This design comes from an exercise in tuning for small area on the open sky130 flow, not from production work. Where RTL was checked, it was by simulation tests only, not by an equivalence proof against the original. The series may have gaps, and a smaller design here may also do less where the tests do not look. No functional check of the RTL was part of run 2. In runs 5 to 9 the design's own scripts or RTL, not TritonCTS, make the clock network. The clock input has no modelled driver; a real chip could not lean on it and would need a root buffer or a full tree. No activity file was given, so power comes from the tool's default toggle rates.

==> design.v <==
module apb_slave (
	input  wire        pclk      ,
	input  wire        preset_n  ,
	input  wire        psel      ,
	input  wire        pwrite    ,
	input  wire        penable   ,
	output wire        pready    ,
	output wire        wr_en     ,
	output wire        rd_en     
);
reg        pready_r   ;
assign wr_en = psel & pwrite & penable;
assign rd_en = psel & !pwrite & penable           ;
assign pready  = (!psel && !penable) ? 0 : pready_r;
always @(posedge pclk or negedge preset_n) begin
	if (!preset_n)
	begin
		pready_r   <= 0;
	end
	else begin
		if (psel && !penable && !pwrite) begin  
			pready_r <= 0;
		end
		else if (psel && penable && !pwrite) begin  
			pready_r <= 1;
		end
		else if (psel && !penable && pwrite) begin  
			pready_r <= 0;
		end
		else if (psel && penable && pwrite) begin  
			pready_r <= 1;
		end
		else
			pready_r <=  0;
	end
end
endmodule
module counter (
	input  wire        sys_clk   ,
	input  wire        sys_rst_n ,
	input  wire        cnt_en    ,
	input  wire [1:0]  wr_sel    ,
     input  wire [3:0]  pstrb     ,
	input  wire [31:0] wdt       ,
     input  wire        timer_en  ,
	output wire [63:0] cnt
);
parameter DEFAULT     = 32'h00;
parameter CNT_DEFAULT = 64'h00;
reg  [31:0] tdr0_r   ;
reg  [31:0] tdr1_r   ;
wire [31:0] tdr0_tmp ;
wire [31:0] tdr1_tmp ;
wire [63:0] cnt_tmp  ;
assign cnt      = {tdr1_r,tdr0_r};
assign cnt_tmp = cnt + 1'b1;
assign tdr0_tmp [7:0] = (wr_sel == 2'b01) & pstrb[0] ?  wdt[7:0]      : 
                        timer_en                     ?  8'h0          :
			         cnt_en                       ?  cnt_tmp [7:0] :
					     		               tdr0_r [7:0]  ;
assign tdr0_tmp [15:8] = (wr_sel == 2'b01) & pstrb[1] ?  wdt[15:8]     :      
                         timer_en                     ?  8'h0          :
                         cnt_en                       ?  cnt_tmp[15:8] :
                                                         tdr0_r [15:8] ;
assign tdr0_tmp [23:16] = (wr_sel == 2'b01) & pstrb[2] ?  wdt[23:16]     :      
                          timer_en                     ?  8'h0           :
                          cnt_en                       ?  cnt_tmp[23:16] :
                                                          tdr0_r [23:16] ;
assign tdr0_tmp [31:24] = (wr_sel == 2'b01) & pstrb[3] ?  wdt[31:24]      :      
                          timer_en                     ?  8'h0            :
                          cnt_en                       ?  cnt_tmp [31:24] :
                                                          tdr0_r [31:24]  ;
assign tdr1_tmp [7:0] = (wr_sel == 2'b10) & pstrb[0] ?  wdt[7:0]        :      
                        timer_en                     ?  8'h0            :
                        cnt_en                       ?  cnt_tmp [39:32] :
                                                        tdr1_r [7:0]    ;
assign tdr1_tmp [15:8] = (wr_sel == 2'b10) & pstrb[1] ?  wdt[15:8]     :  
                         timer_en                     ?  8'h0          :
                         cnt_en                       ?  cnt_tmp[47:40] :
                                                         tdr1_r [15:8] ;
assign tdr1_tmp [23:16] = (wr_sel == 2'b10) & pstrb[2] ?  wdt[23:16]     :
                          timer_en                     ?  8'h0           :
                          cnt_en                       ?  cnt_tmp[55:48] :
                                                          tdr1_r [23:16] ;
assign tdr1_tmp [31:24] = (wr_sel == 2'b10) & pstrb[3] ?  wdt[31:24]      :
                          timer_en                     ?  8'h0            :
                          cnt_en                       ?  cnt_tmp [63:56] :
                                                          tdr1_r [31:24]  ;
always @(posedge sys_clk or negedge sys_rst_n) begin
	if (!sys_rst_n) begin
		tdr0_r <= DEFAULT;
	end
	else begin
		tdr0_r <= tdr0_tmp;
	end
end		
always @(posedge sys_clk or negedge sys_rst_n) begin
     if (!sys_rst_n) begin
          tdr1_r <= DEFAULT;
     end 
     else begin
          tdr1_r <= tdr1_tmp;
     end 
end
endmodule
module counter_control (
	input  wire       sys_clk   ,
	input  wire       sys_rst_n ,
	input  wire       div_en    ,
	input  wire [3:0] div_val   ,
	input  wire       halt_req  ,
	input  wire       timer_en  ,
	output wire       cnt_en  
);
reg  [7:0]  div             ;
reg  [7:0]  cnt             ;
wire [7:0]  cnt_pre         ;
wire        cnt_rst         ;
wire        default_mode    ;
wire        cnt_ctrl_mode_0 ;
wire        cnt_ctrl_other  ;
assign cnt_rst = (cnt == div) | (!timer_en) | (!div_en);
assign cnt_pre = halt_req   ? cnt  :
                 cnt_rst    ? 8'h0 :
                 cnt + 1'b1 ;
always @(posedge sys_clk or negedge sys_rst_n) begin
     if (!sys_rst_n) begin
          cnt <= 8'h0;
     end else begin
          cnt <= cnt_pre;
     end
end
always @(*) begin
	case (div_val) 
		4'b0000: div = 8'd0   ;
		4'b0001: div = 8'd1   ;
		4'b0010: div = 8'd3   ;
		4'b0011: div = 8'd7   ;
		4'b0100: div = 8'd15  ;
		4'b0101: div = 8'd31  ;
		4'b0110: div = 8'd63  ;
		4'b0111: div = 8'd127 ;
		4'b1000: div = 8'd255 ;
		default: div = 8'd0      ;
	endcase
end
assign default_mode    = !div_en & timer_en ;
assign cnt_ctrl_mode_0 = div_en  & timer_en & (div_val == 0);
assign cnt_ctrl_other  = timer_en & div_en & (div_val != 0) & (cnt == div);
assign cnt_en          = (default_mode | cnt_ctrl_mode_0 | cnt_ctrl_other) & !halt_req ;
endmodule	
module register #(parameter N = 32)
(
	input  wire         sys_clk      ,
     input  wire         sys_rst_n    ,
	input  wire         wr_en        ,
	input  wire         rd_en        ,
	input  wire [11:0]  addr         ,
	input  wire [N-1:0] pwdata       ,
	input  wire [63:0]  cnt          ,
	input  wire         dbg_mode     ,
     input  wire [3:0]   pstrb        ,
	output wire [N-1:0] rdata        ,
	output wire         div_en       ,
	output wire [3:0]   div_val      ,
	output wire         halt_req     ,
	output wire         timer_en     ,
     output wire         timer_en_out ,
	output wire [1:0]   wr_sel       ,
	output wire         pslverr      ,
	output wire         tim_int      ,
	output wire [N-1:0] wdt       
);
parameter ADDR_TCR     = 12'h00;
parameter ADDR_TDR0    = 12'h04;
parameter ADDR_TDR1    = 12'h08;
parameter ADDR_TCMP0   = 12'h0C;
parameter ADDR_TCMP1   = 12'h10;
parameter ADDR_TIER    = 12'h14;
parameter ADDR_TISR    = 12'h18;
parameter ADDR_THCSR   = 12'h1C;
parameter TCR_DEFAULT   = 32'h100 ;
parameter TDR0_DEFAULT  = 32'h0   ;
parameter TDR1_DEFAULT  = 32'h0   ;
parameter TIER_DEFAULT  = 32'b0    ;
parameter TISR_DEFAULT  = 32'b0    ;
parameter THCSR_DEFAULT = 32'b0    ;
parameter TCMP0_DEFAULT = 32'hFFFF_FFFF ;
parameter TCMP1_DEFAULT = 32'hFFFF_FFFF ;
reg [7:0]    sel_reg      ;
reg [N-1:0]  tcr_r        ;
reg [N-1:0]  tcmp0_r      ;
reg [N-1:0]  tcmp1_r      ;
reg [N-1:0]  tisr_r       ;
reg [N-1:0]  tier_r       ;
reg [N-1:0]  thcsr_r      ;
reg [N-1:0]  rdata_r      ;
reg          timer_en_r   ;
wire [N-1:0] tcmp0_tmp    ;
wire [N-1:0] tcmp1_tmp    ;
wire         int_clr      ;
wire         int_set      ;
wire         int_st       ; 
wire         int_en       ;
wire         ctrl         ;
wire         halt_ack     ;
wire         halt_req_tmp ;
wire         err_div_en   ;
wire [N-1:0]   tcr_tmp      ;
wire         div_val_tmp  ;
wire         err_div_val_0  ;
wire         err_div_val_1  ;
always @(*) begin
	case (addr)
		ADDR_TCR   : sel_reg = 8'b0000_0001;
		ADDR_TDR0  : sel_reg = 8'b0000_0010;
		ADDR_TDR1  : sel_reg = 8'b0000_0100;
		ADDR_TCMP0 : sel_reg = 8'b0000_1000;
		ADDR_TCMP1 : sel_reg = 8'b0001_0000;
		ADDR_TIER  : sel_reg = 8'b0010_0000;
          ADDR_TISR  : sel_reg = 8'b0100_0000;
          ADDR_THCSR : sel_reg = 8'b1000_0000;
		default    : sel_reg = 8'b0000_0000;
	endcase
end
assign ctrl         = wr_en & sel_reg[0]     ;
assign timer_en_out = ~tcr_r[0] & timer_en_r ;
always @(posedge sys_clk or negedge sys_rst_n) begin
     if (!sys_rst_n) begin
          timer_en_r <= 1'b0;
     end else begin
          timer_en_r <= tcr_r[0];
     end
end
assign pslverr     = err_div_en | err_div_val_1 | err_div_val_0;
assign div_val_tmp = ctrl && pstrb[1] && (pwdata[11:8] <= 4'h8)            ;
assign div_val     = div_val_tmp & ~pslverr ? pwdata[11:8] : tcr_r[11:8] ;
assign div_en      = ctrl & pstrb[0] & ~pslverr ? pwdata [1] : tcr_r[1]  ;
assign timer_en    = ctrl & pstrb[0] & ~pslverr ? pwdata [0] : tcr_r[0]  ;
assign err_div_en = tcr_r[0] & ctrl & pstrb[0] & (pwdata[1] != tcr_r[1]);
assign err_div_val_1 = ctrl && pstrb[1] && (pwdata[11:8] > 8);
assign err_div_val_0 = tcr_r[0] && ctrl && pstrb[1] && (pwdata[11:8] != tcr_r[11:8]);
assign tcr_tmp = {20'h0, div_val, 6'h0, div_en, timer_en};
always @(posedge sys_clk or negedge sys_rst_n) begin
	if (!sys_rst_n) begin
		tcr_r <= TCR_DEFAULT; 
	end
	else begin
		tcr_r <= tcr_tmp;
	end
end
assign wr_sel    = wr_en & sel_reg[1] ? 2'b01   :
			    wr_en & sel_reg[2] ? 2'b10   :
								2'b00   ;
assign wdt     = (|wr_sel == 1) ? pwdata : 32'h0 ;
assign tcmp0_tmp[7:0]    = wr_en & sel_reg[3] & pstrb[0] ? pwdata[7:0]   : tcmp0_r[7:0]   ;
assign tcmp0_tmp[15:8]   = wr_en & sel_reg[3] & pstrb[1] ? pwdata[15:8]  : tcmp0_r[15:8]  ;
assign tcmp0_tmp[23:16]  = wr_en & sel_reg[3] & pstrb[2] ? pwdata[23:16] : tcmp0_r[23:16] ;
assign tcmp0_tmp[31:24]  = wr_en & sel_reg[3] & pstrb[3] ? pwdata[31:24] : tcmp0_r[31:24] ;
always @(posedge sys_clk or negedge sys_rst_n) begin
     if (!sys_rst_n) begin
          tcmp0_r <= TCMP0_DEFAULT;
     end
     else begin
          tcmp0_r <= tcmp0_tmp;
     end
end
assign tcmp1_tmp[7:0]    = wr_en & sel_reg[4] & pstrb[0] ? pwdata[7:0]   : tcmp1_r[7:0]   ;
assign tcmp1_tmp[15:8]   = wr_en & sel_reg[4] & pstrb[1] ? pwdata[15:8]  : tcmp1_r[15:8]  ;
assign tcmp1_tmp[23:16]  = wr_en & sel_reg[4] & pstrb[2] ? pwdata[23:16] : tcmp1_r[23:16] ;
assign tcmp1_tmp[31:24]  = wr_en & sel_reg[4] & pstrb[3] ? pwdata[31:24] : tcmp1_r[31:24] ;
always @(posedge sys_clk or negedge sys_rst_n) begin
     if (!sys_rst_n) begin
          tcmp1_r <= TCMP1_DEFAULT;
     end
     else begin
          tcmp1_r <= tcmp1_tmp;
     end
end
assign int_en = wr_en & sel_reg[5] & pstrb[0] ? pwdata[0] : tier_r[0];
always @(posedge sys_clk or negedge sys_rst_n) begin
     if (!sys_rst_n) begin
          tier_r <= TIER_DEFAULT;
     end
     else begin
          tier_r <= {31'h0, int_en};
     end
end
assign int_clr  = wr_en & sel_reg[6] & pstrb[0] & (pwdata[0] == 1'b1) & (tisr_r[0] == 1'b1) ;
assign int_set  = (cnt[63:0] == {tcmp1_r,tcmp0_r});
assign int_st   = int_clr ? 1'b0        :
			   int_set ? 1'b1        :
					   tisr_r[0]   ;
always @(posedge sys_clk or negedge sys_rst_n) begin
     if (!sys_rst_n) begin
          tisr_r <= TISR_DEFAULT;
     end
     else begin
          tisr_r <={31'h0, int_st};
     end
end
assign tim_int = int_en & int_st;
assign halt_req_tmp = (wr_en & sel_reg[7] & pstrb[0])? pwdata[0] : thcsr_r[0] ;
assign halt_ack     = dbg_mode & halt_req_tmp;
assign halt_req     = halt_ack       ;
always @(posedge sys_clk or negedge sys_rst_n) begin
     if (!sys_rst_n) begin
          thcsr_r <= THCSR_DEFAULT;
     end 
     else begin
          thcsr_r <= {30'h0, halt_ack, halt_req_tmp};
     end 
end
assign rdata       = rdata_r;
     always @(*) begin
         if (rd_en) begin
               case (addr)
                    ADDR_TCR   : rdata_r = tcr_r      ;
                    ADDR_TDR0  : rdata_r = cnt[31:0]  ; 
          		ADDR_TDR1  : rdata_r = cnt[63:32] ;
          		ADDR_TCMP0 : rdata_r = tcmp0_r    ;
          		ADDR_TCMP1 : rdata_r = tcmp1_r    ;
          		ADDR_TIER  : rdata_r = tier_r     ;
          		ADDR_TISR  : rdata_r = tisr_r     ;
          		ADDR_THCSR : rdata_r = thcsr_r    ;
                    default    : rdata_r = 32'h0      ;
               endcase
          end
          else begin
               rdata_r = 32'h0;
          end
     end
     endmodule
module timer_top (
	input  wire        sys_clk      ,
	input  wire        sys_rst_n    ,
	input  wire        tim_psel     ,
	input  wire        tim_pwrite   ,
	input  wire        tim_penable  ,
	input  wire [11:0] tim_paddr    ,
	input  wire [31:0] tim_pwdata   ,
	input  wire [3:0]  tim_pstrb    ,
	output wire        tim_pready   ,
	input  wire        dbg_mode     ,
	output wire [31:0] tim_prdata   ,
	output wire        tim_pslverr  ,
	output wire        tim_int      
);
wire [31:0] wdta            ;
wire        write_en        ;
wire        read_en         ;
wire [63:0] count           ;
wire        div_en          ;
wire [3:0]  div_val         ;
wire        halt_req        ;
wire        timer_en_out    ;
wire        timer_en_tmp    ;
wire [1:0]  wr_sel          ;
wire        count_en        ;
		apb_slave u_apb (
						.pclk     ( sys_clk     ),
						.preset_n ( sys_rst_n   ),
						.psel     ( tim_psel    ),
						.pwrite   ( tim_pwrite  ),
						.penable  ( tim_penable ),
						.pready   ( tim_pready  ),
						.wr_en    ( write_en    ),
						.rd_en    ( read_en     )
					);
		register u_reg (
						.sys_clk      ( sys_clk     ),
						.sys_rst_n    ( sys_rst_n   ),
						.wr_en        ( write_en    ),
						.rd_en        ( read_en     ),
						.addr         ( tim_paddr   ),
						.pwdata       ( tim_pwdata  ),
						.cnt          ( count       ),
						.dbg_mode     ( dbg_mode    ),
                              .pstrb        ( tim_pstrb   ),
						.rdata        ( tim_prdata  ),
						.div_en       ( div_en      ),					
						.div_val      ( div_val     ),
						.halt_req     ( halt_req	   ), 
  						.timer_en     ( timer_en_tmp),
                              .timer_en_out ( timer_en_out),
						.wr_sel       ( wr_sel      ),
						.pslverr      ( tim_pslverr ),
						.tim_int      ( tim_int     ),
						.wdt          ( wdta        )
					);
		counter_control u_cnt_ctrl (	
			                         .sys_clk   ( sys_clk      ),
     		                         .sys_rst_n ( sys_rst_n    ),
		                              .div_en    ( div_en       ),    
          		                    .div_val   ( div_val      ),
                    		          .halt_req  ( halt_req     ),
                             			.timer_en  ( timer_en_tmp ),
								.cnt_en    ( count_en     )
							);
		counter u_counter (
                                        .sys_clk   ( sys_clk      ),
                                        .sys_rst_n ( sys_rst_n    ),
                                        .cnt_en    ( count_en     ),
		                              .wr_sel    ( wr_sel       ),
                                        .pstrb     ( tim_pstrb    ),
		                              .wdt       ( wdta         ),
                                        .timer_en  ( timer_en_out ),
								.cnt       ( count        )
						);
endmodule
==> run.sh <==
#!/bin/bash
# synth_recipe.tcl (not shown) runs the flow's synth.tcl, then flattens the netlist and writes it again
# the make line also repeats each setting of config.mk as NAME=value (left out here)
make -C /OpenROAD-flow-scripts/flow DESIGN_CONFIG=/design/flow/config.mk WORK_HOME=/design/flow/orfs CLKGATE_MAP_FILE= SYNTH_SCRIPT=/design/flow/synth_recipe.tcl finish
==> config.mk <==
export PLATFORM = sky130hd
export DESIGN_NAME = timer_top
export DESIGN_NICKNAME = timer_top
export VERILOG_FILES = /design/flow/design.v
export SDC_FILE = /design/flow/constraint.sdc
export NUM_CORES = 4
export LEC_CHECK = 0
export CAP_MARGIN = 20
export CORE_MARGIN = 2
export CORE_UTILIZATION = 40
export SLEW_MARGIN = 20
==> constraint.sdc <==
create_clock -name core_clock -period 6.0 [get_ports {sys_clk}]
set_input_delay 1.2000 -clock core_clock [delete_from_list [all_inputs] [get_ports {sys_clk}]]
set_output_delay 1.2000 -clock core_clock [all_outputs]
set_load 0.01 [all_outputs]
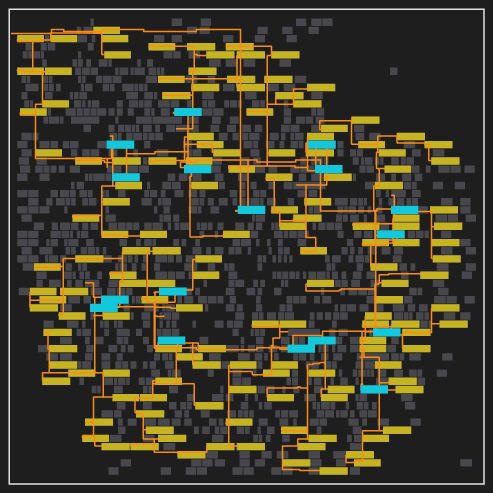
**Above:** run 1 (routed clock nets over the placement).
Drawn at 3 px/um.
legend:
  orange:
    item: clock wires
    length: 2160 um
  cyan:
    item: cells driving clock nets
    count: 17
  yellow:
    item: flip-flops
    count: 148
flops lie: spread over the die
routed clock nets: 18

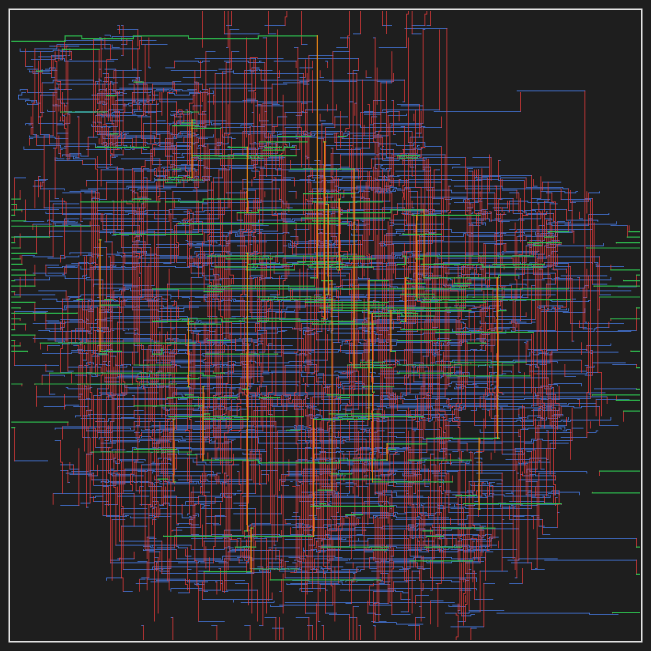
**Above:** run 1 (wiring by layer).
Drawn at 4 px/um.
legend:
  red:
    layer: met2
    wire_length: 15400 um
  green:
    layer: met3
    wire_length: 2420 um
  blue:
    layer: met1
    wire_length: 14200 um
  orange:
    layer: met4
    wire_length: 662 um

==> key figures, run 1 <==
Critical path
  • Crit Path Class: in2out
  • Worst path required time: 4.80 ns
  • Reg-to-reg endpoint: u_counter.tdr0_r[21]$_DFFE_PN0P_
  • Critical path startpoint: tim_paddr[8]
  • Crit end category: output pin
  • RR Startpoint: u_reg.tcr_r[9]$_DFF_PN0_
  • CP startpoint kind: input port

Cells and area
  • Fraction of layout cells with a size suffix above 1: 18.62%
  • Inverters: 29
  • Seq cells: 148
  • Commonest non-fill, non-tap cell in the layout: clkdlybuf4s50_1
  • Layout non-clock buf frac: 9.438%
  • Leading cell kind: multi-input combinational cells
  • Commonest cells after routing, fill and taps aside: clkdlybuf4s50_1 (87), dfrtp_1 (83), a22oi_1 (74)
  • Clock Buffer Count: 24
  • Area grow syn2layout: 19.84%
  • Multi-input gates: 763
  • Sequential cell area share: 33.39%
  • Antenna diode count: 0
  • Nets: 1128

Hold path
  • Hold EP: u_reg.tier_r[0]$_DFF_PN0_
  • Tightest Hold Check Type: reg2reg

Clock tree
  • Resize count post-CTS: 0
  • Clk Latency, worst-skew pair: 0.44 ns
  • Clk slew on worst S/H paths: 0.06 ns
  • Root buf cell: clkbuf_16
  • CTS H-Tree Depth: 4
  • Post-CTS setup buffers: 0
  • CTS buffer count: 17

Logic synthesis
  • Syn_nets: 1054
  • Mux share of post-synthesis cell area: 7.938%
  • Largest family of logic cells by synthesized area: compound AO/OA/AOI/OAI gates
  • Cell taking the most area after synthesis: dfrtp_1
  • Xor/xnor share of the synthesized area: 8.334%
  • Register area share after synthesis: 40.02%
  • Yosys reg bits: 148
  • Synth Area in Compound Gates: 21.67%
  • Synth Area in Adders: 0.2646%
  • Top post-synthesis cells by area: dfrtp_1 (22%), dfstp_2 (18%), mux2_2 (7.6%), a22oi_1 (5.9%), xnor2_1 (5.0%)
  • Synth Warn #: 4
  • Synth async-reset ratio: 100.0%
  • Synth top area share: 21.96%
  • Synth Cell Area: 9458 sq um

Timing
  • Hold Violations, Final: 0
  • Fmax: 185.3 MHz
  • Crit share post-route: 89.94%
  • Slew Limit Fails: 0
  • Rel. slew slack: 37.32%
  • Final setup slack of the worst path: 0.6034 ns

Detailed routing
  • DRT antenna net count: 0
  • Metal-1 WL: 14210 um
  • Drt wl/cell: 23.27 um
  • Uppermost layer routed: met4
  • Via density: 6.286
  • DR iter-0 viols: 947
  • Post-route DRC: 0
  • WL final: 32670 um
  • Met2 WL: 15380 um

Global routing
  • Number of antenna violations at the first check in global routing: 0
  • First-pass GRT wire length: 50600 um
  • Largest net degree at the start of global routing: 95
  • Vias in the first global route: 8508
  • GRT Total Usage: 26.86%

Place
  • Setup WS pre-CTS: 0.4592 ns
  • Final HPWL DP: 23480 um
  • Number of port buffers: 88
  • Post-Place Cells: 1372

Run status
  • Status: timing/DRC/antenna clean

Floorplan
  • Initial Utilization: 40.54%
  • Boundary pin count: 89
  • Taps Inserted: 319

Pwr
  • Seq pwr share: 44.7%
  • Gate power share: 4.3%
  • Switching part of the total power: 22.08%

Flow run
  • MaxCap Viol Count: 0
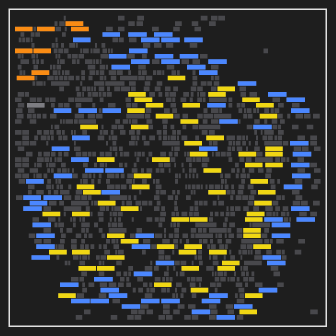
**Above:** run 1 (sequential cells colored by instance or generate block).
Drawn at 2 px/um.
legend:
  yellow:
    scope: u_counter
    sequential_cells: 64
  blue:
    scope: u_reg
    sequential_cells: 75
    where: spread over the die
  orange:
    scope: u_cnt_ctrl
    sequential_cells: 8
    where: top left
not colored: 1

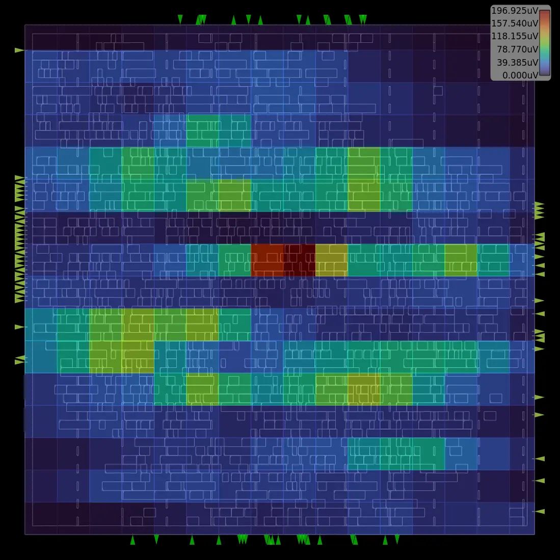
**Above:** run 1 (supply voltage drop heat map).
PD cells: 198.2 nW/um^2
Pwr Total: 0.002246 W
Int Pwr: 0.001750 W
Psw: 0.0004961 W

-- run 1: registers in the layout, summed over array words and instances, names as in the netlist --
signal,count
u_cnt_ctrl.cnt,8
u_reg.tcmp1_r,32
u_reg.thcsr_r,2
u_reg.tier_r,1
u_apb.pready_r,1
u_counter.tdr0_r,32
u_reg.tisr_r,1
u_reg.timer_en_r,1
u_reg.tcr_r,6
u_reg.tcmp0_r,32
u_counter.tdr1_r,32
-- run 1: critical path, cell delays in order --
cell             delay (ns)
clkdlybuf4s50_1        0.39
nor4_1                 0.28
buf_4                  0.19
nor4b_1                0.47
nand2_1                0.24
o31ai_1                0.47
o41ai_1                0.26
and2_1                 0.22
clkdlybuf4s50_1        0.47
-- run 1: power groups by stage --
stage | sequential [W] | clock, W | combinational [W]
3_3_place_gp | 0.00102 | 0 | 0.0000973
2_1_floorplan | 0.00102 | 0 | 0.0000168
6_report | 0.00100 | 0.00115 | 0.0000967
5_1_grt | 0.00100 | 0.00119 | 0.000106
3_5_place_dp | 0.00102 | 0 | 0.0000972
4_1_cts | 0.00100 | 0.00115 | 0.0000976
-- run 1: metrics by stage --
stage	area, sq um	hold slack [ns]	power (W)	utilization [%]
global placement	10710	0.5078	0.001118	45.90
floorplan	9458	0.3519	0.001036	-
detailed placement	10710	0.5171	0.001117	45.90
finish	11330	0.5277	0.002246	48.58
global route	11330	0.5429	0.002303	48.58
CTS	11330	0.5306	0.002255	48.58
-- run 1: synth_stat cells, types with 4 or more instances --
cell type and number:
dfrtp_1 83, a22oi_1 74, nand2_1 71, dfstp_2 65, mux2_2 64, xnor2_1 54, nand3_1 53, nor2_1 45
clkbuf_1 44, nand4_1 44, a21oi_1 42, xor2_1 36, a22o_1 35, and3_1 34, o21ai_0 31, inv_1 28
nor3_1 17, a2bb2oi_1 15, nor4_1 13, o22ai_1 10, and2_1 9, buf_2 9, o31ai_1 9, o211ai_1 7
or4_1 7, a222oi_1 6, a31oi_1 6, and4_1 6, o21a_1 6, a32oi_1 5, buf_1 5, nor2b_1 5
nand4b_1 4, o41ai_1 4, or2_2 4
-- run 1: per-layer routing --
layer	up-vias	GRT usage, %
met5	-	0
met4	0	6.753
met3	55	4.626
met2	389	42.94
met1	4432	37.77
li1	3949	-
--- run 2 (changed files replaced; the others as in run 1) ---
removed: run.sh
==> design.v <==
module timer_top (
	input  wire        sys_clk      ,
	input  wire        sys_rst_n    ,
	input  wire        tim_psel     ,
	input  wire        tim_pwrite   ,
	input  wire        tim_penable  ,
	input  wire [11:0] tim_paddr    ,
	input  wire [31:0] tim_pwdata   ,
	input  wire [3:0]  tim_pstrb    ,
	output wire        tim_pready   ,
	input  wire        dbg_mode     ,
	output wire [31:0] tim_prdata   ,
	output wire        tim_pslverr  ,
	output wire        tim_int
);
reg        pready_r;
reg [63:0] cnt;
reg [63:0] tcmp;
reg        ten, den;           
reg [3:0]  dval;               
reg        ten_d;              
reg        tier;
reg        tisr;
reg        hreq, hack;         
reg [7:0]  pc;                 
wire acc  = tim_psel & tim_penable;
wire wr   = acc & tim_pwrite;
wire rd   = acc & ~tim_pwrite;
wire abase = ~|tim_paddr[11:5] & ~|tim_paddr[1:0];
wire [7:0] sel;
assign sel[0] = abase & (tim_paddr[4:2] == 3'd0);
assign sel[1] = abase & (tim_paddr[4:2] == 3'd1);
assign sel[2] = abase & (tim_paddr[4:2] == 3'd2);
assign sel[3] = abase & (tim_paddr[4:2] == 3'd3);
assign sel[4] = abase & (tim_paddr[4:2] == 3'd4);
assign sel[5] = abase & (tim_paddr[4:2] == 3'd5);
assign sel[6] = abase & (tim_paddr[4:2] == 3'd6);
assign sel[7] = abase & (tim_paddr[4:2] == 3'd7);
assign tim_pready = (tim_psel | tim_penable) & pready_r;
wire ctrl  = wr & sel[0];
wire wb0   = ctrl & tim_pstrb[0];
wire wb1   = ctrl & tim_pstrb[1];
wire [3:0] wdv = tim_pwdata[11:8];
wire dv_big = wdv[3] & |wdv[2:0];
wire err   = (wb1 & dv_big)
           | (ten & wb1 & (wdv != dval))
           | (ten & wb0 & (tim_pwdata[1] != den));
assign tim_pslverr = err;
wire ten_c  = (wb0 & ~err) ? tim_pwdata[0] : ten;
wire den_c  = (wb0 & ~err) ? tim_pwdata[1] : den;
wire [3:0] dval_c = (wb1 & ~err) ? wdv : dval;
wire hreq_c = (wr & sel[7] & tim_pstrb[0]) ? tim_pwdata[0] : hreq;
wire halt   = dbg_mode & hreq_c;
wire [7:0] divm;
assign divm[0] = dval_c != 4'd0;
assign divm[1] = dval_c >  4'd1;
assign divm[2] = dval_c >  4'd2;
assign divm[3] = dval_c >  4'd3;
assign divm[4] = dval_c >  4'd4;
assign divm[5] = dval_c >  4'd5;
assign divm[6] = dval_c >  4'd6;
assign divm[7] = dval_c >  4'd7;
wire pc_hit = (pc == divm);
wire pc_rst = pc_hit | ~ten_c | ~den_c;
wire [7:0] pc_n = halt ? pc : pc_rst ? 8'h0 : pc + 8'd1;
wire cnt_en = ten_c & ~halt & (~den_c | ~divm[0] | pc_hit);
wire clr = ~ten & ten_d;
wire [63:0] inc = cnt + {63'd0, cnt_en};
wire [7:0] wcb;
assign wcb[3:0] = {4{wr & sel[1]}} & tim_pstrb;
assign wcb[7:4] = {4{wr & sel[2]}} & tim_pstrb;
wire [63:0] cnt_n;
genvar g;
generate for (g = 0; g < 8; g = g + 1) begin : gb
	assign cnt_n[g*8 +: 8] = wcb[g] ? tim_pwdata[(g%4)*8 +: 8] :
	                         clr    ? 8'h0 : inc[g*8 +: 8];
end endgenerate
wire [7:0] wtb;
assign wtb[3:0] = {4{wr & sel[3]}} & tim_pstrb;
assign wtb[7:4] = {4{wr & sel[4]}} & tim_pstrb;
wire [63:0] tcmp_n;
generate for (g = 0; g < 8; g = g + 1) begin : gt
	assign tcmp_n[g*8 +: 8] = wtb[g] ? tim_pwdata[(g%4)*8 +: 8] : tcmp[g*8 +: 8];
end endgenerate
wire tier_c = (wr & sel[5] & tim_pstrb[0]) ? tim_pwdata[0] : tier;
wire iclr   = wr & sel[6] & tim_pstrb[0] & tim_pwdata[0];
wire iset   = (cnt == tcmp);
wire ist    = tisr ? ~iclr : iset;
assign tim_int = tier_c & ist;
wire [7:0] rs = sel & {8{rd}};
assign tim_prdata =
	  ({32{rs[1]}} & cnt[31:0])
	| ({32{rs[2]}} & cnt[63:32])
	| ({32{rs[3]}} & tcmp[31:0])
	| ({32{rs[4]}} & tcmp[63:32])
	| {20'd0, {4{rs[0]}} & dval, 6'd0,
	   (rs[0] & den) | (rs[7] & hack),
	   (rs[0] & ten) | (rs[5] & tier) | (rs[6] & tisr) | (rs[7] & hreq)};
always @(posedge sys_clk or negedge sys_rst_n) begin
	if (!sys_rst_n) begin
		pready_r <= 1'b0;
		cnt      <= 64'd0;
		tcmp     <= {64{1'b1}};
		ten      <= 1'b0;
		den      <= 1'b0;
		dval     <= 4'd1;
		ten_d    <= 1'b0;
		tier     <= 1'b0;
		tisr     <= 1'b0;
		hreq     <= 1'b0;
		hack     <= 1'b0;
		pc       <= 8'd0;
	end else begin
		pready_r <= acc;
		cnt      <= cnt_n;
		tcmp     <= tcmp_n;
		ten      <= ten_c;
		den      <= den_c;
		dval     <= dval_c;
		ten_d    <= ten;
		tier     <= tier_c;
		tisr     <= ist;
		hreq     <= hreq_c;
		hack     <= halt;
		pc       <= pc_n;
	end
end
endmodule
==> flow/run.sh <==
#!/bin/bash
# Standard ORFS layout, with small port buffers and a lighter clock tree.
set -euo pipefail
export BUFFER_PORTS_ARGS="-buffer_cell sky130_fd_sc_hd__buf_1"
export CTS_ARGS="-sink_clustering_enable -repair_clock_nets -buf_list {sky130_fd_sc_hd__clkbuf_4 sky130_fd_sc_hd__clkbuf_8} -dont_use_dummy_load"
bash standard.sh > standard.log 2>&1
==> standard.sh <==
#!/bin/bash
# synth_recipe.tcl (not shown) runs the flow's synth.tcl, then flattens the netlist and writes it again
# the make line also repeats each setting of config.mk as NAME=value (left out here)
make -C /OpenROAD-flow-scripts/flow DESIGN_CONFIG=/design/flow/config.mk WORK_HOME=/design/flow/orfs CLKGATE_MAP_FILE= SYNTH_SCRIPT=/design/flow/synth_recipe.tcl "${@:-finish}"
==> config.mk <==
export PLATFORM = sky130hd
export DESIGN_NAME = timer_top
export DESIGN_NICKNAME = timer_top
export VERILOG_FILES = /design/flow/design.v
export SDC_FILE = /design/flow/constraint.sdc
export NUM_CORES = 4
export LEC_CHECK = 0
export CAP_MARGIN = 20
export CORE_MARGIN = 2
export CORE_UTILIZATION = 60
export SLEW_MARGIN = 20
==> key figures, run 2 <==
Run status
  • Status: timing/DRC/antenna clean

Critical path
  • Reg-to-reg endpoint: cnt[50]$_DFF_PN0_
  • CP peak stage delay: 0.47 ns (about the same)
  • Crit end category: flip-flop
  • Critical Path, Cell by Cell: buf_1 -> xor2_2 -> o41ai_4 -> and4b_2 -> mux2i_1 -> xor2_1 -> a211o_1 -> or3_1 -> a311oi_1 -> ha_1 -> nand2_1 -> nor3_1 -> and3_1 -> nand2_1 -> nor3_1 -> buf_4 -> nand3_1 -> xor2_1 -> o21ai_0
  • Buf/Inv on CP: 2 (-1)
  • Worst path required time: 6.36 ns (+1.56 ns)
  • RR Startpoint: dval[1]$_DFF_PN0_

Clock tree
  • CTS buffer count: 17 (unchanged)
  • Root buf cell: clkbuf_8
  • Clk Latency, worst-skew pair: 0.45 ns (about the same)
  • CTS H-Tree Depth: 4 (unchanged)

Detailed routing
  • DR iter-0 viols: 719 (-24%)
  • Post-route DRC: 0 (unchanged)
  • DRT antenna net count: 0 (unchanged)
  • Via density: 6.526 (+3.8%)

Logic synthesis
  • Synth top area share: 23.01% (+1.0 points)
  • Synth Cell Area: 9027 sq um (-4.6%)
  • Synth Warn #: 1 (-3)
  • Synth async-reset ratio: 100.0% (unchanged)
  • Top post-synthesis cells by area: dfrtp_1 (23%), dfstp_2 (19%), mux2_2 (8.5%), xnor2_1 (8.4%), nand2_1 (5.6%)
  • Most common cell in the synthesized netlist: nand2_1

Timing
  • Fin Hold WS: 0.5246 ns (-0.003076 ns)
  • Final setup slack of the worst path: 0.3561 ns (-0.2473 ns)
  • Crit share post-route: 94.07% (+4.1 points)
  • Hold Violations, Final: 0 (unchanged)
  • Fmax: 177.2 MHz (-4.4%)

Cells and area
  • Fraction of layout cells with a size suffix above 1: 20.59% (+2.0 points)
  • Commonest cells after routing, fill and taps aside: nand2_1 (135), xnor2_1 (87), buf_1 (87)
  • Nets: 1074 (-4.8%)
  • Antenna diode count: 0 (unchanged)
  • Top flop regs: cnt: 64 flops, tcmp: 64 flops, pc: 8 flops
  • Design area: 9832 sq um (-13%)

Global routing
  • First-pass GRT wire length: 43110 um (-15%)

Place
  • Number of port buffers: 88 (unchanged)
  • Post-Place Cells: 1182 (-14%)
  • Final HPWL DP: 19970 um (-15%)

Pwr
  • Switching part of the total power: 23.49% (+1.4 points)
  • Gate power share: 4.7% (+0.4 points)

Hold path
  • Tightest Hold Check Type: reg2reg
  • Hold EP: tisr$_DFF_PN0_

Floorplan
  • Initial Utilization: 61.65% (+21 points)
==> run 2: cell types whose count changed after synthesis, moves of 16 or more <==
cell / previous run / this run
nand3_1: 53 / 34
nand4_1: 44 / 28
a21oi_1: 42 / 6
and3_1: 34 / 15
o21ai_0: 31 / 50
inv_1: 28 / 9
xnor2_1: 54 / 87
nand2_1: 71 / 135
a22o_1: 35 / 1
a22oi_1: 74 / 58
==> run 2: cell families after synthesis <==
family	after synthesis	share of synthesized area [%]
adder cells (fa/ha/maj)	3	0.4158
flip-flops	148	41.93
AND/OR/NAND/NOR	330	17.77
XOR/XNOR	138	13.56
multiplexers	77	9.480
buffers and inverters	61	2.869
AO/OA/AOI/OAI	176	13.99
==> run 2: cell type report <==
type / count / area, sq um
fill: 1211 / 4812
timing repair buffer: 117 / 551.8
tap: 184 / 230.2
inverter: 9 / 33.78
multi-input combinational: 724 / 4997
sequential: 148 / 3785
clock buffer: 17 / 234.0
==> run 2: power by group through the flow <==
stage / Clock [W] / Sequential, W / Combinational, W
floorplan: 0 / 0.00102 / 0.0000231
global placement: 0 / 0.00102 / 0.0000760
detailed placement: 0 / 0.00102 / 0.0000782
CTS: 0.000588 / 0.00100 / 0.0000787
global route: 0.000624 / 0.00100 / 0.0000872
finish: 0.000581 / 0.00100 / 0.0000781
==> run 2: worst max-delay path by stage <==
stage	startpoint	to	slack [ns]	cells past startpoint
2_1_floorplan	tim_pwdata[8]	cnt[63]$_DFF_PN0_	0.34	21
3_3_place_gp	tim_pwdata[8]	cnt[50]$_DFF_PN0_	0.13	19
3_5_place_dp	tim_pwdata[8]	cnt[58]$_DFF_PN0_	-0.11	19
4_1_cts	tim_pwdata[8]	cnt[50]$_DFF_PN0_	0.32	19
5_1_grt	tim_pwdata[8]	cnt[50]$_DFF_PN0_	0.03	19
6_report	tim_pwdata[8]	cnt[50]$_DFF_PN0_	0.36	19
==> run 2: what timing repair did <==
action	CTS	global route
hold buffers	0	0
setup buffers	0	0
endpoints found under the setup margin	0	1
resized for setup	0	1
==> run 2: metal layers <==
layer / global-route usage (%) / part of all wire, % / vias to the layer above
met4: 12.35 / 3.6 / 0
li1: - / - / 3477
met3: 8.815 / 7.7 / 72
met1: 46.01 / 41 / 3923
met2: 56.53 / 48 / 353
met5: 0 / 0 / -
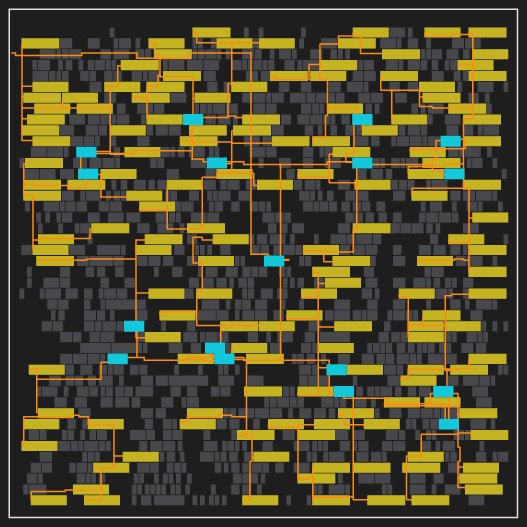
**Above:** run 2 (routed clock nets over the placement).
Drawn at 4 px/um.
legend:
  yellow:
    item: flip-flops
    count: 148
  orange:
    item: clock wires
    length: 1810 um
  cyan:
    item: cells driving clock nets
    count: 17
routed clock nets: 18
flops lie: spread over the die

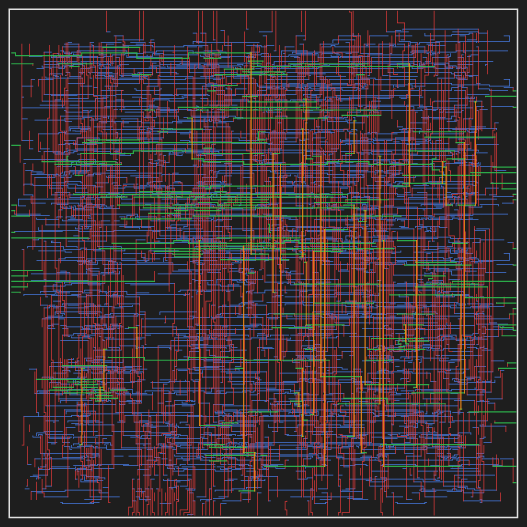
**Above:** run 2 (wiring by layer).
Drawn at 4 px/um.
legend:
  blue:
    layer: met1
    wire_length: 11100 um
  green:
    layer: met3
    wire_length: 2090 um
  orange:
    layer: met4
    wire_length: 980 um
  red:
    layer: met2
    wire_length: 12800 um

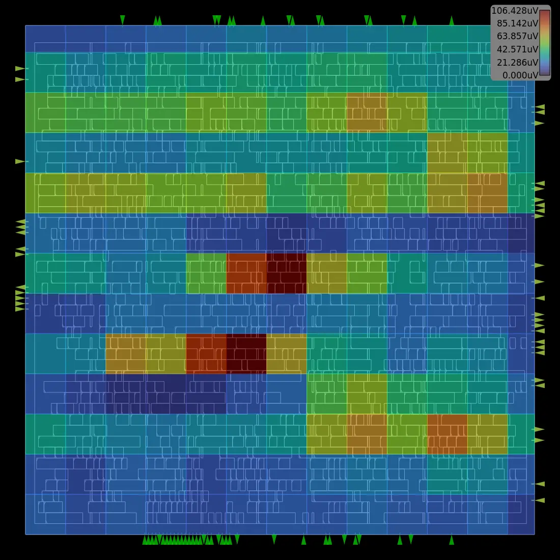
**Above:** run 2 (supply voltage drop heat map).
PD cells: 168.9 nW/um^2
Psw: 0.0003902 W
Int Pwr: 0.001271 W
Pwr Total: 0.001661 W

==> run 2 -> run 3 <==
--- a/design.v
+++ b/design.v
@@ -52,24 +52,41 @@
 wire hreq_c = (wr & sel[7] & tim_pstrb[0]) ? tim_pwdata[0] : hreq;
 wire halt   = dbg_mode & hreq_c;
-wire [7:0] divm;
-assign divm[0] = dval_c != 4'd0;
-assign divm[1] = dval_c >  4'd1;
-assign divm[2] = dval_c >  4'd2;
-assign divm[3] = dval_c >  4'd3;
-assign divm[4] = dval_c >  4'd4;
-assign divm[5] = dval_c >  4'd5;
-assign divm[6] = dval_c >  4'd6;
-assign divm[7] = dval_c >  4'd7;
-wire pc_hit = (pc == divm);
+function [7:0] divmask;
+	input [3:0] v;
+	integer i;
+	begin
+		for (i = 0; i < 8; i = i + 1) divmask[i] = (v > i);
+	end
+endfunction
+wire wdv_ok = wb1 & ~err;            
+wire hit_r  = (pc == divmask(dval));
+wire hit_w  = (pc == divmask(wdv));
+wire pc_hit = wdv_ok ? hit_w : hit_r;
+wire dz     = wdv_ok ? ~|wdv : ~|dval;
 wire pc_rst = pc_hit | ~ten_c | ~den_c;
 wire [7:0] pc_n = halt ? pc : pc_rst ? 8'h0 : pc + 8'd1;
-wire cnt_en = ten_c & ~halt & (~den_c | ~divm[0] | pc_hit);
+wire cnt_en = ten_c & ~halt & (~den_c | dz | pc_hit);
 wire clr = ~ten & ten_d;
-wire [63:0] inc = cnt + {63'd0, cnt_en};
+wire [15:0] nib;
+wire [16:0] blw;                     
+assign blw[0] = 1'b1;
+genvar g;
+generate for (g = 0; g < 16; g = g + 1) begin : gn
+	assign nib[g] = &cnt[g*4 +: 4];
+	assign blw[g+1] = blw[g] & nib[g];
+end endgenerate
+wire [63:0] cy;
+generate for (g = 0; g < 64; g = g + 1) begin : gc
+	if (g % 4 == 0) begin : h
+		assign cy[g] = cnt_en & blw[g/4];
+	end else begin : r
+		assign cy[g] = cy[g-1] & cnt[g-1];
+	end
+end endgenerate
+wire [63:0] inc = cnt ^ cy;
 wire [7:0] wcb;
 assign wcb[3:0] = {4{wr & sel[1]}} & tim_pstrb;
 assign wcb[7:4] = {4{wr & sel[2]}} & tim_pstrb;
 wire [63:0] cnt_n;
-genvar g;
 generate for (g = 0; g < 8; g = g + 1) begin : gb
 	assign cnt_n[g*8 +: 8] = wcb[g] ? tim_pwdata[(g%4)*8 +: 8] :
==> flow/run.sh (replaced) <==
#!/bin/bash
# The standard ORFS layout with three changes:
#  - synthesis is the standard flow's script, but ABC maps with flow/area.script (area oriented);
#  - every port still gets a buffer, but a buf_1 rather than the default choice;
#  - the clock tree uses smaller buffers and no dummy loads.
set -euo pipefail
W=$PWD
{ head -n 1 synth_recipe.tcl; cat flow/abc_override.tcl; tail -n +2 synth_recipe.tcl; } > flow_synth.tcl
sed "s#SYNTH_SCRIPT=[^ ]*#SYNTH_SCRIPT=$W/flow_synth.tcl#" standard.sh > flow_standard.sh
export MY_ABC_SCRIPT=$W/flow/area.script
export BUFFER_PORTS_ARGS="-buffer_cell sky130_fd_sc_hd__buf_1"
export CTS_ARGS="$(cat flow/cts_args)"
bash flow_standard.sh > standard.log 2>&1
==> flow/abc_override.tcl (new file) <==
# Map with an area-oriented ABC script instead of the speed one (registers are untouched).
proc abc {args} {
  set i [lsearch -exact $args -script]
  if { $i >= 0 && [info exists ::env(MY_ABC_SCRIPT)] } {
    set args [lreplace $args [expr {$i + 1}] [expr {$i + 1}] $::env(MY_ABC_SCRIPT)]
  }
  yosys abc {*}$args
}
==> flow/area.script (new file) <==
strash
&get -n
&st
&syn2
&dch
&nf -a
&put
strash
dch
amap
topo
stime -c
==> flow/cts_args (new file) <==
-sink_clustering_enable -repair_clock_nets -buf_list {sky130_fd_sc_hd__clkbuf_8} -dont_use_dummy_load -sink_clustering_size 25 -sink_clustering_max_diameter 60
==> key figures, run 3 <==
Critical path
  • Crit end category: flip-flop
  • CP peak stage delay: 0.35 ns (-0.12 ns)
  • Buf/Inv on CP: 4 (+2)

Cells and area
  • Filler Cells Inserted: 1186 (-2.1%)
  • Commonest cells after routing, fill and taps aside: clkinv_1 (214), o22ai_1 (116), buf_1 (87)
  • Top flop regs: cnt: 64 flops, tcmp: 64 flops, pc: 8 flops
  • Nets: 1170 (+8.9%)
  • Antenna diode count: 0 (unchanged)
  • Fraction of layout cells with a size suffix above 1: 10.99% (-9.6 points)

Timing
  • Crit share post-route: 93.07% (-1.0 points)
  • Fmax: 179.1 MHz (+1.1%)
  • Final setup slack of the worst path: 0.4159 ns (+0.05975 ns)
  • Hold Violations, Final: 0 (unchanged)

Logic synthesis
  • Top post-synthesis cells by area: dfrtp_1 (25%), dfstp_2 (20%), clkinv_1 (9.5%), o22ai_1 (8.6%), ha_1 (7.3%)
  • Cell taking the most area after synthesis: dfrtp_1
  • Xor/xnor share of the synthesized area: 0% (-14 points)
  • Most common cell in the synthesized netlist: clkinv_1
  • Largest family of logic cells by synthesized area: compound AO/OA/AOI/OAI gates
  • Mux share of post-synthesis cell area: 0% (-9.5 points)
  • Synth Area in Compound Gates: 27.81% (+14 points)
  • Synth Cell Area: 8431 sq um (-6.6%)
  • Synth Area in Adders: 7.272% (+6.9 points)

Pwr
  • PD cells: 175.3 nW/um^2 (+3.8%)
  • Switching part of the total power: 23.30% (-0.20 points)
  • Worst VDD drop: 0.1550 mV
  • Gate power share: 4.6% (about the same)

Floorplan
  • Rows: 43
  • Initial Utilization: 60.97% (-0.67 points)

Detailed routing
  • Post-route DRC: 0 (unchanged)
  • Via density: 6.695 (+2.6%)
  • DRT antenna net count: 0 (unchanged)

Clock tree
  • CTS buffer count: 17 (unchanged)
  • CTS hold repair buffers: 0 (unchanged)
  • Resize count post-CTS: 0 (unchanged)
  • Root buf cell: clkbuf_8
  • CTS H-Tree Depth: 4 (unchanged)
  • Post-CTS setup buffers: 0 (unchanged)

Place
  • Number of port buffers: 88 (unchanged)
  • Final HPWL DP: 20490 um (+2.6%)

Run status
  • Status: timing/DRC/antenna clean

Hold path
  • Tightest Hold Check Type: reg2reg
-- run 3: routing by layer --
layer / part of all wire, % / track usage [%] / vias up
met5: 0 / 0 / -
li1: - / - / 3756
met4: 4.5 / 18.68 / 0
met3: 10 / 9.944 / 98
met1: 41 / 51.08 / 3976
met2: 45 / 58.92 / 505
-- run 3: final cells by class --
class                      count  area (sq um)  share of cell area, %
multi-input combinational    571          3876                  40.97
timing repair buffer         115         536.8                  5.674
tap                          180         225.2                  2.381
inverter                     214         803.3                  8.491
clock buffer                  17         234.0                  2.473
sequential                   148          3785                  40.01
-- run 3: final timing paths --
| kind | start | cells after the start | to | slack (ns) |
|---|---|---|---|---|
| max | tim_pwdata[8] | 24 | cnt[51]$_DFF_PN0_ | 0.42 |
| min in group asynchronous | sys_rst_n | 1 | cnt[29]$_DFF_PN0_ | 0.79 |
| max reg2reg | dval[0]$_DFFE_PN1N_ | 23 | cnt[51]$_DFF_PN0_ | 0.67 |
| max in group asynchronous | sys_rst_n | 2 | cnt[35]$_DFF_PN0_ | 4.06 |
| min reg2reg | tcmp[63]$_DFFE_PN1P_ | 2 | tcmp[63]$_DFFE_PN1P_ | 0.50 |
| min | tcmp[63]$_DFFE_PN1P_ | 2 | tcmp[63]$_DFFE_PN1P_ | 0.50 |
-- run 3: tightest hold or removal path, stage by stage, from the launching register on --
cell      delay (ns)
dfstp_2         0.37
clkinv_1        0.05
o22ai_1         0.07
-- run 3: power groups by stage --
| stage | clock network [W] | logic (W) | registers [W] |
|---|---|---|---|
| 2_1_floorplan | 0 | 0.0000253 | 0.00102 |
| 3_3_place_gp | 0 | 0.0000760 | 0.00102 |
| 3_5_place_dp | 0 | 0.0000761 | 0.00102 |
| 4_1_cts | 0.000584 | 0.0000764 | 0.00100 |
| 5_1_grt | 0.000623 | 0.0000865 | 0.00100 |
| 6_report | 0.000579 | 0.0000768 | 0.00100 |
-- run 3: cell families after synthesis --
group	Yosys count
compound gates	328
fa+ha+maj	49
buf+inv	214
flops	148
simple gates	194
-- run 3: metrics by stage --
stage	instance area, sq um	utilization [%]	hold slack (ns)	std cells	power (W)
final	9460	68.42	0.5025	1245	0.001658
after global routing	9460	68.42	0.5193	1245	0.001712
after CTS	9439	68.27	0.5026	1245	0.001664
after detailed placement	9205	66.57	0.4930	1228	0.001096
after global placement	9205	66.57	0.4879	1228	0.001096
after floorplan	8431	-	0.4329	933	0.001045
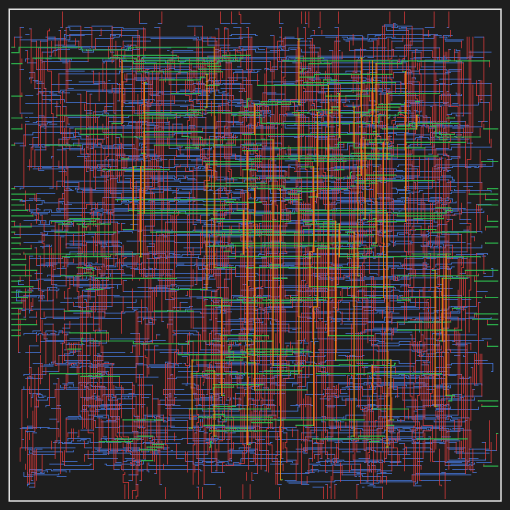
**Above:** run 3 (wiring by layer).
Drawn at 4 px/um.
legend:
  orange:
    layer: met4
    wire_length: 1260 um
  blue:
    layer: met1
    wire_length: 11300 um
  red:
    layer: met2
    wire_length: 12600 um
  green:
    layer: met3
    wire_length: 2790 um

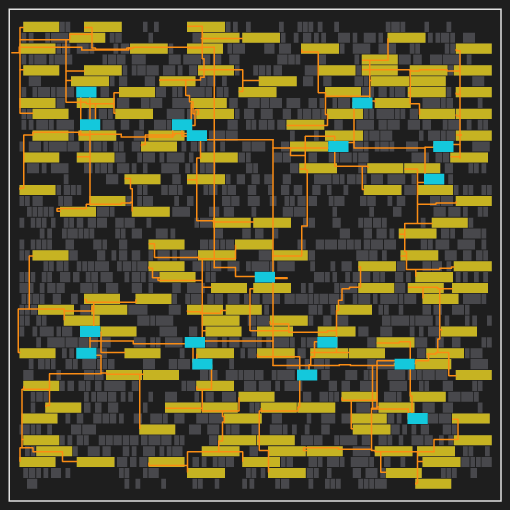
**Above:** run 3 (routed clock nets over the placement).
Drawn at 4 px/um.
legend:
  yellow:
    item: flip-flops
    count: 148
  orange:
    item: clock wires
    length: 1790 um
  cyan:
    item: cells driving clock nets
    count: 17
flops lie: spread over the die
routed clock nets: 18

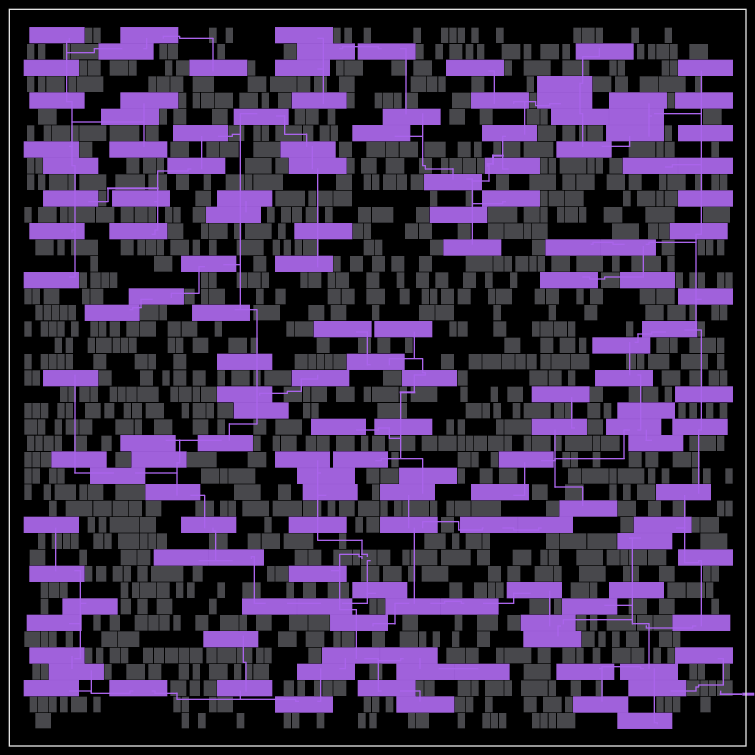
**Above:** run 3 (port wiring).
Drawn at 6 px/um.
legend:
  purple:
    port: sys_rst_n
    bits: 1
    direction: input
    edge: right
    end_cells: 148
    buffers: 3
    wire: 1120 um

==> run 3 -> run 4 <==
==> flow/cts_args (replaced) <==
-sink_clustering_enable -repair_clock_nets -buf_list {sky130_fd_sc_hd__clkbuf_4 sky130_fd_sc_hd__clkbuf_8} -dont_use_dummy_load -sink_clustering_size 20 -sink_clustering_max_diameter 50
--- a/config.mk
+++ b/config.mk
@@ -6,6 +6,6 @@
 export NUM_CORES = 4
 export LEC_CHECK = 0
-export CAP_MARGIN = 20
+export CAP_MARGIN = 5
 export CORE_MARGIN = 2
-export CORE_UTILIZATION = 60
-export SLEW_MARGIN = 20
+export CORE_UTILIZATION = 70
+export SLEW_MARGIN = 5
==> key figures, run 4 <==
Run status
  • Status: timing/DRC/antenna clean

Critical path
  • Setup slack, reg-to-reg: 0.60 ns (-0.07 ns)
  • CP startpoint kind: input port
  • Cells on worst reg2reg path: 25 (+8.7%)
  • CP endpoint: cnt[23]$_DFF_PN0_
  • Worst path required time: 6.37 ns
  • Reg-to-reg endpoint: cnt[23]$_DFF_PN0_
  • Buf/Inv on CP: 5 (+1)
  • CP most frequent cell: nor2_1
  • Critical Path Stages: 26 (+8.3%)
  • Crit end category: flip-flop
  • Crit Path Class: in2reg
  • CP peak stage delay: 0.40 ns (+0.05 ns)
  • Critical path startpoint: tim_pwdata[8]
  • RR Startpoint: dval[0]$_DFFE_PN1N_

Global routing
  • Number of antenna violations at the first check in global routing: 0
  • Vias in the first global route: 8050
  • GRT Residual Overflow: 0
  • Largest net degree at the start of global routing: 65
  • GRT Total Usage: 43.28%

Timing
  • Clk_skew: 0.01512 ns
  • Min cycle time layout: 5.657 ns
  • Fmax: 176.8 MHz (-1.3%)
  • Crit share post-route: 94.29% (+1.2 points)
  • Fin Hold WS: 0.5083 ns (+0.005817 ns)
  • Hold Violations, Final: 0 (unchanged)
  • Slew Limit Fails: 0

Cells and area
  • Antenna diode count: 0 (unchanged)
  • Area grow syn2layout: 11.62%
  • Top flop regs: cnt: 64 flops, tcmp: 64 flops, pc: 8 flops
  • Filler Cells Inserted: 866 (-27%)
  • Fraction of layout cells with a size suffix above 1: 10.90% (-0.084 points)
  • Nets: 1169 (-0.085%)
  • Design area: 9410 sq um (-0.53%)
  • Commonest cells after routing, fill and taps aside: clkinv_1 (214), o22ai_1 (116), buf_1 (87)
  • Layout Cells excl Fill: 1211 (-2.7%)

Logic synthesis
  • Synth Cell Area: 8431 sq um (unchanged)
  • Synth Area in Adders: 7.272% (unchanged)
  • Synth Area in Compound Gates: 27.81% (unchanged)
  • Synth async-reset ratio: 100.0%
  • Most common cell in the synthesized netlist: clkinv_1
  • Top post-synthesis cells by area: dfrtp_1 (25%), dfstp_2 (20%), clkinv_1 (9.5%), o22ai_1 (8.6%), ha_1 (7.3%)
  • Synthesized area per cell: 9.036 sq um
  • Synth Warn #: 1
  • Mux share of post-synthesis cell area: 0% (unchanged)
  • Cell taking the most area after synthesis: dfrtp_1
  • Largest family of logic cells by synthesized area: compound AO/OA/AOI/OAI gates
  • Xor/xnor share of the synthesized area: 0% (unchanged)
  • Synth top area share: 24.64%
  • Register area share after synthesis: 44.89%

Place
  • Number of port buffers: 88 (unchanged)
  • Placed cell area: 9149 sq um (-0.61%)
  • Final HPWL DP: 19560 um (-4.5%)
  • Post-Place Cells: 1193 (-2.9%)

Floorplan
  • Chip width: 113.7 um
  • Rows: 40 (-7.0%)
  • Die Y-Extent: 113.7 um
  • Initial Utilization: 71.08% (+10 points)
  • Full die area: 12940 sq um

Clock tree
  • CTS H-Tree Depth: 4 (unchanged)
  • Clk slew on worst S/H paths: 0.07 ns
  • CTS hold repair buffers: 0 (unchanged)
  • CTS buffer count: 17 (unchanged)
  • Root buf cell: clkbuf_8
  • Clk Latency, worst-skew pair: 0.47 ns

Hold path
  • Tightest Hold Check Type: reg2reg
  • HP Start: tcmp[63]$_DFFE_PN1P_
  • Hold path depth: 2 (unchanged)

Pwr
  • Leak: 3.612 nW
  • Worst VDD drop: 0.1565 mV (+0.97%)

Detailed routing
  • DRT antenna net count: 0 (unchanged)
  • Post-route DRC: 0 (unchanged)
  • WL final: 27020 um
  • Via density: 6.985 (+4.3%)
  • Via count: 8459
run 4: changes by cell type in the layout (fill, tap and decap cells not counted), sizes merged:
cell  previous run  this run
buf            114       113
run 4: report_power, final:
group	internal, W	total [W]	switching (W)
logic	0.0000204	0.0000754	0.0000550
registers	0.00100	0.00100	0.00000134
clock network	0.000249	0.000581	0.000331
total	0.00127	0.00166	0.000388
run 4: area by class of cell:
type	count	area (sq um)	share of cell area (%)
flip-flops and latches	148	3785	40.22
repair buffers	114	529.3	5.624
clock buffers	17	234.0	2.486
inverters	214	803.3	8.536
multi-input cells	571	3875	41.18
well taps	147	183.9	1.955
run 4: stage by stage:
step | setup WS (ns) | utilization, %
2_1_floorplan | 0.4410 | -
3_3_place_gp | 0.1479 | 77.13
3_5_place_dp | -0.03224 | 77.13
4_1_cts | 0.3602 | 79.10
5_1_grt | 0.005487 | 79.34
6_report | 0.3427 | 79.34
run 4: worst min-delay path, stage by stage, from the launching register on:
cell and delay, ns:
dfstp_2 0.38, clkinv_1 0.05, o22ai_1 0.07
run 4: metal layers:
| layer | global-route usage, % | wire (um) | vias up |
|---|---|---|---|
| met1 | 57.80 | 10200 | 3969 |
| met2 | 66.23 | 12150 | 604 |
| met5 | 0 | 0 | - |
| met4 | 21.14 | 1466 | 0 |
| li1 | - | - | 3760 |
| met3 | 11.32 | 3196 | 126 |
run 4: logic make-up after synthesis:
group	after synthesis
AO/OA/AOI/OAI	328
adder cells (fa/ha/maj)	49
buffers and inverters	214
flip-flops	148
AND/OR/NAND/NOR	194
run 4: worst min path at each step:
stage,to
floorplan,ten_d$_DFF_PN0_
global placement,tcmp[42]$_DFFE_PN1P_
detailed placement,tcmp[54]$_DFFE_PN1P_
CTS,tcmp[54]$_DFFE_PN1P_
global route,tcmp[51]$_DFFE_PN1P_
finish,tcmp[63]$_DFFE_PN1P_
run 4: repair_timing:
action / in CTS / in global routing
endpoints found under the setup margin: 0 / 10
hold endpoints to repair: 0 / 0
gates resized for setup: 0 / 4
setup buffers: 0 / 1
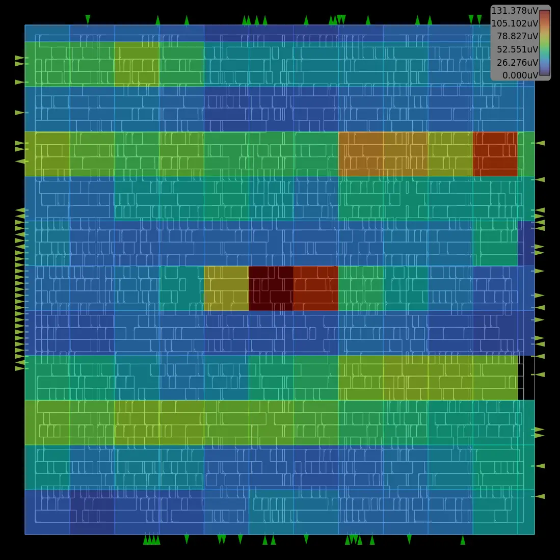
**Above:** run 4 (supply voltage drop heat map).
Psw: 0.0003877 W
Pwr Total: 0.001659 W
Int Pwr: 0.001271 W
PD cells: 176.3 nW/um^2

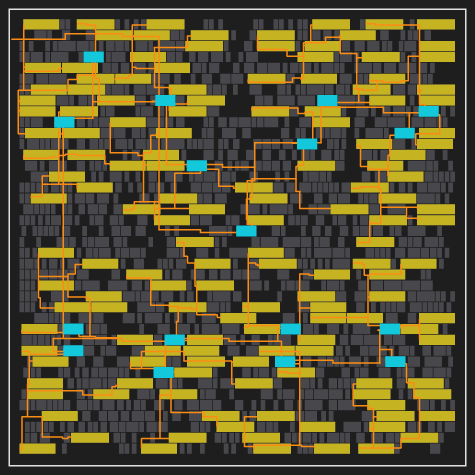
**Above:** run 4 (routed clock nets over the placement).
Drawn at 4 px/um.
legend:
  yellow:
    item: flip-flops
    count: 148
  orange:
    item: clock wires
    length: 1710 um
  cyan:
    item: cells driving clock nets
    count: 17
flops lie: spread over the die
routed clock nets: 18

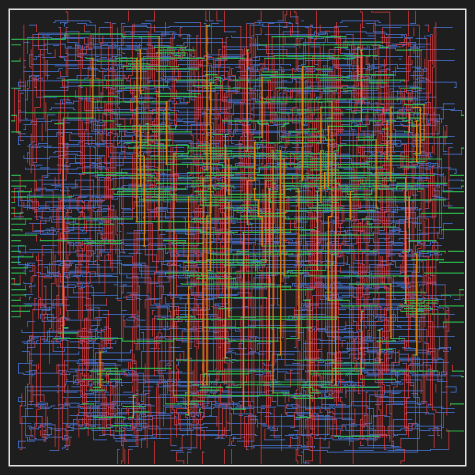
**Above:** run 4 (wiring by layer).
Drawn at 4 px/um.
legend:
  orange:
    layer: met4
    wire_length: 1470 um
  green:
    layer: met3
    wire_length: 3200 um
  blue:
    layer: met1
    wire_length: 10200 um
  red:
    layer: met2
    wire_length: 12100 um

==> run 4 -> run 5 <==
--- a/design.v
+++ b/design.v
@@ -16,5 +16,6 @@
 reg        pready_r;
 reg [63:0] cnt;
-reg [63:0] tcmp;
+reg [63:0] tcmpi;                 
+wire [63:0] tcmp = ~tcmpi;
 reg        ten, den;           
 reg [3:0]  dval;               
@@ -60,8 +61,6 @@
 endfunction
 wire wdv_ok = wb1 & ~err;            
-wire hit_r  = (pc == divmask(dval));
-wire hit_w  = (pc == divmask(wdv));
-wire pc_hit = wdv_ok ? hit_w : hit_r;
-wire dz     = wdv_ok ? ~|wdv : ~|dval;
+wire pc_hit = (pc == divmask(dval_c));
+wire dz     = ~|dval_c;
 wire pc_rst = pc_hit | ~ten_c | ~den_c;
 wire [7:0] pc_n = halt ? pc : pc_rst ? 8'h0 : pc + 8'd1;
@@ -96,7 +95,7 @@
 assign wtb[3:0] = {4{wr & sel[3]}} & tim_pstrb;
 assign wtb[7:4] = {4{wr & sel[4]}} & tim_pstrb;
-wire [63:0] tcmp_n;
+wire [63:0] tcmpi_n;
 generate for (g = 0; g < 8; g = g + 1) begin : gt
-	assign tcmp_n[g*8 +: 8] = wtb[g] ? tim_pwdata[(g%4)*8 +: 8] : tcmp[g*8 +: 8];
+	assign tcmpi_n[g*8 +: 8] = wtb[g] ? ~tim_pwdata[(g%4)*8 +: 8] : tcmpi[g*8 +: 8];
 end endgenerate
 wire tier_c = (wr & sel[5] & tim_pstrb[0]) ? tim_pwdata[0] : tier;
@@ -118,5 +117,5 @@
 		pready_r <= 1'b0;
 		cnt      <= 64'd0;
-		tcmp     <= {64{1'b1}};
+		tcmpi    <= 64'd0;
 		ten      <= 1'b0;
 		den      <= 1'b0;
@@ -131,5 +130,5 @@
 		pready_r <= acc;
 		cnt      <= cnt_n;
-		tcmp     <= tcmp_n;
+		tcmpi    <= tcmpi_n;
 		ten      <= ten_c;
 		den      <= den_c;
==> flow/run.sh (replaced) <==
#!/bin/bash
# The standard ORFS layout with four changes:
#  - synthesis is the standard flow's script, but ABC maps with flow/area.script (area oriented);
#  - every port still gets a buffer, but a buf_1 rather than the default choice;
#  - the clock tree is built by flow/manual_cts.tcl (a root buffer and a grid of
#    leaf buffers, one per region of flip-flops) in place of TritonCTS;
#  - the rest (repair, routing, finishing) is ORFS's as usual.
set -euo pipefail
W=$PWD
{ head -n 1 synth_recipe.tcl; cat flow/abc_override.tcl; tail -n +2 synth_recipe.tcl; } > flow_synth.tcl
sed "s#SYNTH_SCRIPT=[^ ]*#SYNTH_SCRIPT=$W/flow_synth.tcl#" standard.sh > flow_standard.sh
export MY_ABC_SCRIPT=$W/flow/area.script
export BUFFER_PORTS_ARGS="-buffer_cell sky130_fd_sc_hd__buf_1"
export PRE_CTS_TCL=$W/flow/manual_cts.tcl
export MCTS_NET=sys_clk MCTS_NBUF=16 MCTS_NCOL=4 MCTS_BUF=sky130_fd_sc_hd__clkbuf_4 MCTS_ROOT=sky130_fd_sc_hd__clkbuf_8
bash flow_standard.sh > standard.log 2>&1
==> flow/area.script (replaced) <==
strash
&get -n
&st
&syn2
&dch -f
&nf -a -p -F 8 -A 8 -R 100
&put
topo
stime -c
==> flow/manual_cts.tcl (new file) <==
# Clock tree by hand: the clock port drives NBUF clock buffers, each driving
# the flip-flops of one region of the placement. Replaces TritonCTS, whose
# H-tree builds 17 buffers for 148 flip-flops.
proc clock_tree_synthesis { args } {
  set nbuf $::env(MCTS_NBUF)
  set bufm $::env(MCTS_BUF)
  set block [ord::get_db_block]
  set db [ord::get_db]
  set master [$db findMaster $bufm]
  set clk [$block findNet $::env(MCTS_NET)]
  set sinks {}
  foreach it [$clk getITerms] {
    set inst [$it getInst]
    set bb [$inst getBBox]
    lappend sinks [list $it [expr {([$bb xMin] + [$bb xMax]) / 2}] [expr {([$bb yMin] + [$bb yMax]) / 2}]]
  }
  # split into nbuf groups: sort by x into columns, then each column by y
  set ncol $::env(MCTS_NCOL)
  set nrow [expr {$nbuf / $ncol}]
  set sinks [lsort -integer -index 1 $sinks]
  set n [llength $sinks]
  set groups {}
  for {set c 0} {$c < $ncol} {incr c} {
    set col [lrange $sinks [expr {$c * $n / $ncol}] [expr {($c + 1) * $n / $ncol - 1}]]
    set col [lsort -integer -index 2 $col]
    set m [llength $col]
    for {set r 0} {$r < $nrow} {incr r} {
      lappend groups [lrange $col [expr {$r * $m / $nrow}] [expr {($r + 1) * $m / $nrow - 1}]]
    }
  }
  # optional root buffer between the clock port and the leaf buffers
  set src $clk
  if {[info exists ::env(MCTS_ROOT)] && $::env(MCTS_ROOT) ne ""} {
    set rinst [odb::dbInst_create $block [$db findMaster $::env(MCTS_ROOT)] "clkbuf_m_root"]
    set src [odb::dbNet_create $block "clknet_m_root"]
    $src setSigType CLOCK
    [$rinst findITerm A] connect $clk
    [$rinst findITerm X] connect $src
    set rx 0; set ry 0
    foreach s $sinks { incr rx [lindex $s 1]; incr ry [lindex $s 2] }
    $rinst setLocation [expr {$rx / $n}] [expr {$ry / $n}]
    $rinst setPlacementStatus PLACED
  }
  set k 0
  foreach g $groups {
    set inst [odb::dbInst_create $block $master "clkbuf_m_$k"]
    set net [odb::dbNet_create $block "clknet_m_$k"]
    $net setSigType CLOCK
    set sx 0; set sy 0
    foreach s $g {
      set it [lindex $s 0]
      $it disconnect
      $it connect $net
      incr sx [lindex $s 1]; incr sy [lindex $s 2]
    }
    [$inst findITerm A] connect $src
    [$inst findITerm X] connect $net
    $inst setLocation [expr {$sx / [llength $g]}] [expr {$sy / [llength $g]}]
    $inst setPlacementStatus PLACED
    incr k
  }
  puts "manual clock tree: $k x $bufm"
  set_propagated_clock [all_clocks]
}
removed: flow/cts_args
==> key figures, run 5 <==
Logic synthesis
  • Register area share after synthesis: 45.43% (+0.53 points)
  • Synth top area share: 45.11% (+20 points)
  • Cell taking the most area after synthesis: dfrtp_1
  • Synth Area in Compound Gates: 18.82% (-9.0 points)
  • Mux share of post-synthesis cell area: 3.498% (+3.5 points)
  • Most common cell in the synthesized netlist: nand2_1
  • Xor/xnor share of the synthesized area: 4.296% (+4.3 points)
  • Synth async-reset ratio: 100.0% (unchanged)
  • Synth Area in Adders: 7.518% (+0.25 points)
  • Largest family of logic cells by synthesized area: simple AND/OR/NAND/NOR gates
  • Synth Cell Area: 8155 sq um (-3.3%)

Pwr
  • Switching part of the total power: 23.82% (+0.45 points)
  • Gate power share: 4.1% (-0.4 points)
  • Psw: 0.0003601 W (-7.1%)
  • Worst VDD drop: 0.1836 mV (+17%)
  • Power share of the clock group: 29.8% (-5.2 points)

Run status
  • Status: timing/DRC/antenna clean

Detailed routing
  • Uppermost layer routed: met4
  • Via density: 6.411 (-8.2%)
  • Post-route DRC: 0 (unchanged)
  • Metal-1 WL: 9569 um (-6.2%)
  • WL final: 23100 um (-15%)
  • Via count: 7610 (-10%)
  • DRT antenna net count: 0 (unchanged)
  • Met3 wire length: 2334 um (-27%)

Floorplan
  • Full die area: 12530 sq um (-3.2%)
  • Chip width: 111.9 um (-1.6%)
  • Rows: 39 (-2.5%)

Hold path
  • Hold EP: tier$_DFF_PN0_
  • Tightest Hold Check Type: reg2reg
  • HP Start: tier$_DFF_PN0_

Cells and area
  • Nets: 1149 (-1.7%)
  • Area grow syn2layout: 9.359%
  • Filler Cells Inserted: 860 (-0.69%)
  • Antenna diode count: 0 (unchanged)
  • Commonest cells after routing, fill and taps aside: nand2_1 (172), dfrtp_1 (147), nor2_1 (134)
  • Register Area: 3705 sq um (-2.1%)
  • Top flop regs: cnt: 64 flops, tcmpi: 64 flops, pc: 8 flops
  • Fraction of layout cells with a size suffix above 1: 3.161% (-7.7 points)

Timing
  • Hold Violations, Final: 0 (unchanged)
  • Crit share post-route: 91.34% (-3.0 points)
  • Slew Limit Fails: 0 (unchanged)
  • Fmax: 182.5 MHz (+3.2%)
  • Min cycle time layout: 5.480 ns (-0.1770 ns)
  • Clk_skew: 0.01783 ns (+0.002712 ns)

Critical path
  • Buf/Inv on CP: 3 (-2)
  • CP peak stage delay: 0.61 ns (+0.21 ns)
  • Worst path required time: 6.34 ns (-0.03 ns)
  • Crit end category: flip-flop
  • Crit Path Class: in2reg
  • CP startpoint kind: input port

Place
  • Final HPWL DP: 16470 um (-16%)
  • Number of port buffers: 88 (unchanged)

Global routing
  • Vias in the first global route: 7184 (-11%)
  • Routing usage on met2: 58.38% (-7.8 points)
run 5: cell count changes in the layout (fill, tap and decap cells not counted), sizes merged, moves of 24 or more:
cell,change
nor2,+55
o21ai,+52
o32ai,-49
clkinv,-204
dfstp,-64
o22ai,-111
a21oi,+101
dfrtp,+64
a22oi,-24
nand2,+125
o211ai,+28
run 5: worst max path at each step:
stage / startpoint / to / cells past startpoint
2_1_floorplan: tim_paddr[6] / cnt[23]$_DFF_PN0_ / 22
3_3_place_gp: tim_paddr[6] / cnt[35]$_DFF_PN0_ / 24
3_5_place_dp: tim_paddr[6] / cnt[23]$_DFF_PN0_ / 24
4_1_cts: tim_paddr[6] / cnt[23]$_DFF_PN0_ / 24
5_1_grt: tim_paddr[6] / cnt[23]$_DFF_PN0_ / 24
6_report: tim_paddr[6] / cnt[23]$_DFF_PN0_ / 24
run 5: cell families (layout without fill, tap and decap cells):
| group | Yosys count | in the layout |
|---|---|---|
| compound gates | 270 | 270 |
| mux | 26 | 26 |
| xor+xnor | 40 | 40 |
| flops | 148 | 148 |
| buf+inv | 10 | 125 |
| simple gates | 386 | 386 |
| fa+ha+maj | 49 | 49 |
run 5: power groups by stage:
stage / logic [W] / clock network, W / registers (W)
2_1_floorplan: 0.00000859 / 0 / 0.00102
3_3_place_gp: 0.0000606 / 0 / 0.00102
3_5_place_dp: 0.0000612 / 0 / 0.00102
4_1_cts: 0.0000614 / 0.000451 / 0.00100
5_1_grt: 0.0000688 / 0.000490 / 0.00100
6_report: 0.0000617 / 0.000450 / 0.00100
run 5: area by class of cell:
| class | count | area share (%) |
|---|---|---|
| multi-input combinational | 771 | 49.66 |
| inverter | 10 | 0.4209 |
| buffer | 17 | 1.501 |
| tap | 143 | 2.006 |
| sequential | 148 | 41.54 |
| timing repair buffer | 98 | 4.868 |
run 5: stage by stage:
step	power (W)	utilization [%]	area [sq um]	worst slack, ns	instances
4_1_cts	0.001512	78.39	8912	0.4932	1187
2_1_floorplan	0.001027	-	8155	0.4185	929
3_3_place_gp	0.001080	77.21	8778	0.2727	1170
5_1_grt	0.001559	78.44	8919	0.06470	1187
3_5_place_dp	0.001080	77.21	8778	0.01626	1170
6_report	0.001512	78.44	8919	0.5197	1187
run 5: repair_timing:
action                                  in CTS  in global routing
resized for setup                            0                  1
endpoints found under the setup margin       0                  1
buffers inserted                             0                  0
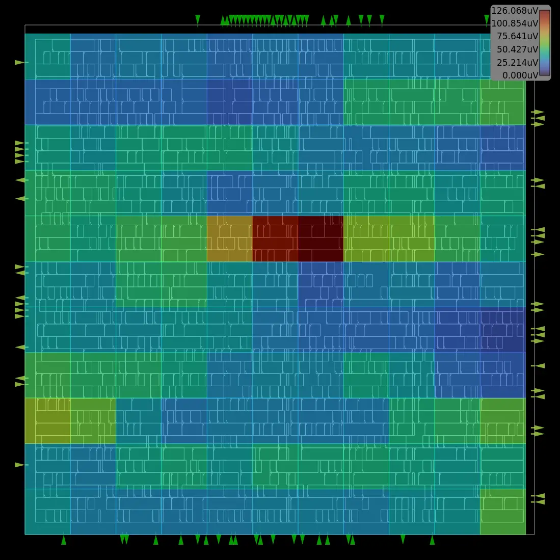
**Above:** run 5 (supply voltage drop heat map).
Pwr Total: 0.001512 W
Int Pwr: 0.001152 W
PD cells: 169.5 nW/um^2

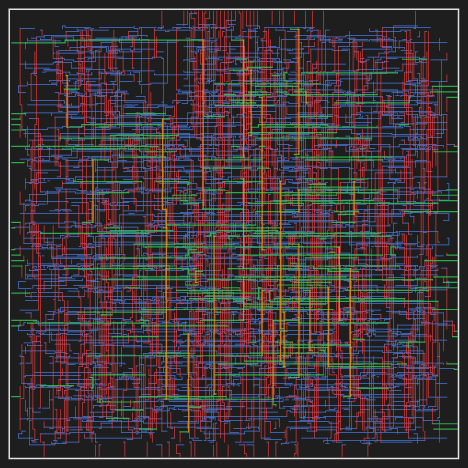
**Above:** run 5 (wiring by layer).
Drawn at 4 px/um.
legend:
  green:
    layer: met3
    wire_length: 2330 um
  blue:
    layer: met1
    wire_length: 9570 um
  red:
    layer: met2
    wire_length: 10600 um
  orange:
    layer: met4
    wire_length: 585 um

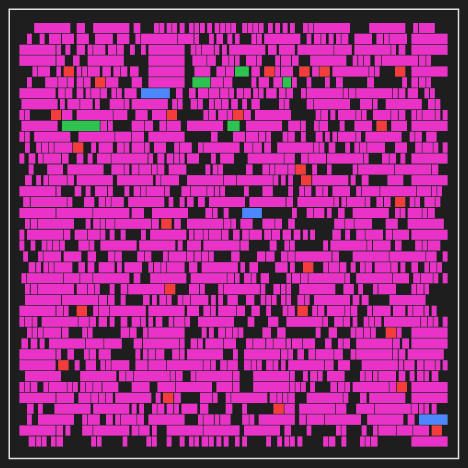
**Above:** run 5 (drive-strength map).
Drawn at 4 px/um.
legend:
  magenta:
    size: drive 1 or less
    cells: 1011
    most_used: nand2_1
  green:
    size: drive 2
    cells: 5
  red:
    size: drive 3 to 4
    cells: 25
    most_used: clkbuf_4
  blue:
    size: drive 6 and up
    cells: 3
    most_used: buf_12

==> run 5 -> run 6 <==
==> flow/area.script (replaced) <==
&get -n
&st
&deepsyn -J 100
&put
strash
&get -n
&st
&dch -f
&nf -p -F 8 -A 8 -R 30
&put
topo
==> key figures, run 6 <==
Run status
  • Status: complete, but fails checks
  • Layout violations: negative setup slack

Detailed routing
  • DR iter-0 viols: 1512
  • Met2 WL: 12960 um
  • Drt wl/cell: 26.20 um
  • Drt pass-1 iters: 6
  • Via density: 7.511 (+17%)
  • Via count: 8292 (+9.0%)
  • Met3 wire length: 3769 um (+61%)
  • WL final: 28920 um (+25%)
  • DRT antenna net count: 0 (unchanged)
  • Post-route DRC: 0 (unchanged)
  • Uppermost layer routed: met4
  • Metal-1 WL: 9748 um (+1.9%)

Logic synthesis
  • Cell taking the most area after synthesis: dfrtp_1
  • Mux share of post-synthesis cell area: 0.7929% (-2.7 points)
  • Synthesized area per cell: 9.850 sq um
  • Most common cell in the synthesized netlist: dfrtp_1
  • Synth cell count leaders: dfrtp_1 (147), nor2_1 (127), a21oi_1 (99)
  • EDFF count, synth: 0
  • Post-Synth Simple-Gate Area: 15.84%
  • Synth async-reset ratio: 100.0% (unchanged)
  • Synth Area in Compound Gates: 23.04% (+4.2 points)
  • Synth Cell Area: 7890 sq um (-3.3%)
  • Synth top area share: 46.62% (+1.5 points)
  • Syn_nets: 904
  • Synth Area in Adders: 7.770% (+0.25 points)
  • Top post-synthesis cells by area: dfrtp_1 (47%), ha_1 (7.8%), a22o_1 (7.1%), a21oi_1 (6.3%), nor2_1 (6.0%)
  • Largest family of logic cells by synthesized area: compound AO/OA/AOI/OAI gates
  • Yosys reg bits: 148
  • Yosys cell types: 45
  • Xor/xnor share of the synthesized area: 5.217% (+0.92 points)
  • Synth Instances: 801
  • Post-synth top flop: dfrtp_1
  • Register area share after synthesis: 46.96% (+1.5 points)

Timing
  • Clk_skew: 0.02298 ns (+0.005145 ns)
  • Fmax: 154.9 MHz (-15%)
  • RSZ-0062 raised after global routing: true
  • # setup viols final: 19
  • Fin Hold WS: 0.5571 ns
  • Final setup slack of the worst path: -0.4558 ns (-0.9755 ns)
  • Hold Violations, Final: 0 (unchanged)
  • Slew Limit Fails: 0 (unchanged)
  • Crit share post-route: 107.6% (+16 points)
  • Rel. slew slack: 18.72%
  • Min cycle time layout: 6.456 ns (+0.9755 ns)
  • Worst slew pin tran: 1.215 ns

Place
  • Final HPWL DP: 18840 um (+14%)
  • Number of port buffers: 88 (unchanged)
  • Setup WS pre-CTS: -0.8773 ns (-0.8935 ns)
  • Placed cell area: 8847 sq um (+0.78%)
  • Post-Place Cells: 1074 (-8.2%)

Global routing
  • Number of antenna violations at the first check in global routing: 0
  • Largest net degree at the start of global routing: 54
  • Met3 layer usage reported by global route: 11.52%
  • GRT Residual Overflow: 0
  • Vias in the first global route: 8163 (+14%)
  • Most used routing layer: met2
  • Met1 Track Usage GR: 58.65%
  • GRT Total Usage: 47.01%
  • Routing usage on met2: 74.36% (+16 points)

Cells and area
  • Commonest non-fill, non-tap cell in the layout: dfrtp_1
  • Design area: 9405 sq um (+5.5%)
  • Layout Cells excl Fill: 1104 (-7.0%)
  • Fin util: 86.01% (+7.6 points)
  • Fraction of layout cells with a size suffix above 1: 12.66% (+9.5 points)
  • Nets: 1069 (-7.0%)
  • Antenna diode count: 0 (unchanged)
  • Area grow syn2layout: 19.20%
  • Top flop regs: cnt: 64 flops, tcmpi: 64 flops, pc: 8 flops
  • Filler Cells Inserted: 559 (-35%)
  • Commonest cells after routing, fill and taps aside: dfrtp_1 (147), nor2_1 (125), a21oi_1 (98)

Pwr
  • Leak: 4.445 nW
  • Worst VDD drop: 0.1663 mV (-9.4%)

Clock tree
  • Clk Latency, worst-skew pair: 0.48 ns
  • Clk slew on worst S/H paths: 0.10 ns

Floorplan
  • Die Y-Extent: 110.2 um
  • Rows: 38 (-2.6%)
  • Full die area: 12140 sq um (-3.1%)
  • Chip width: 110.2 um (-1.6%)
  • Boundary pin count: 89
  • Core area: 10940 sq um

Critical path
  • Crit Path Class: in2reg
  • Critical path data arrival time: 6.82 ns
  • Worst path required time: 6.37 ns (+0.03 ns)
  • CP startpoint kind: input port
  • Crit end category: flip-flop
  • Critical path fanouts, max: 4

Hold path
  • Tightest Hold Check Type: reg2reg
==> run 6: kinds of logic (layout without fill, tap and decap cells) <==
| logic type | count (synthesis) | count (layout) |
|---|---|---|
| compound gates | 270 | 270 |
| xor+xnor | 47 | 47 |
| fa+ha+maj | 49 | 49 |
| buf+inv | 8 | 171 |
| flops | 148 | 148 |
| mux | 6 | 6 |
| simple gates | 273 | 273 |
==> run 6: area by class of cell <==
type,count,area (sq um),share of cell area [%]
inverters,8,37.54,0.3991
plain buffers,17,133.9,1.423
well taps,140,175.2,1.862
multi-input cells,645,4551,48.38
repair buffers,146,803.3,8.541
flip-flops and latches,148,3705,39.39
==> run 6: path summary, 6_finish.rpt <==
check                                      startpoint               endpoint  slack (ns)  cells after the start
worst max-delay path                     tim_paddr[7]      cnt[63]$_DFF_PN0_       -0.46                     27
worst min-delay path            tcmpi[46]$_DFFE_PN0P_  tcmpi[46]$_DFFE_PN0P_        0.56                      2
worst max register to register      dval[0]$_DFF_PN1_      cnt[63]$_DFF_PN0_       -0.08                     25
worst min register to register  tcmpi[46]$_DFFE_PN0P_  tcmpi[46]$_DFFE_PN0P_        0.56                      2
max in group asynchronous                   sys_rst_n       cnt[6]$_DFF_PN0_        4.11                      2
min in group asynchronous                   sys_rst_n  tcmpi[19]$_DFFE_PN0P_        0.76                      1
==> run 6: critical path, cell delays in order <==
cell and delay, ns:
buf_1 0.10, nor4_4 0.31, nand4b_1 0.27, buf_6 0.22, a2111oi_4 0.47, nor4_4 0.07, buf_4 0.18, mux2i_4 0.24
nand3_2 0.10, xnor2_1 0.19, a2111oi_4 0.34, nand4_1 0.13, o21a_1 0.25, a2111oi_4 0.39, nor4b_4 0.29, nor4b_4 0.27
nor2b_4 0.20, nor2b_4 0.17, nor2b_4 0.16, nor2b_4 0.15, nor3b_4 0.24, nor2b_4 0.22, ha_4 0.15, ha_4 0.13
ha_4 0.12, xor2_1 0.05, a22o_1 0.20
==> run 6: report_power, final <==
| part | internal, W | switching (W) |
|---|---|---|
| registers | 0.000998 | 0.00000170 |
| clock network | 0.000138 | 0.000323 |
| logic | 0.0000217 | 0.0000554 |
==> run 6: what timing repair did <==
item	4_1_cts	5_1_grt
endpoints found under the setup margin	17	27
setup buffers	11	3
resized for setup	32	31
hold endpoints to repair	0	0
pin swaps	11	12
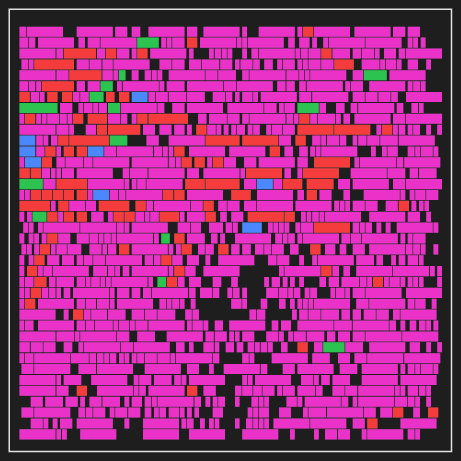
**Above:** run 6 (drive-strength map).
Drawn at 4 px/um.
legend:
  green:
    size: drive 2
    cells: 14
  red:
    size: drive 3 to 4
    cells: 100
    most_used: buf_4
  magenta:
    size: drive 1 or less
    cells: 842
    most_used: dfrtp_1
  blue:
    size: drive 6 and up
    cells: 8
    most_used: buf_6

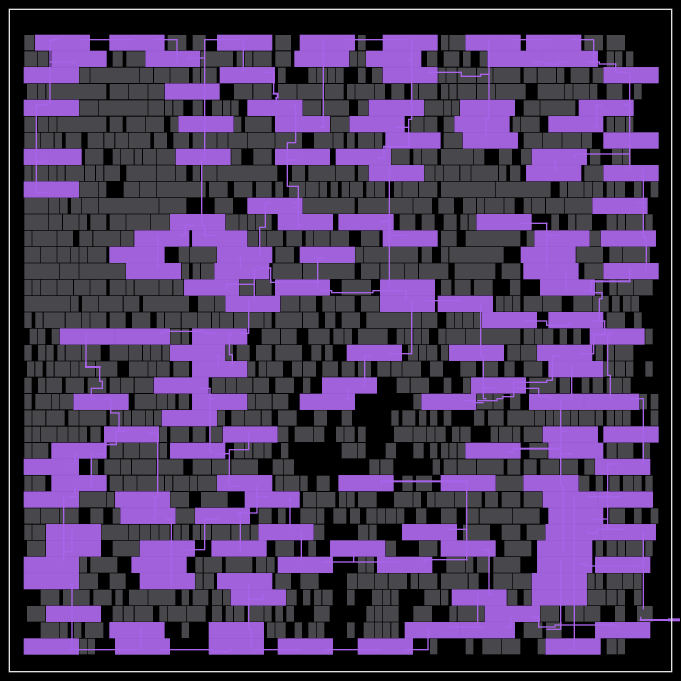
**Above:** run 6 (port wiring).
Drawn at 6 px/um.
legend:
  purple:
    port: sys_rst_n
    bits: 1
    direction: input
    edge: right
    end_cells: 148
    buffers: 3
    wire: 1050 um

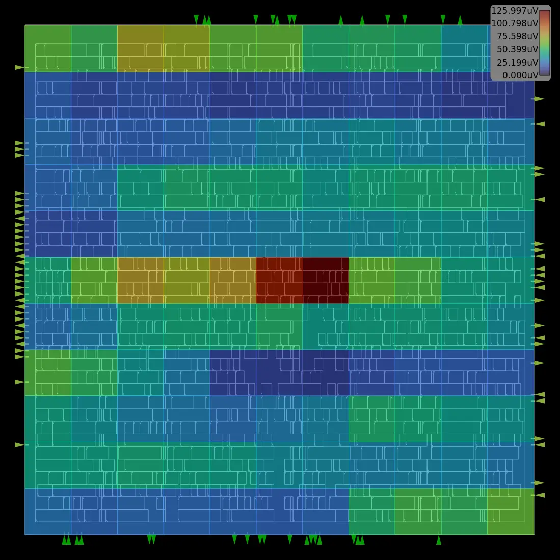
**Above:** run 6 (supply voltage drop heat map).
PD cells: 163.6 nW/um^2
Pwr Total: 0.001538 W
Int Pwr: 0.001158 W
Psw: 0.0003803 W

==> run 6 -> run 7 <==
==> flow/area.script (replaced) <==
strash
&get -n
&st
&syn2
&dch
&nf -a -p
&put
topo
stime -c
--- a/config.mk
+++ b/config.mk
@@ -8,4 +8,4 @@
 export CAP_MARGIN = 5
 export CORE_MARGIN = 2
-export CORE_UTILIZATION = 70
+export CORE_UTILIZATION = 55
 export SLEW_MARGIN = 5
==> key figures, run 7 <==
Critical path
  • Critical path data arrival time: 5.85 ns (-0.97 ns)
  • CP top delay family: compound AO/OA/AOI/OAI gates
  • Crit end category: flip-flop
  • Worst path required time: 6.43 ns (+0.06 ns)
  • Buf/Inv on CP: 3 (unchanged)
  • CP peak stage delay: 0.65 ns (+0.18 ns)
  • Setup slack, reg-to-reg: 0.94 ns (+1.02 ns)
  • Crit Path Class: in2reg
  • CP most frequent cell: ha_1
  • Crit path max-delay cell type: or4b_1
  • Critical Path, Cell by Cell: buf_1 -> xor2_1 -> o41ai_1 -> nand2_1 -> or4b_1 -> mux2i_1 -> clkinv_1 -> nor2_1 -> a31oi_1 -> xor2_1 -> o31ai_1 -> o211ai_1 -> buf_4 -> nor4_1 -> ha_1 -> ha_1 -> ha_1 -> o21ai_0 -> a211oi_1 -> a21o_1
  • RR Startpoint: dval[0]$_DFF_PN1_
  • CP startpoint kind: input port

Timing
  • Crit share post-route: 90.36% (-17 points)
  • Min cycle time layout: 5.422 ns (-1.034 ns)
  • Hold Violations, Final: 0 (unchanged)
  • Clk_skew: 0.01953 ns (-0.003444 ns)
  • Fmax: 184.4 MHz (+19%)
  • # setup viols final: 0 (-19)
  • Slew Limit Fails: 0 (unchanged)
  • RSZ-0062 raised after global routing: false
  • Worst slew pin tran: 0.9960 ns (-0.2186 ns)

Clock tree
  • Post-CTS setup buffers: 0 (-11)
  • Clk Latency, worst-skew pair: 0.50 ns (+0.02 ns)
  • Resize count post-CTS: 0 (-100%)
  • Clk slew on worst S/H paths: 0.10 ns (about the same)

Logic synthesis
  • Synth async-reset ratio: 100.0% (unchanged)
  • Yosys cell types: 42 (-6.7%)
  • Most common cell in the synthesized netlist: nand2_1
  • Post-synth top flop: dfrtp_1
  • Synthesized area per cell: 9.099 sq um (-7.6%)
  • Synth top area share: 45.32% (-1.3 points)
  • Register area share after synthesis: 45.65% (-1.3 points)
  • Top post-synthesis cells by area: dfrtp_1 (45%), nand2_1 (9.5%), o21ai_0 (7.7%), ha_1 (7.6%), xor2_1 (3.3%)
  • Synth cell count leaders: nand2_1 (205), dfrtp_1 (147), o21ai_0 (125)
  • EDFF count, synth: 0 (unchanged)
  • Synth Instances: 892 (+11%)
  • Synth Cell Area: 8117 sq um (+2.9%)
  • Cell taking the most area after synthesis: dfrtp_1
  • Syn_nets: 995 (+10%)

Global routing
  • Met3 layer usage reported by global route: 5.349% (-6.2 points)
  • GRT Residual Overflow: 0 (unchanged)
  • Largest net degree at the start of global routing: 64 (+19%)
  • Vias in the first global route: 7602 (-6.9%)
  • GRT Total Usage: 32.95% (-14 points)
  • Number of antenna violations at the first check in global routing: 0 (unchanged)

Detailed routing
  • DR iter-0 viols: 641 (-58%)
  • WL final: 26230 um (-9.3%)
  • Drt pass-1 iters: 5 (-1)
  • Post-route DRC: 0 (unchanged)
  • Met3 wire length: 2361 um (-37%)
  • Via count: 7707 (-7.1%)
  • DRT antenna net count: 0 (unchanged)
  • Met2 WL: 11880 um (-8.3%)
  • Uppermost layer routed: met4
  • Metal-1 WL: 10820 um (+11%)
  • Via density: 6.423 (-14%)
  • Drt wl/cell: 21.86 um (-17%)

Cells and area
  • Area of the multi-input gates: 4379 sq um (-3.8%)
  • Commonest cells after routing, fill and taps aside: nand2_1 (205), dfrtp_1 (147), o21ai_0 (125)
  • Area grow syn2layout: 10.58%
  • Commonest non-fill, non-tap cell in the layout: nand2_1
  • Fraction of layout cells with a size suffix above 1: 3.937% (-8.7 points)
  • Register Area: 3705 sq um (unchanged)
  • Top flop regs: cnt: 64 flops, tcmpi: 64 flops, pc: 8 flops
  • Nets: 1121 (+4.9%)
  • Filler Cells Inserted: 1340 (+140%)
  • Antenna diode count: 0 (unchanged)

Pwr
  • Worst VDD drop: 0.1455 mV (-12%)
  • Seq pwr share: 65.3% (+0.3 points)
  • Switching part of the total power: 24.79% (+0.066 points)
  • PD cells: 170.6 nW/um^2 (+4.3%)
  • Leak: 4.258 nW (-4.2%)
  • Flop+latch power: 0.000999 W (about the same)
  • Int Pwr: 0.001151 W (-0.58%)
  • Pwr top: registers
  • Power Clock: 0.000467 W (+1%)
  • Power share of the clock group: 30.5% (+0.5 points)
  • Psw: 0.0003794 W (-0.23%)
  • Comb. pwr: 0.0000646 W (-16%)

Hold path
  • Hold path depth: 2 (unchanged)
  • Tightest Hold Check Type: reg2reg
  • Hold EP: tcmpi[52]$_DFFE_PN0P_
  • HP Start: tcmpi[52]$_DFFE_PN0P_

Floorplan
  • Full die area: 15750 sq um (+30%)
  • Chip width: 125.5 um (+14%)
  • Die Y-Extent: 125.5 um (+14%)
  • Core area: 14480 sq um (+32%)
  • Rows: 44 (+16%)
  • Boundary pin count: 89 (unchanged)

Run status
  • Status: timing/DRC/antenna clean

Place
  • Final HPWL DP: 19240 um (+2.1%)
-- run 7: cell count changes after synthesis, sizes merged, moves of 11 or more --
cell,change
a211oi,+13
a21o,+14
a21oi,-73
a221o,+15
a22o,-63
nand2,+145
nand3,+24
nor2,-82
nor2b,-11
nor3,+12
o211ai,-12
o21ai,+103
-- run 7: how the worst max path moves through the flow --
stage | to | from | slack, ns | cells past startpoint
after detailed placement | cnt[35]$_DFF_PN0_ | tim_pwdata[9] | 0.11 | 20
after global placement | cnt[23]$_DFF_PN0_ | tim_pwdata[9] | 0.35 | 19
after global routing | cnt[35]$_DFF_PN0_ | tim_paddr[6] | 0.08 | 21
after floorplan | cnt[51]$_DFF_PN0_ | tim_paddr[6] | 0.57 | 18
after CTS | cnt[35]$_DFF_PN0_ | tim_pwdata[9] | 0.61 | 20
final | cnt[35]$_DFF_PN0_ | tim_pwdata[9] | 0.58 | 20
-- run 7: logic make-up (layout without fill, tap and decap cells) --
logic type / Yosys count / in the layout / share of synthesized area (%)
flip-flops: 148 / 148 / 45.65
AO/OA/AOI/OAI: 266 / 266 / 20.47
buffers and inverters: 10 / 134 / 0.4625
adder cells (fa/ha/maj): 49 / 49 / 7.554
AND/OR/NAND/NOR: 365 / 365 / 19.86
multiplexers: 9 / 9 / 1.156
XOR/XNOR: 45 / 45 / 4.856
-- run 7: final cells by class --
cell class	instances	share of cell area, %
multi-input cells	734	48.79
flip-flops and latches	148	41.28
repair buffers	107	5.451
well taps	184	2.565
plain buffers	17	1.492
inverters	10	0.4182
-- run 7: tightest hold or removal path, stage by stage, from the launching register on --
cell	delay, ns
dfrtp_1	0.39
nand2_1	0.06
o21ai_0	0.07
-- run 7: stage by stage --
| step | std cells | worst slack [ns] | utilization [%] | instance area [sq um] | hold slack, ns |
|---|---|---|---|---|---|
| final | 1200 | 0.5782 | 61.99 | 8975 | 0.5450 |
| after global routing | 1200 | 0.08415 | 61.99 | 8975 | 0.5665 |
| after CTS | 1200 | 0.6072 | 61.99 | 8975 | 0.5391 |
| after detailed placement | 1183 | 0.1149 | 61.06 | 8841 | 0.5113 |
| after global placement | 1183 | 0.3526 | 61.06 | 8841 | 0.4981 |
| after floorplan | 892 | 0.5695 | - | 8117 | 0.4421 |
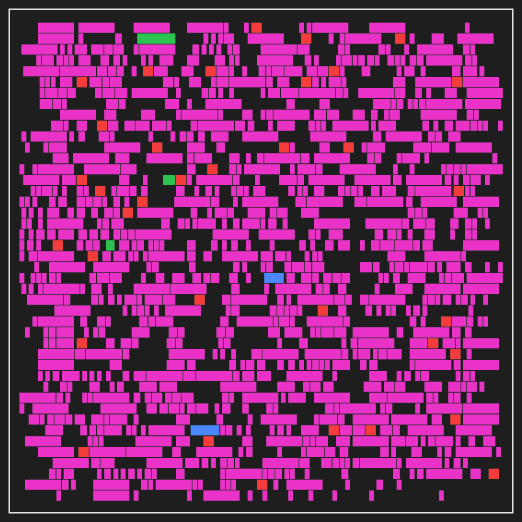
**Above:** run 7 (drive-strength map).
Drawn at 4 px/um.
legend:
  blue:
    size: drive 6 and up
    cells: 2
  green:
    size: drive 2
    cells: 3
  red:
    size: drive 3 to 4
    cells: 35
    most_used: buf_4
  magenta:
    size: drive 1 or less
    cells: 976
    most_used: nand2_1

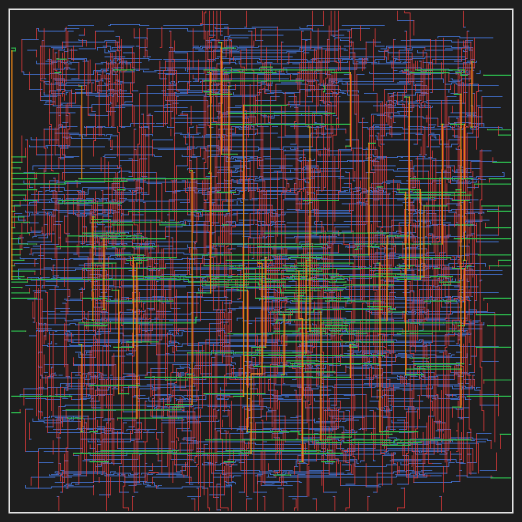
**Above:** run 7 (wiring by layer).
Drawn at 4 px/um.
legend:
  orange:
    layer: met4
    wire_length: 1170 um
  red:
    layer: met2
    wire_length: 11900 um
  blue:
    layer: met1
    wire_length: 10800 um
  green:
    layer: met3
    wire_length: 2360 um

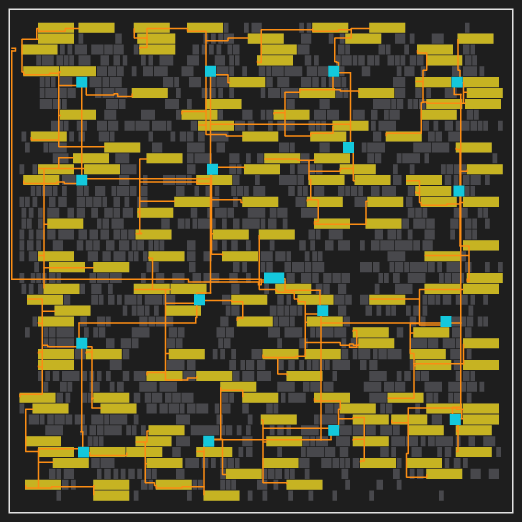
**Above:** run 7 (routed clock nets over the placement).
Drawn at 4 px/um.
legend:
  cyan:
    item: cells driving clock nets
    count: 17
  orange:
    item: clock wires
    length: 1890 um
  yellow:
    item: flip-flops
    count: 148
routed clock nets: 18
flops lie: spread over the die

==> run 7 -> run 8 <==
--- a/config.mk
+++ b/config.mk
@@ -8,4 +8,5 @@
 export CAP_MARGIN = 5
 export CORE_MARGIN = 2
-export CORE_UTILIZATION = 55
+export CORE_UTILIZATION = 70
+export GPL_TIMING_DRIVEN = 0
 export SLEW_MARGIN = 5
==> key figures, run 8 <==
Detailed routing
  • Via density: 6.997 (+8.9%)
  • DR iter-0 viols: 1004 (+57%)
  • Drt wl/cell: 21.87 um (about the same)
  • WL final: 25110 um (-4.3%)
  • Drt pass-1 iters: 8 (+3)
  • DRT antenna net count: 0 (unchanged)
  • Via count: 8032 (+4.2%)
  • Post-route DRC: 0 (unchanged)

Timing
  • Worst slew pin tran: 1.037 ns (+0.04097 ns)
  • Final setup slack of the worst path: 0.1920 ns (-0.3862 ns)
  • Slew Limit Fails: 0 (unchanged)
  • RSZ-0062 raised after global routing: false
  • Fmax: 172.2 MHz (-6.6%)
  • Min cycle time layout: 5.808 ns (+0.3862 ns)
  • Fin Hold WS: 0.5253 ns (-0.01971 ns)
  • # setup viols final: 0 (unchanged)
  • Hold Violations, Final: 0 (unchanged)
  • Clk_skew: 0.01439 ns (-0.005142 ns)
  • Crit share post-route: 96.80% (+6.4 points)

Floorplan
  • Rows: 39 (-11%)
  • Boundary pin count: 89 (unchanged)
  • Chip width: 111.7 um (-11%)
  • Initial Utilization: 71.39%
  • Die Y-Extent: 111.7 um (-11%)
  • Core area: 11370 sq um (-21%)
  • Full die area: 12470 sq um (-21%)

Logic synthesis
  • Synth async-reset ratio: 100.0% (unchanged)
  • Synth Cell Area: 8117 sq um (unchanged)
  • Most common cell in the synthesized netlist: nand2_1
  • Synth cell count leaders: nand2_1 (205), dfrtp_1 (147), o21ai_0 (125)
  • Synth top area share: 45.32% (unchanged)
  • Syn_nets: 995 (unchanged)
  • Cell taking the most area after synthesis: dfrtp_1
  • Post-synth top flop: dfrtp_1
  • EDFF count, synth: 0 (unchanged)
  • Synth Instances: 892 (unchanged)
  • Top post-synthesis cells by area: dfrtp_1 (45%), nand2_1 (9.5%), o21ai_0 (7.7%), ha_1 (7.6%), xor2_1 (3.3%)
  • Register area share after synthesis: 45.65% (unchanged)
  • Yosys cell types: 42 (unchanged)
  • Synthesized area per cell: 9.099 sq um (unchanged)

Critical path
  • CP top delay family: simple AND/OR/NAND/NOR gates
  • Buf/Inv on CP: 3 (unchanged)
  • Cells on worst reg2reg path: 19
  • CP startpoint kind: input port
  • Setup slack, reg-to-reg: 0.72 ns (-0.22 ns)
  • CP peak stage delay: 0.64 ns (about the same)
  • Crit path max-delay cell type: or4b_4
  • Worst path required time: 6.42 ns (about the same)
  • Crit Path Class: in2reg
  • Critical Path, Cell by Cell: buf_1 -> xor2_1 -> o41ai_1 -> nand2_1 -> or4b_4 -> mux2i_4 -> and4_1 -> xor2_1 -> nand4_1 -> o31ai_1 -> o211ai_1 -> buf_4 -> buf_4 -> nor4_1 -> ha_1 -> ha_1 -> ha_1 -> o21ai_0 -> a211oi_1 -> a21o_1
  • CP most frequent cell: ha_1
  • Crit end category: flip-flop
  • RR Startpoint: dval[0]$_DFF_PN1_

Pwr
  • Leak: 4.224 nW (-0.82%)
  • Worst VDD drop: 0.1358 mV (-6.7%)
  • Seq pwr share: 65.4% (about the same)
  • Power share of the clock group: 30.2% (-0.3 points)
  • Switching part of the total power: 24.44% (-0.34 points)
  • PD cells: 170.0 nW/um^2 (-0.31%)
  • Psw: 0.0003734 W (-1.6%)
  • Int Pwr: 0.001154 W (+0.24%)

Clock tree
  • Clk Latency, worst-skew pair: 0.48 ns (-0.02 ns)
  • Clk slew on worst S/H paths: 0.10 ns (about the same)
  • Post-CTS setup buffers: 0 (unchanged)

Cells and area
  • Layout Cells excl Fill: 1148 (-4.3%)
  • Top flop regs: cnt: 64 flops, tcmpi: 64 flops, pc: 8 flops
  • Fraction of layout cells with a size suffix above 1: 3.980% (+0.043 points)
  • Area grow syn2layout: 10.68% (about the same)
  • Commonest cells after routing, fill and taps aside: nand2_1 (205), dfrtp_1 (147), o21ai_0 (125)
  • Antenna diode count: 0 (unchanged)
  • Commonest non-fill, non-tap cell in the layout: nand2_1
  • Nets: 1110 (-0.98%)
  • Fin util: 79.01% (+17 points)
  • Design area: 8984 sq um (about the same)

Hold path
  • Tightest Hold Check Type: reg2reg
  • Hold EP: hreq$_DFF_PN0_
  • HP Start: hreq$_DFF_PN0_
  • Hold path depth: 2 (unchanged)

Global routing
  • Largest net degree at the start of global routing: 41 (-36%)
  • Vias in the first global route: 7871 (+3.5%)
  • GRT Total Usage: 39.70% (+6.8 points)
  • Number of antenna violations at the first check in global routing: 0 (unchanged)
  • GRT Residual Overflow: 0 (unchanged)

Place
  • Setup WS pre-CTS: -0.4151 ns (-0.5300 ns)
  • Final HPWL DP: 17960 um (-6.7%)
  • Post-Place Cells: 1131 (-4.4%)
  • Final GP Congestion: 0.9817
  • Number of port buffers: 88
  • Placed cell area: 8786 sq um (-0.62%)

Run status
  • Status: timing/DRC/antenna clean
## run 8: area by class of cell
| type | count | area, sq um |
|---|---|---|
| Tap cell | 143 | 178.9 |
| Multi-Input combinational cell | 734 | 4453 |
| Buffer | 17 | 133.9 |
| Inverter | 10 | 37.54 |
| Timing Repair Buffer | 96 | 475.5 |
| Fill cell | 822 | 2386 |
| Sequential cell | 148 | 3705 |
## run 8: tightest hold or removal path, delay by kind of cell (launching register included)
kind / cells / cell delay, ns
DFF: 1 / 0.37
muxes: 1 / 0.08
buffers and inverters: 1 / 0.05
## run 8: logic make-up (layout without fill, tap and decap cells)
group / after synthesis / after routing / share of synthesized area [%]
buffers and inverters: 10 / 123 / 0.4625
AO/OA/AOI/OAI: 266 / 266 / 20.47
multiplexers: 9 / 9 / 1.156
adder cells (fa/ha/maj): 49 / 49 / 7.554
XOR/XNOR: 45 / 45 / 4.856
flip-flops: 148 / 148 / 45.65
AND/OR/NAND/NOR: 365 / 365 / 19.86
## run 8: power groups by stage
stage	sequential, W	combinational [W]	clock (W)
after floorplan	0.00102	0.00000843	0
after global placement	0.00102	0.0000561	0
after detailed placement	0.00102	0.0000653	0
after CTS	0.000999	0.0000654	0.000457
after global routing	0.000999	0.0000748	0.000489
final	0.000999	0.0000672	0.000461
## run 8: how the worst max path moves through the flow
stage / startpoint / endpoint / slack, ns / cells past startpoint
after floorplan: tim_paddr[6] / cnt[51]$_DFF_PN0_ / 0.57 / 18
after global placement: sys_rst_n / pc[7]$_DFFE_PN0N_ / -2.77 / 1
after detailed placement: tim_paddr[6] / cnt[63]$_DFF_PN0_ / -0.42 / 21
after CTS: tim_paddr[6] / cnt[63]$_DFF_PN0_ / 0.02 / 20
after global routing: tim_pwdata[8] / cnt[23]$_DFF_PN0_ / 0.002 / 20
final: tim_pwdata[8] / cnt[23]$_DFF_PN0_ / 0.19 / 20
## run 8: timing repair
item,4_1_cts,5_1_grt
setup endpoints to repair,0,18
hold buffers,0,0
resized for setup,0,12
## run 8: metal layers
metal / global-route usage [%] / vias up / routed length [um]
met5: 0 / - / 0
met4: 16.46 / 0 / 1277
met3: 6.913 / 130 / 2745
li1: - / 3548 / -
met1: 52.43 / 3790 / 9397
met2: 65.45 / 564 / 11690
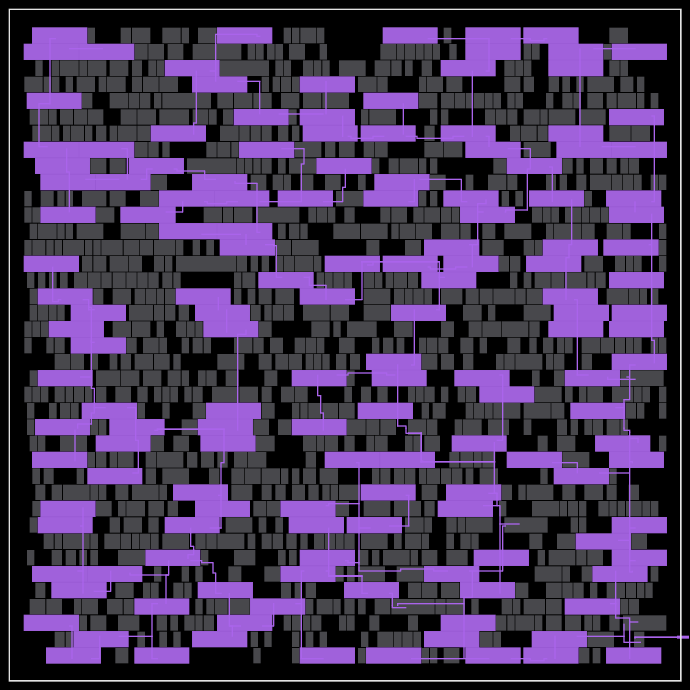
**Above:** run 8 (port wiring).
Drawn at 6 px/um.
legend:
  purple:
    port: sys_rst_n
    bits: 1
    direction: input
    edge: right
    end_cells: 148
    buffers: 5
    wire: 1030 um

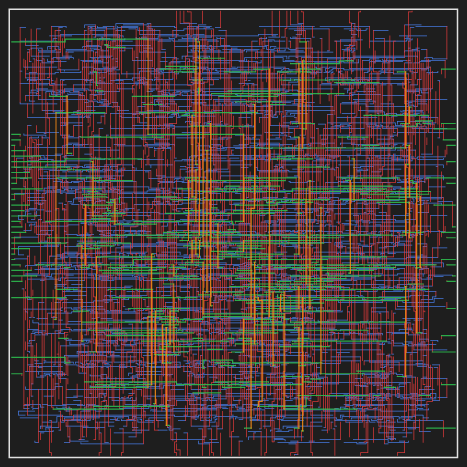
**Above:** run 8 (wiring by layer).
Drawn at 4 px/um.
legend:
  red:
    layer: met2
    wire_length: 11700 um
  green:
    layer: met3
    wire_length: 2750 um
  orange:
    layer: met4
    wire_length: 1280 um
  blue:
    layer: met1
    wire_length: 9400 um

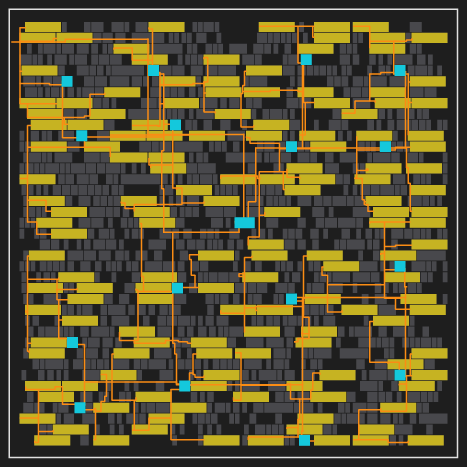
**Above:** run 8 (routed clock nets over the placement).
Drawn at 4 px/um.
legend:
  yellow:
    item: flip-flops
    count: 148
  cyan:
    item: cells driving clock nets
    count: 17
  orange:
    item: clock wires
    length: 1740 um
flops lie: spread over the die

==> run 8 -> run 9 <==
--- a/config.mk
+++ b/config.mk
@@ -9,4 +9,3 @@
 export CORE_MARGIN = 2
 export CORE_UTILIZATION = 70
-export GPL_TIMING_DRIVEN = 0
 export SLEW_MARGIN = 5
==> key figures, run 9 <==
Run status
  • Status: timing/DRC/antenna clean

Logic synthesis
  • Synth top area share: 45.32% (unchanged)
  • Synth Instances: 892 (unchanged)
  • Synth cell count leaders: nand2_1 (205), dfrtp_1 (147), o21ai_0 (125)
  • Register area share after synthesis: 45.65% (unchanged)
  • Post-synth top flop: dfrtp_1
  • Synthesized area per cell: 9.099 sq um (unchanged)
  • Top post-synthesis cells by area: dfrtp_1 (45%), nand2_1 (9.5%), o21ai_0 (7.7%), ha_1 (7.6%), xor2_1 (3.3%)
  • Syn_nets: 995 (unchanged)
  • Cell taking the most area after synthesis: dfrtp_1
  • EDFF count, synth: 0 (unchanged)
  • Synth Cell Area: 8117 sq um (unchanged)

Global routing
  • GRT Total Usage: 40.65% (+0.95 points)
  • Largest net degree at the start of global routing: 63 (+54%)
  • Most used routing layer: met2
  • GRT Residual Overflow: 0 (unchanged)

Cells and area
  • Fraction of layout cells with a size suffix above 1: 3.656% (-0.32 points)
  • Antenna diode count: 0 (unchanged)
  • Filler Cells Inserted: 827 (+0.61%)
  • Commonest non-fill, non-tap cell in the layout: nand2_1
  • Nets: 1117 (+0.63%)

Place
  • Setup WS pre-CTS: 0.08785 ns (+0.5030 ns)
  • Number of port buffers: 88 (unchanged)
  • Placed cell area: 8750 sq um (-0.41%)
  • Final GP Congestion: 0.9858 (+0.42%)

Critical path
  • Crit end category: flip-flop
  • CP startpoint kind: input port

Timing
  • Fmax: 179.7 MHz (+4.4%)
  • Final setup slack of the worst path: 0.4360 ns (+0.2440 ns)
  • Slew Limit Fails: 0 (unchanged)
  • Hold Violations, Final: 0 (unchanged)
  • Min cycle time layout: 5.564 ns (-0.2440 ns)

Floorplan
  • Rows: 39 (unchanged)
  • Boundary pin count: 89 (unchanged)
  • Chip width: 111.7 um (unchanged)

Hold path
  • HP Start: tcmpi[10]$_DFFE_PN0P_
  • Hold path depth: 2 (unchanged)

Detailed routing
  • Post-route DRC: 0 (unchanged)
  • DR iter-0 viols: 1139 (+13%)
  • Drt pass-1 iters: 5 (-3)
  • Drt wl/cell: 22.16 um (+1.3%)
  • WL final: 25590 um (+1.9%)

Clock tree
  • Post-CTS setup buffers: 0 (unchanged)
  • CTS hold repair buffers: 0 (unchanged)

Pwr
  • Worst VDD drop: 0.1539 mV (+13%)
[run 9: cell counts after synthesis]
No cell type changed its count.
[run 9: critical path, stage by stage]
cell and delay, ns:
buf_1 0.28, xor2_1 0.11, o41ai_1 0.34, nand2_1 0.15, or4b_1 0.66, mux2i_1 0.51
clkinv_1 0.23, nor2_1 0.20, a31oi_1 0.08, xor2_1 0.19, o31ai_1 0.37, o211ai_1 0.12
buf_4 0.23, nor4_1 0.35, ha_1 0.21, ha_1 0.14, ha_1 0.17, o21ai_0 0.10
a211oi_1 0.22, a21o_1 0.11
[run 9: cells by family after synthesis]
kind of cell | synth area share (%)
buf+inv | 0.4625
simple gates | 19.86
compound gates | 20.47
flops | 45.65
mux | 1.156
xor+xnor | 4.856
fa+ha+maj | 7.554
[run 9: worst max path at each step]
stage                              start                end  slack [ns]  cells past startpoint
after floorplan             tim_paddr[6]  cnt[51]$_DFF_PN0_        0.57                     18
after global placement     tim_pwdata[8]  cnt[23]$_DFF_PN0_        0.41                     19
after detailed placement  tim_pwdata[10]  cnt[23]$_DFF_PN0_        0.09                     20
after CTS                 tim_pwdata[10]  cnt[23]$_DFF_PN0_        0.56                     20
after global routing      tim_pwdata[10]  cnt[23]$_DFF_PN0_        0.06                     20
final                     tim_pwdata[10]  cnt[23]$_DFF_PN0_        0.44                     20
[run 9: layout make-up]
type	instances	area (sq um)	share of cell area, %
Buffer	17	133.9	1.507
Multi-Input combinational cell	734	4382	49.32
Sequential cell	148	3705	41.70
Tap cell	143	178.9	2.014
Inverter	10	37.54	0.4225
Timing Repair Buffer	103	446.7	5.028
[run 9: stage by stage]
step	hold slack (ns)	instances
3_3_place_gp	0.4946	1138
6_report	0.5383	1155
4_1_cts	0.5339	1155
5_1_grt	0.5623	1155
2_1_floorplan	0.4421	892
3_5_place_dp	0.5080	1138
[run 9: per-layer routing]
layer | share of wire [%] | wire [um]
met2 | 46 | 11760
met5 | 0 | 0
met3 | 11 | 2737
met4 | 5.2 | 1343
met1 | 38 | 9753
[run 9: report_power, final]
part | internal [W] | total, W | leakage (nW) | switching [W]
logic | 0.0000155 | 0.0000642 | 2.10 | 0.0000487
clock network | 0.000138 | 0.000459 | 0.0808 | 0.000321
registers | 0.000998 | 0.000999 | 2.06 | 0.00000123
total | 0.00115 | 0.00152 | 4.24 | 0.000371
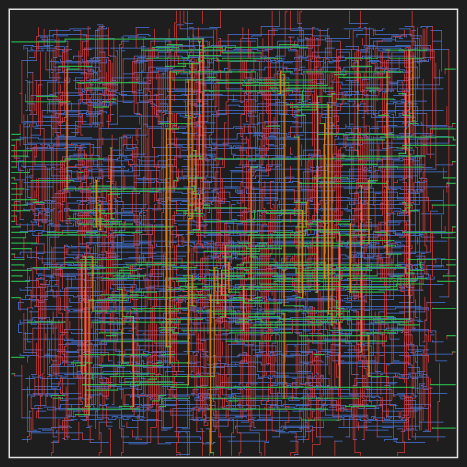
**Above:** run 9 (wiring by layer).
Drawn at 4 px/um.
legend:
  blue:
    layer: met1
    wire_length: 9750 um
  orange:
    layer: met4
    wire_length: 1340 um
  red:
    layer: met2
    wire_length: 11800 um
  green:
    layer: met3
    wire_length: 2740 um

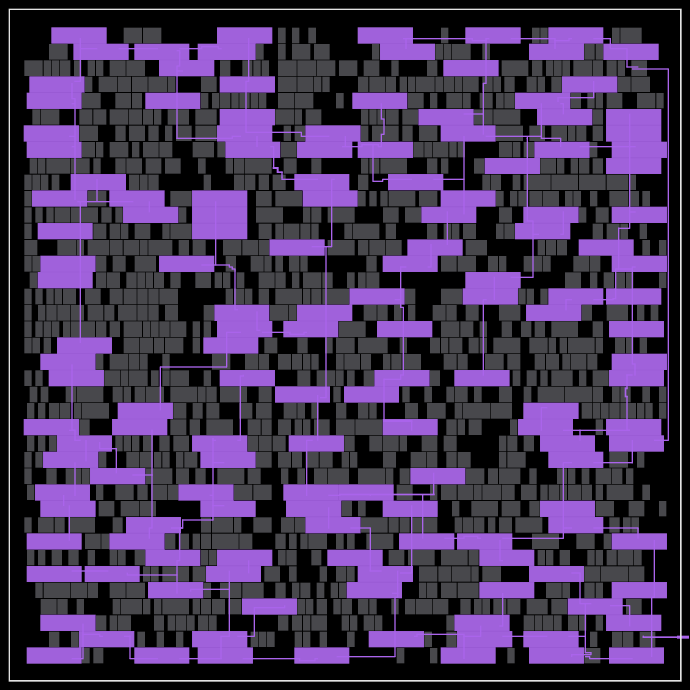
**Above:** run 9 (port wiring).
Drawn at 6 px/um.
legend:
  purple:
    port: sys_rst_n
    bits: 1
    direction: input
    edge: right
    end_cells: 148
    buffers: 3
    wire: 1120 um

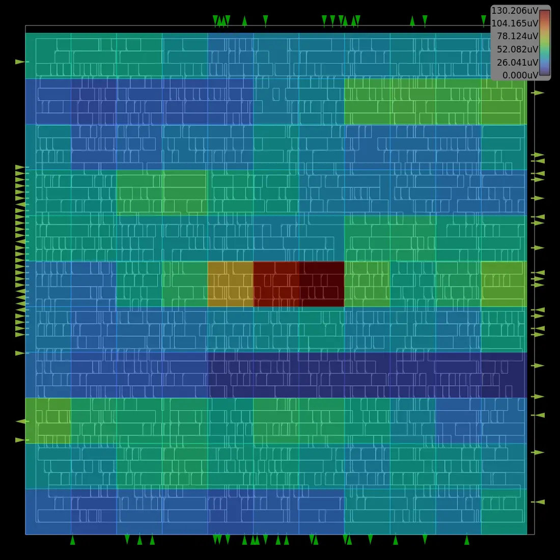
**Above:** run 9 (supply voltage drop heat map).
Psw: 0.0003710 W
PD cells: 171.4 nW/um^2
Int Pwr: 0.001152 W
Pwr Total: 0.001523 W

[re-timing with driven ports]
No port has a modelled driver above. Below, the same layouts with a new extraction and two added sets of constraints.
Step 1, drivers: a clkbuf_16 drives sys_clk and a buf_2 each remaining input, both assumed.
Step 2, shift: input delay + t, output delay - t, t = (earliest + latest rising clock arrival at the registers) / 2. This alone moves slack from input paths to output paths.
Slacks: ideal ports / drivers / drivers and shift; pairs: ideal ports / drivers.
run | t (ns) | setup WS [ns] | worst setup path at the end | slew at the worst register clock pin (ns) | pins driven straight from the clock port
run 1 | 0.478 | 0.603 / 0.579 / 0.349 | input to register | 0.07 / 0.07 | 1
run 2 | 0.480 | 0.356 / 0.376 / -0.104 | input to register | 0.08 / 0.08 | 1
run 3 | 0.484 | 0.416 / 0.433 / -0.051 | input to register | 0.09 / 0.09 | 1
run 4 | 0.496 | 0.343 / 0.360 / -0.137 | input to register | 0.08 / 0.08 | 1
run 5 | 0.488 | 0.520 / 0.536 / 0.047 | input to register | 0.11 / 0.11 | 1
run 6 | 0.514 | -0.456 / -0.455 / -0.968 | input to register | 0.12 / 0.12 | 1
run 7 | 0.529 | 0.578 / 0.595 / 0.066 | input to register | 0.12 / 0.12 | 1
run 8 | 0.512 | 0.192 / 0.207 / -0.305 | input to register | 0.11 / 0.11 | 1
run 9 | 0.502 | 0.436 / 0.452 / -0.050 | input to register | 0.11 / 0.11 | 1
With both steps, setup timing fails in 5 of these runs, where it was met with ideal ports.
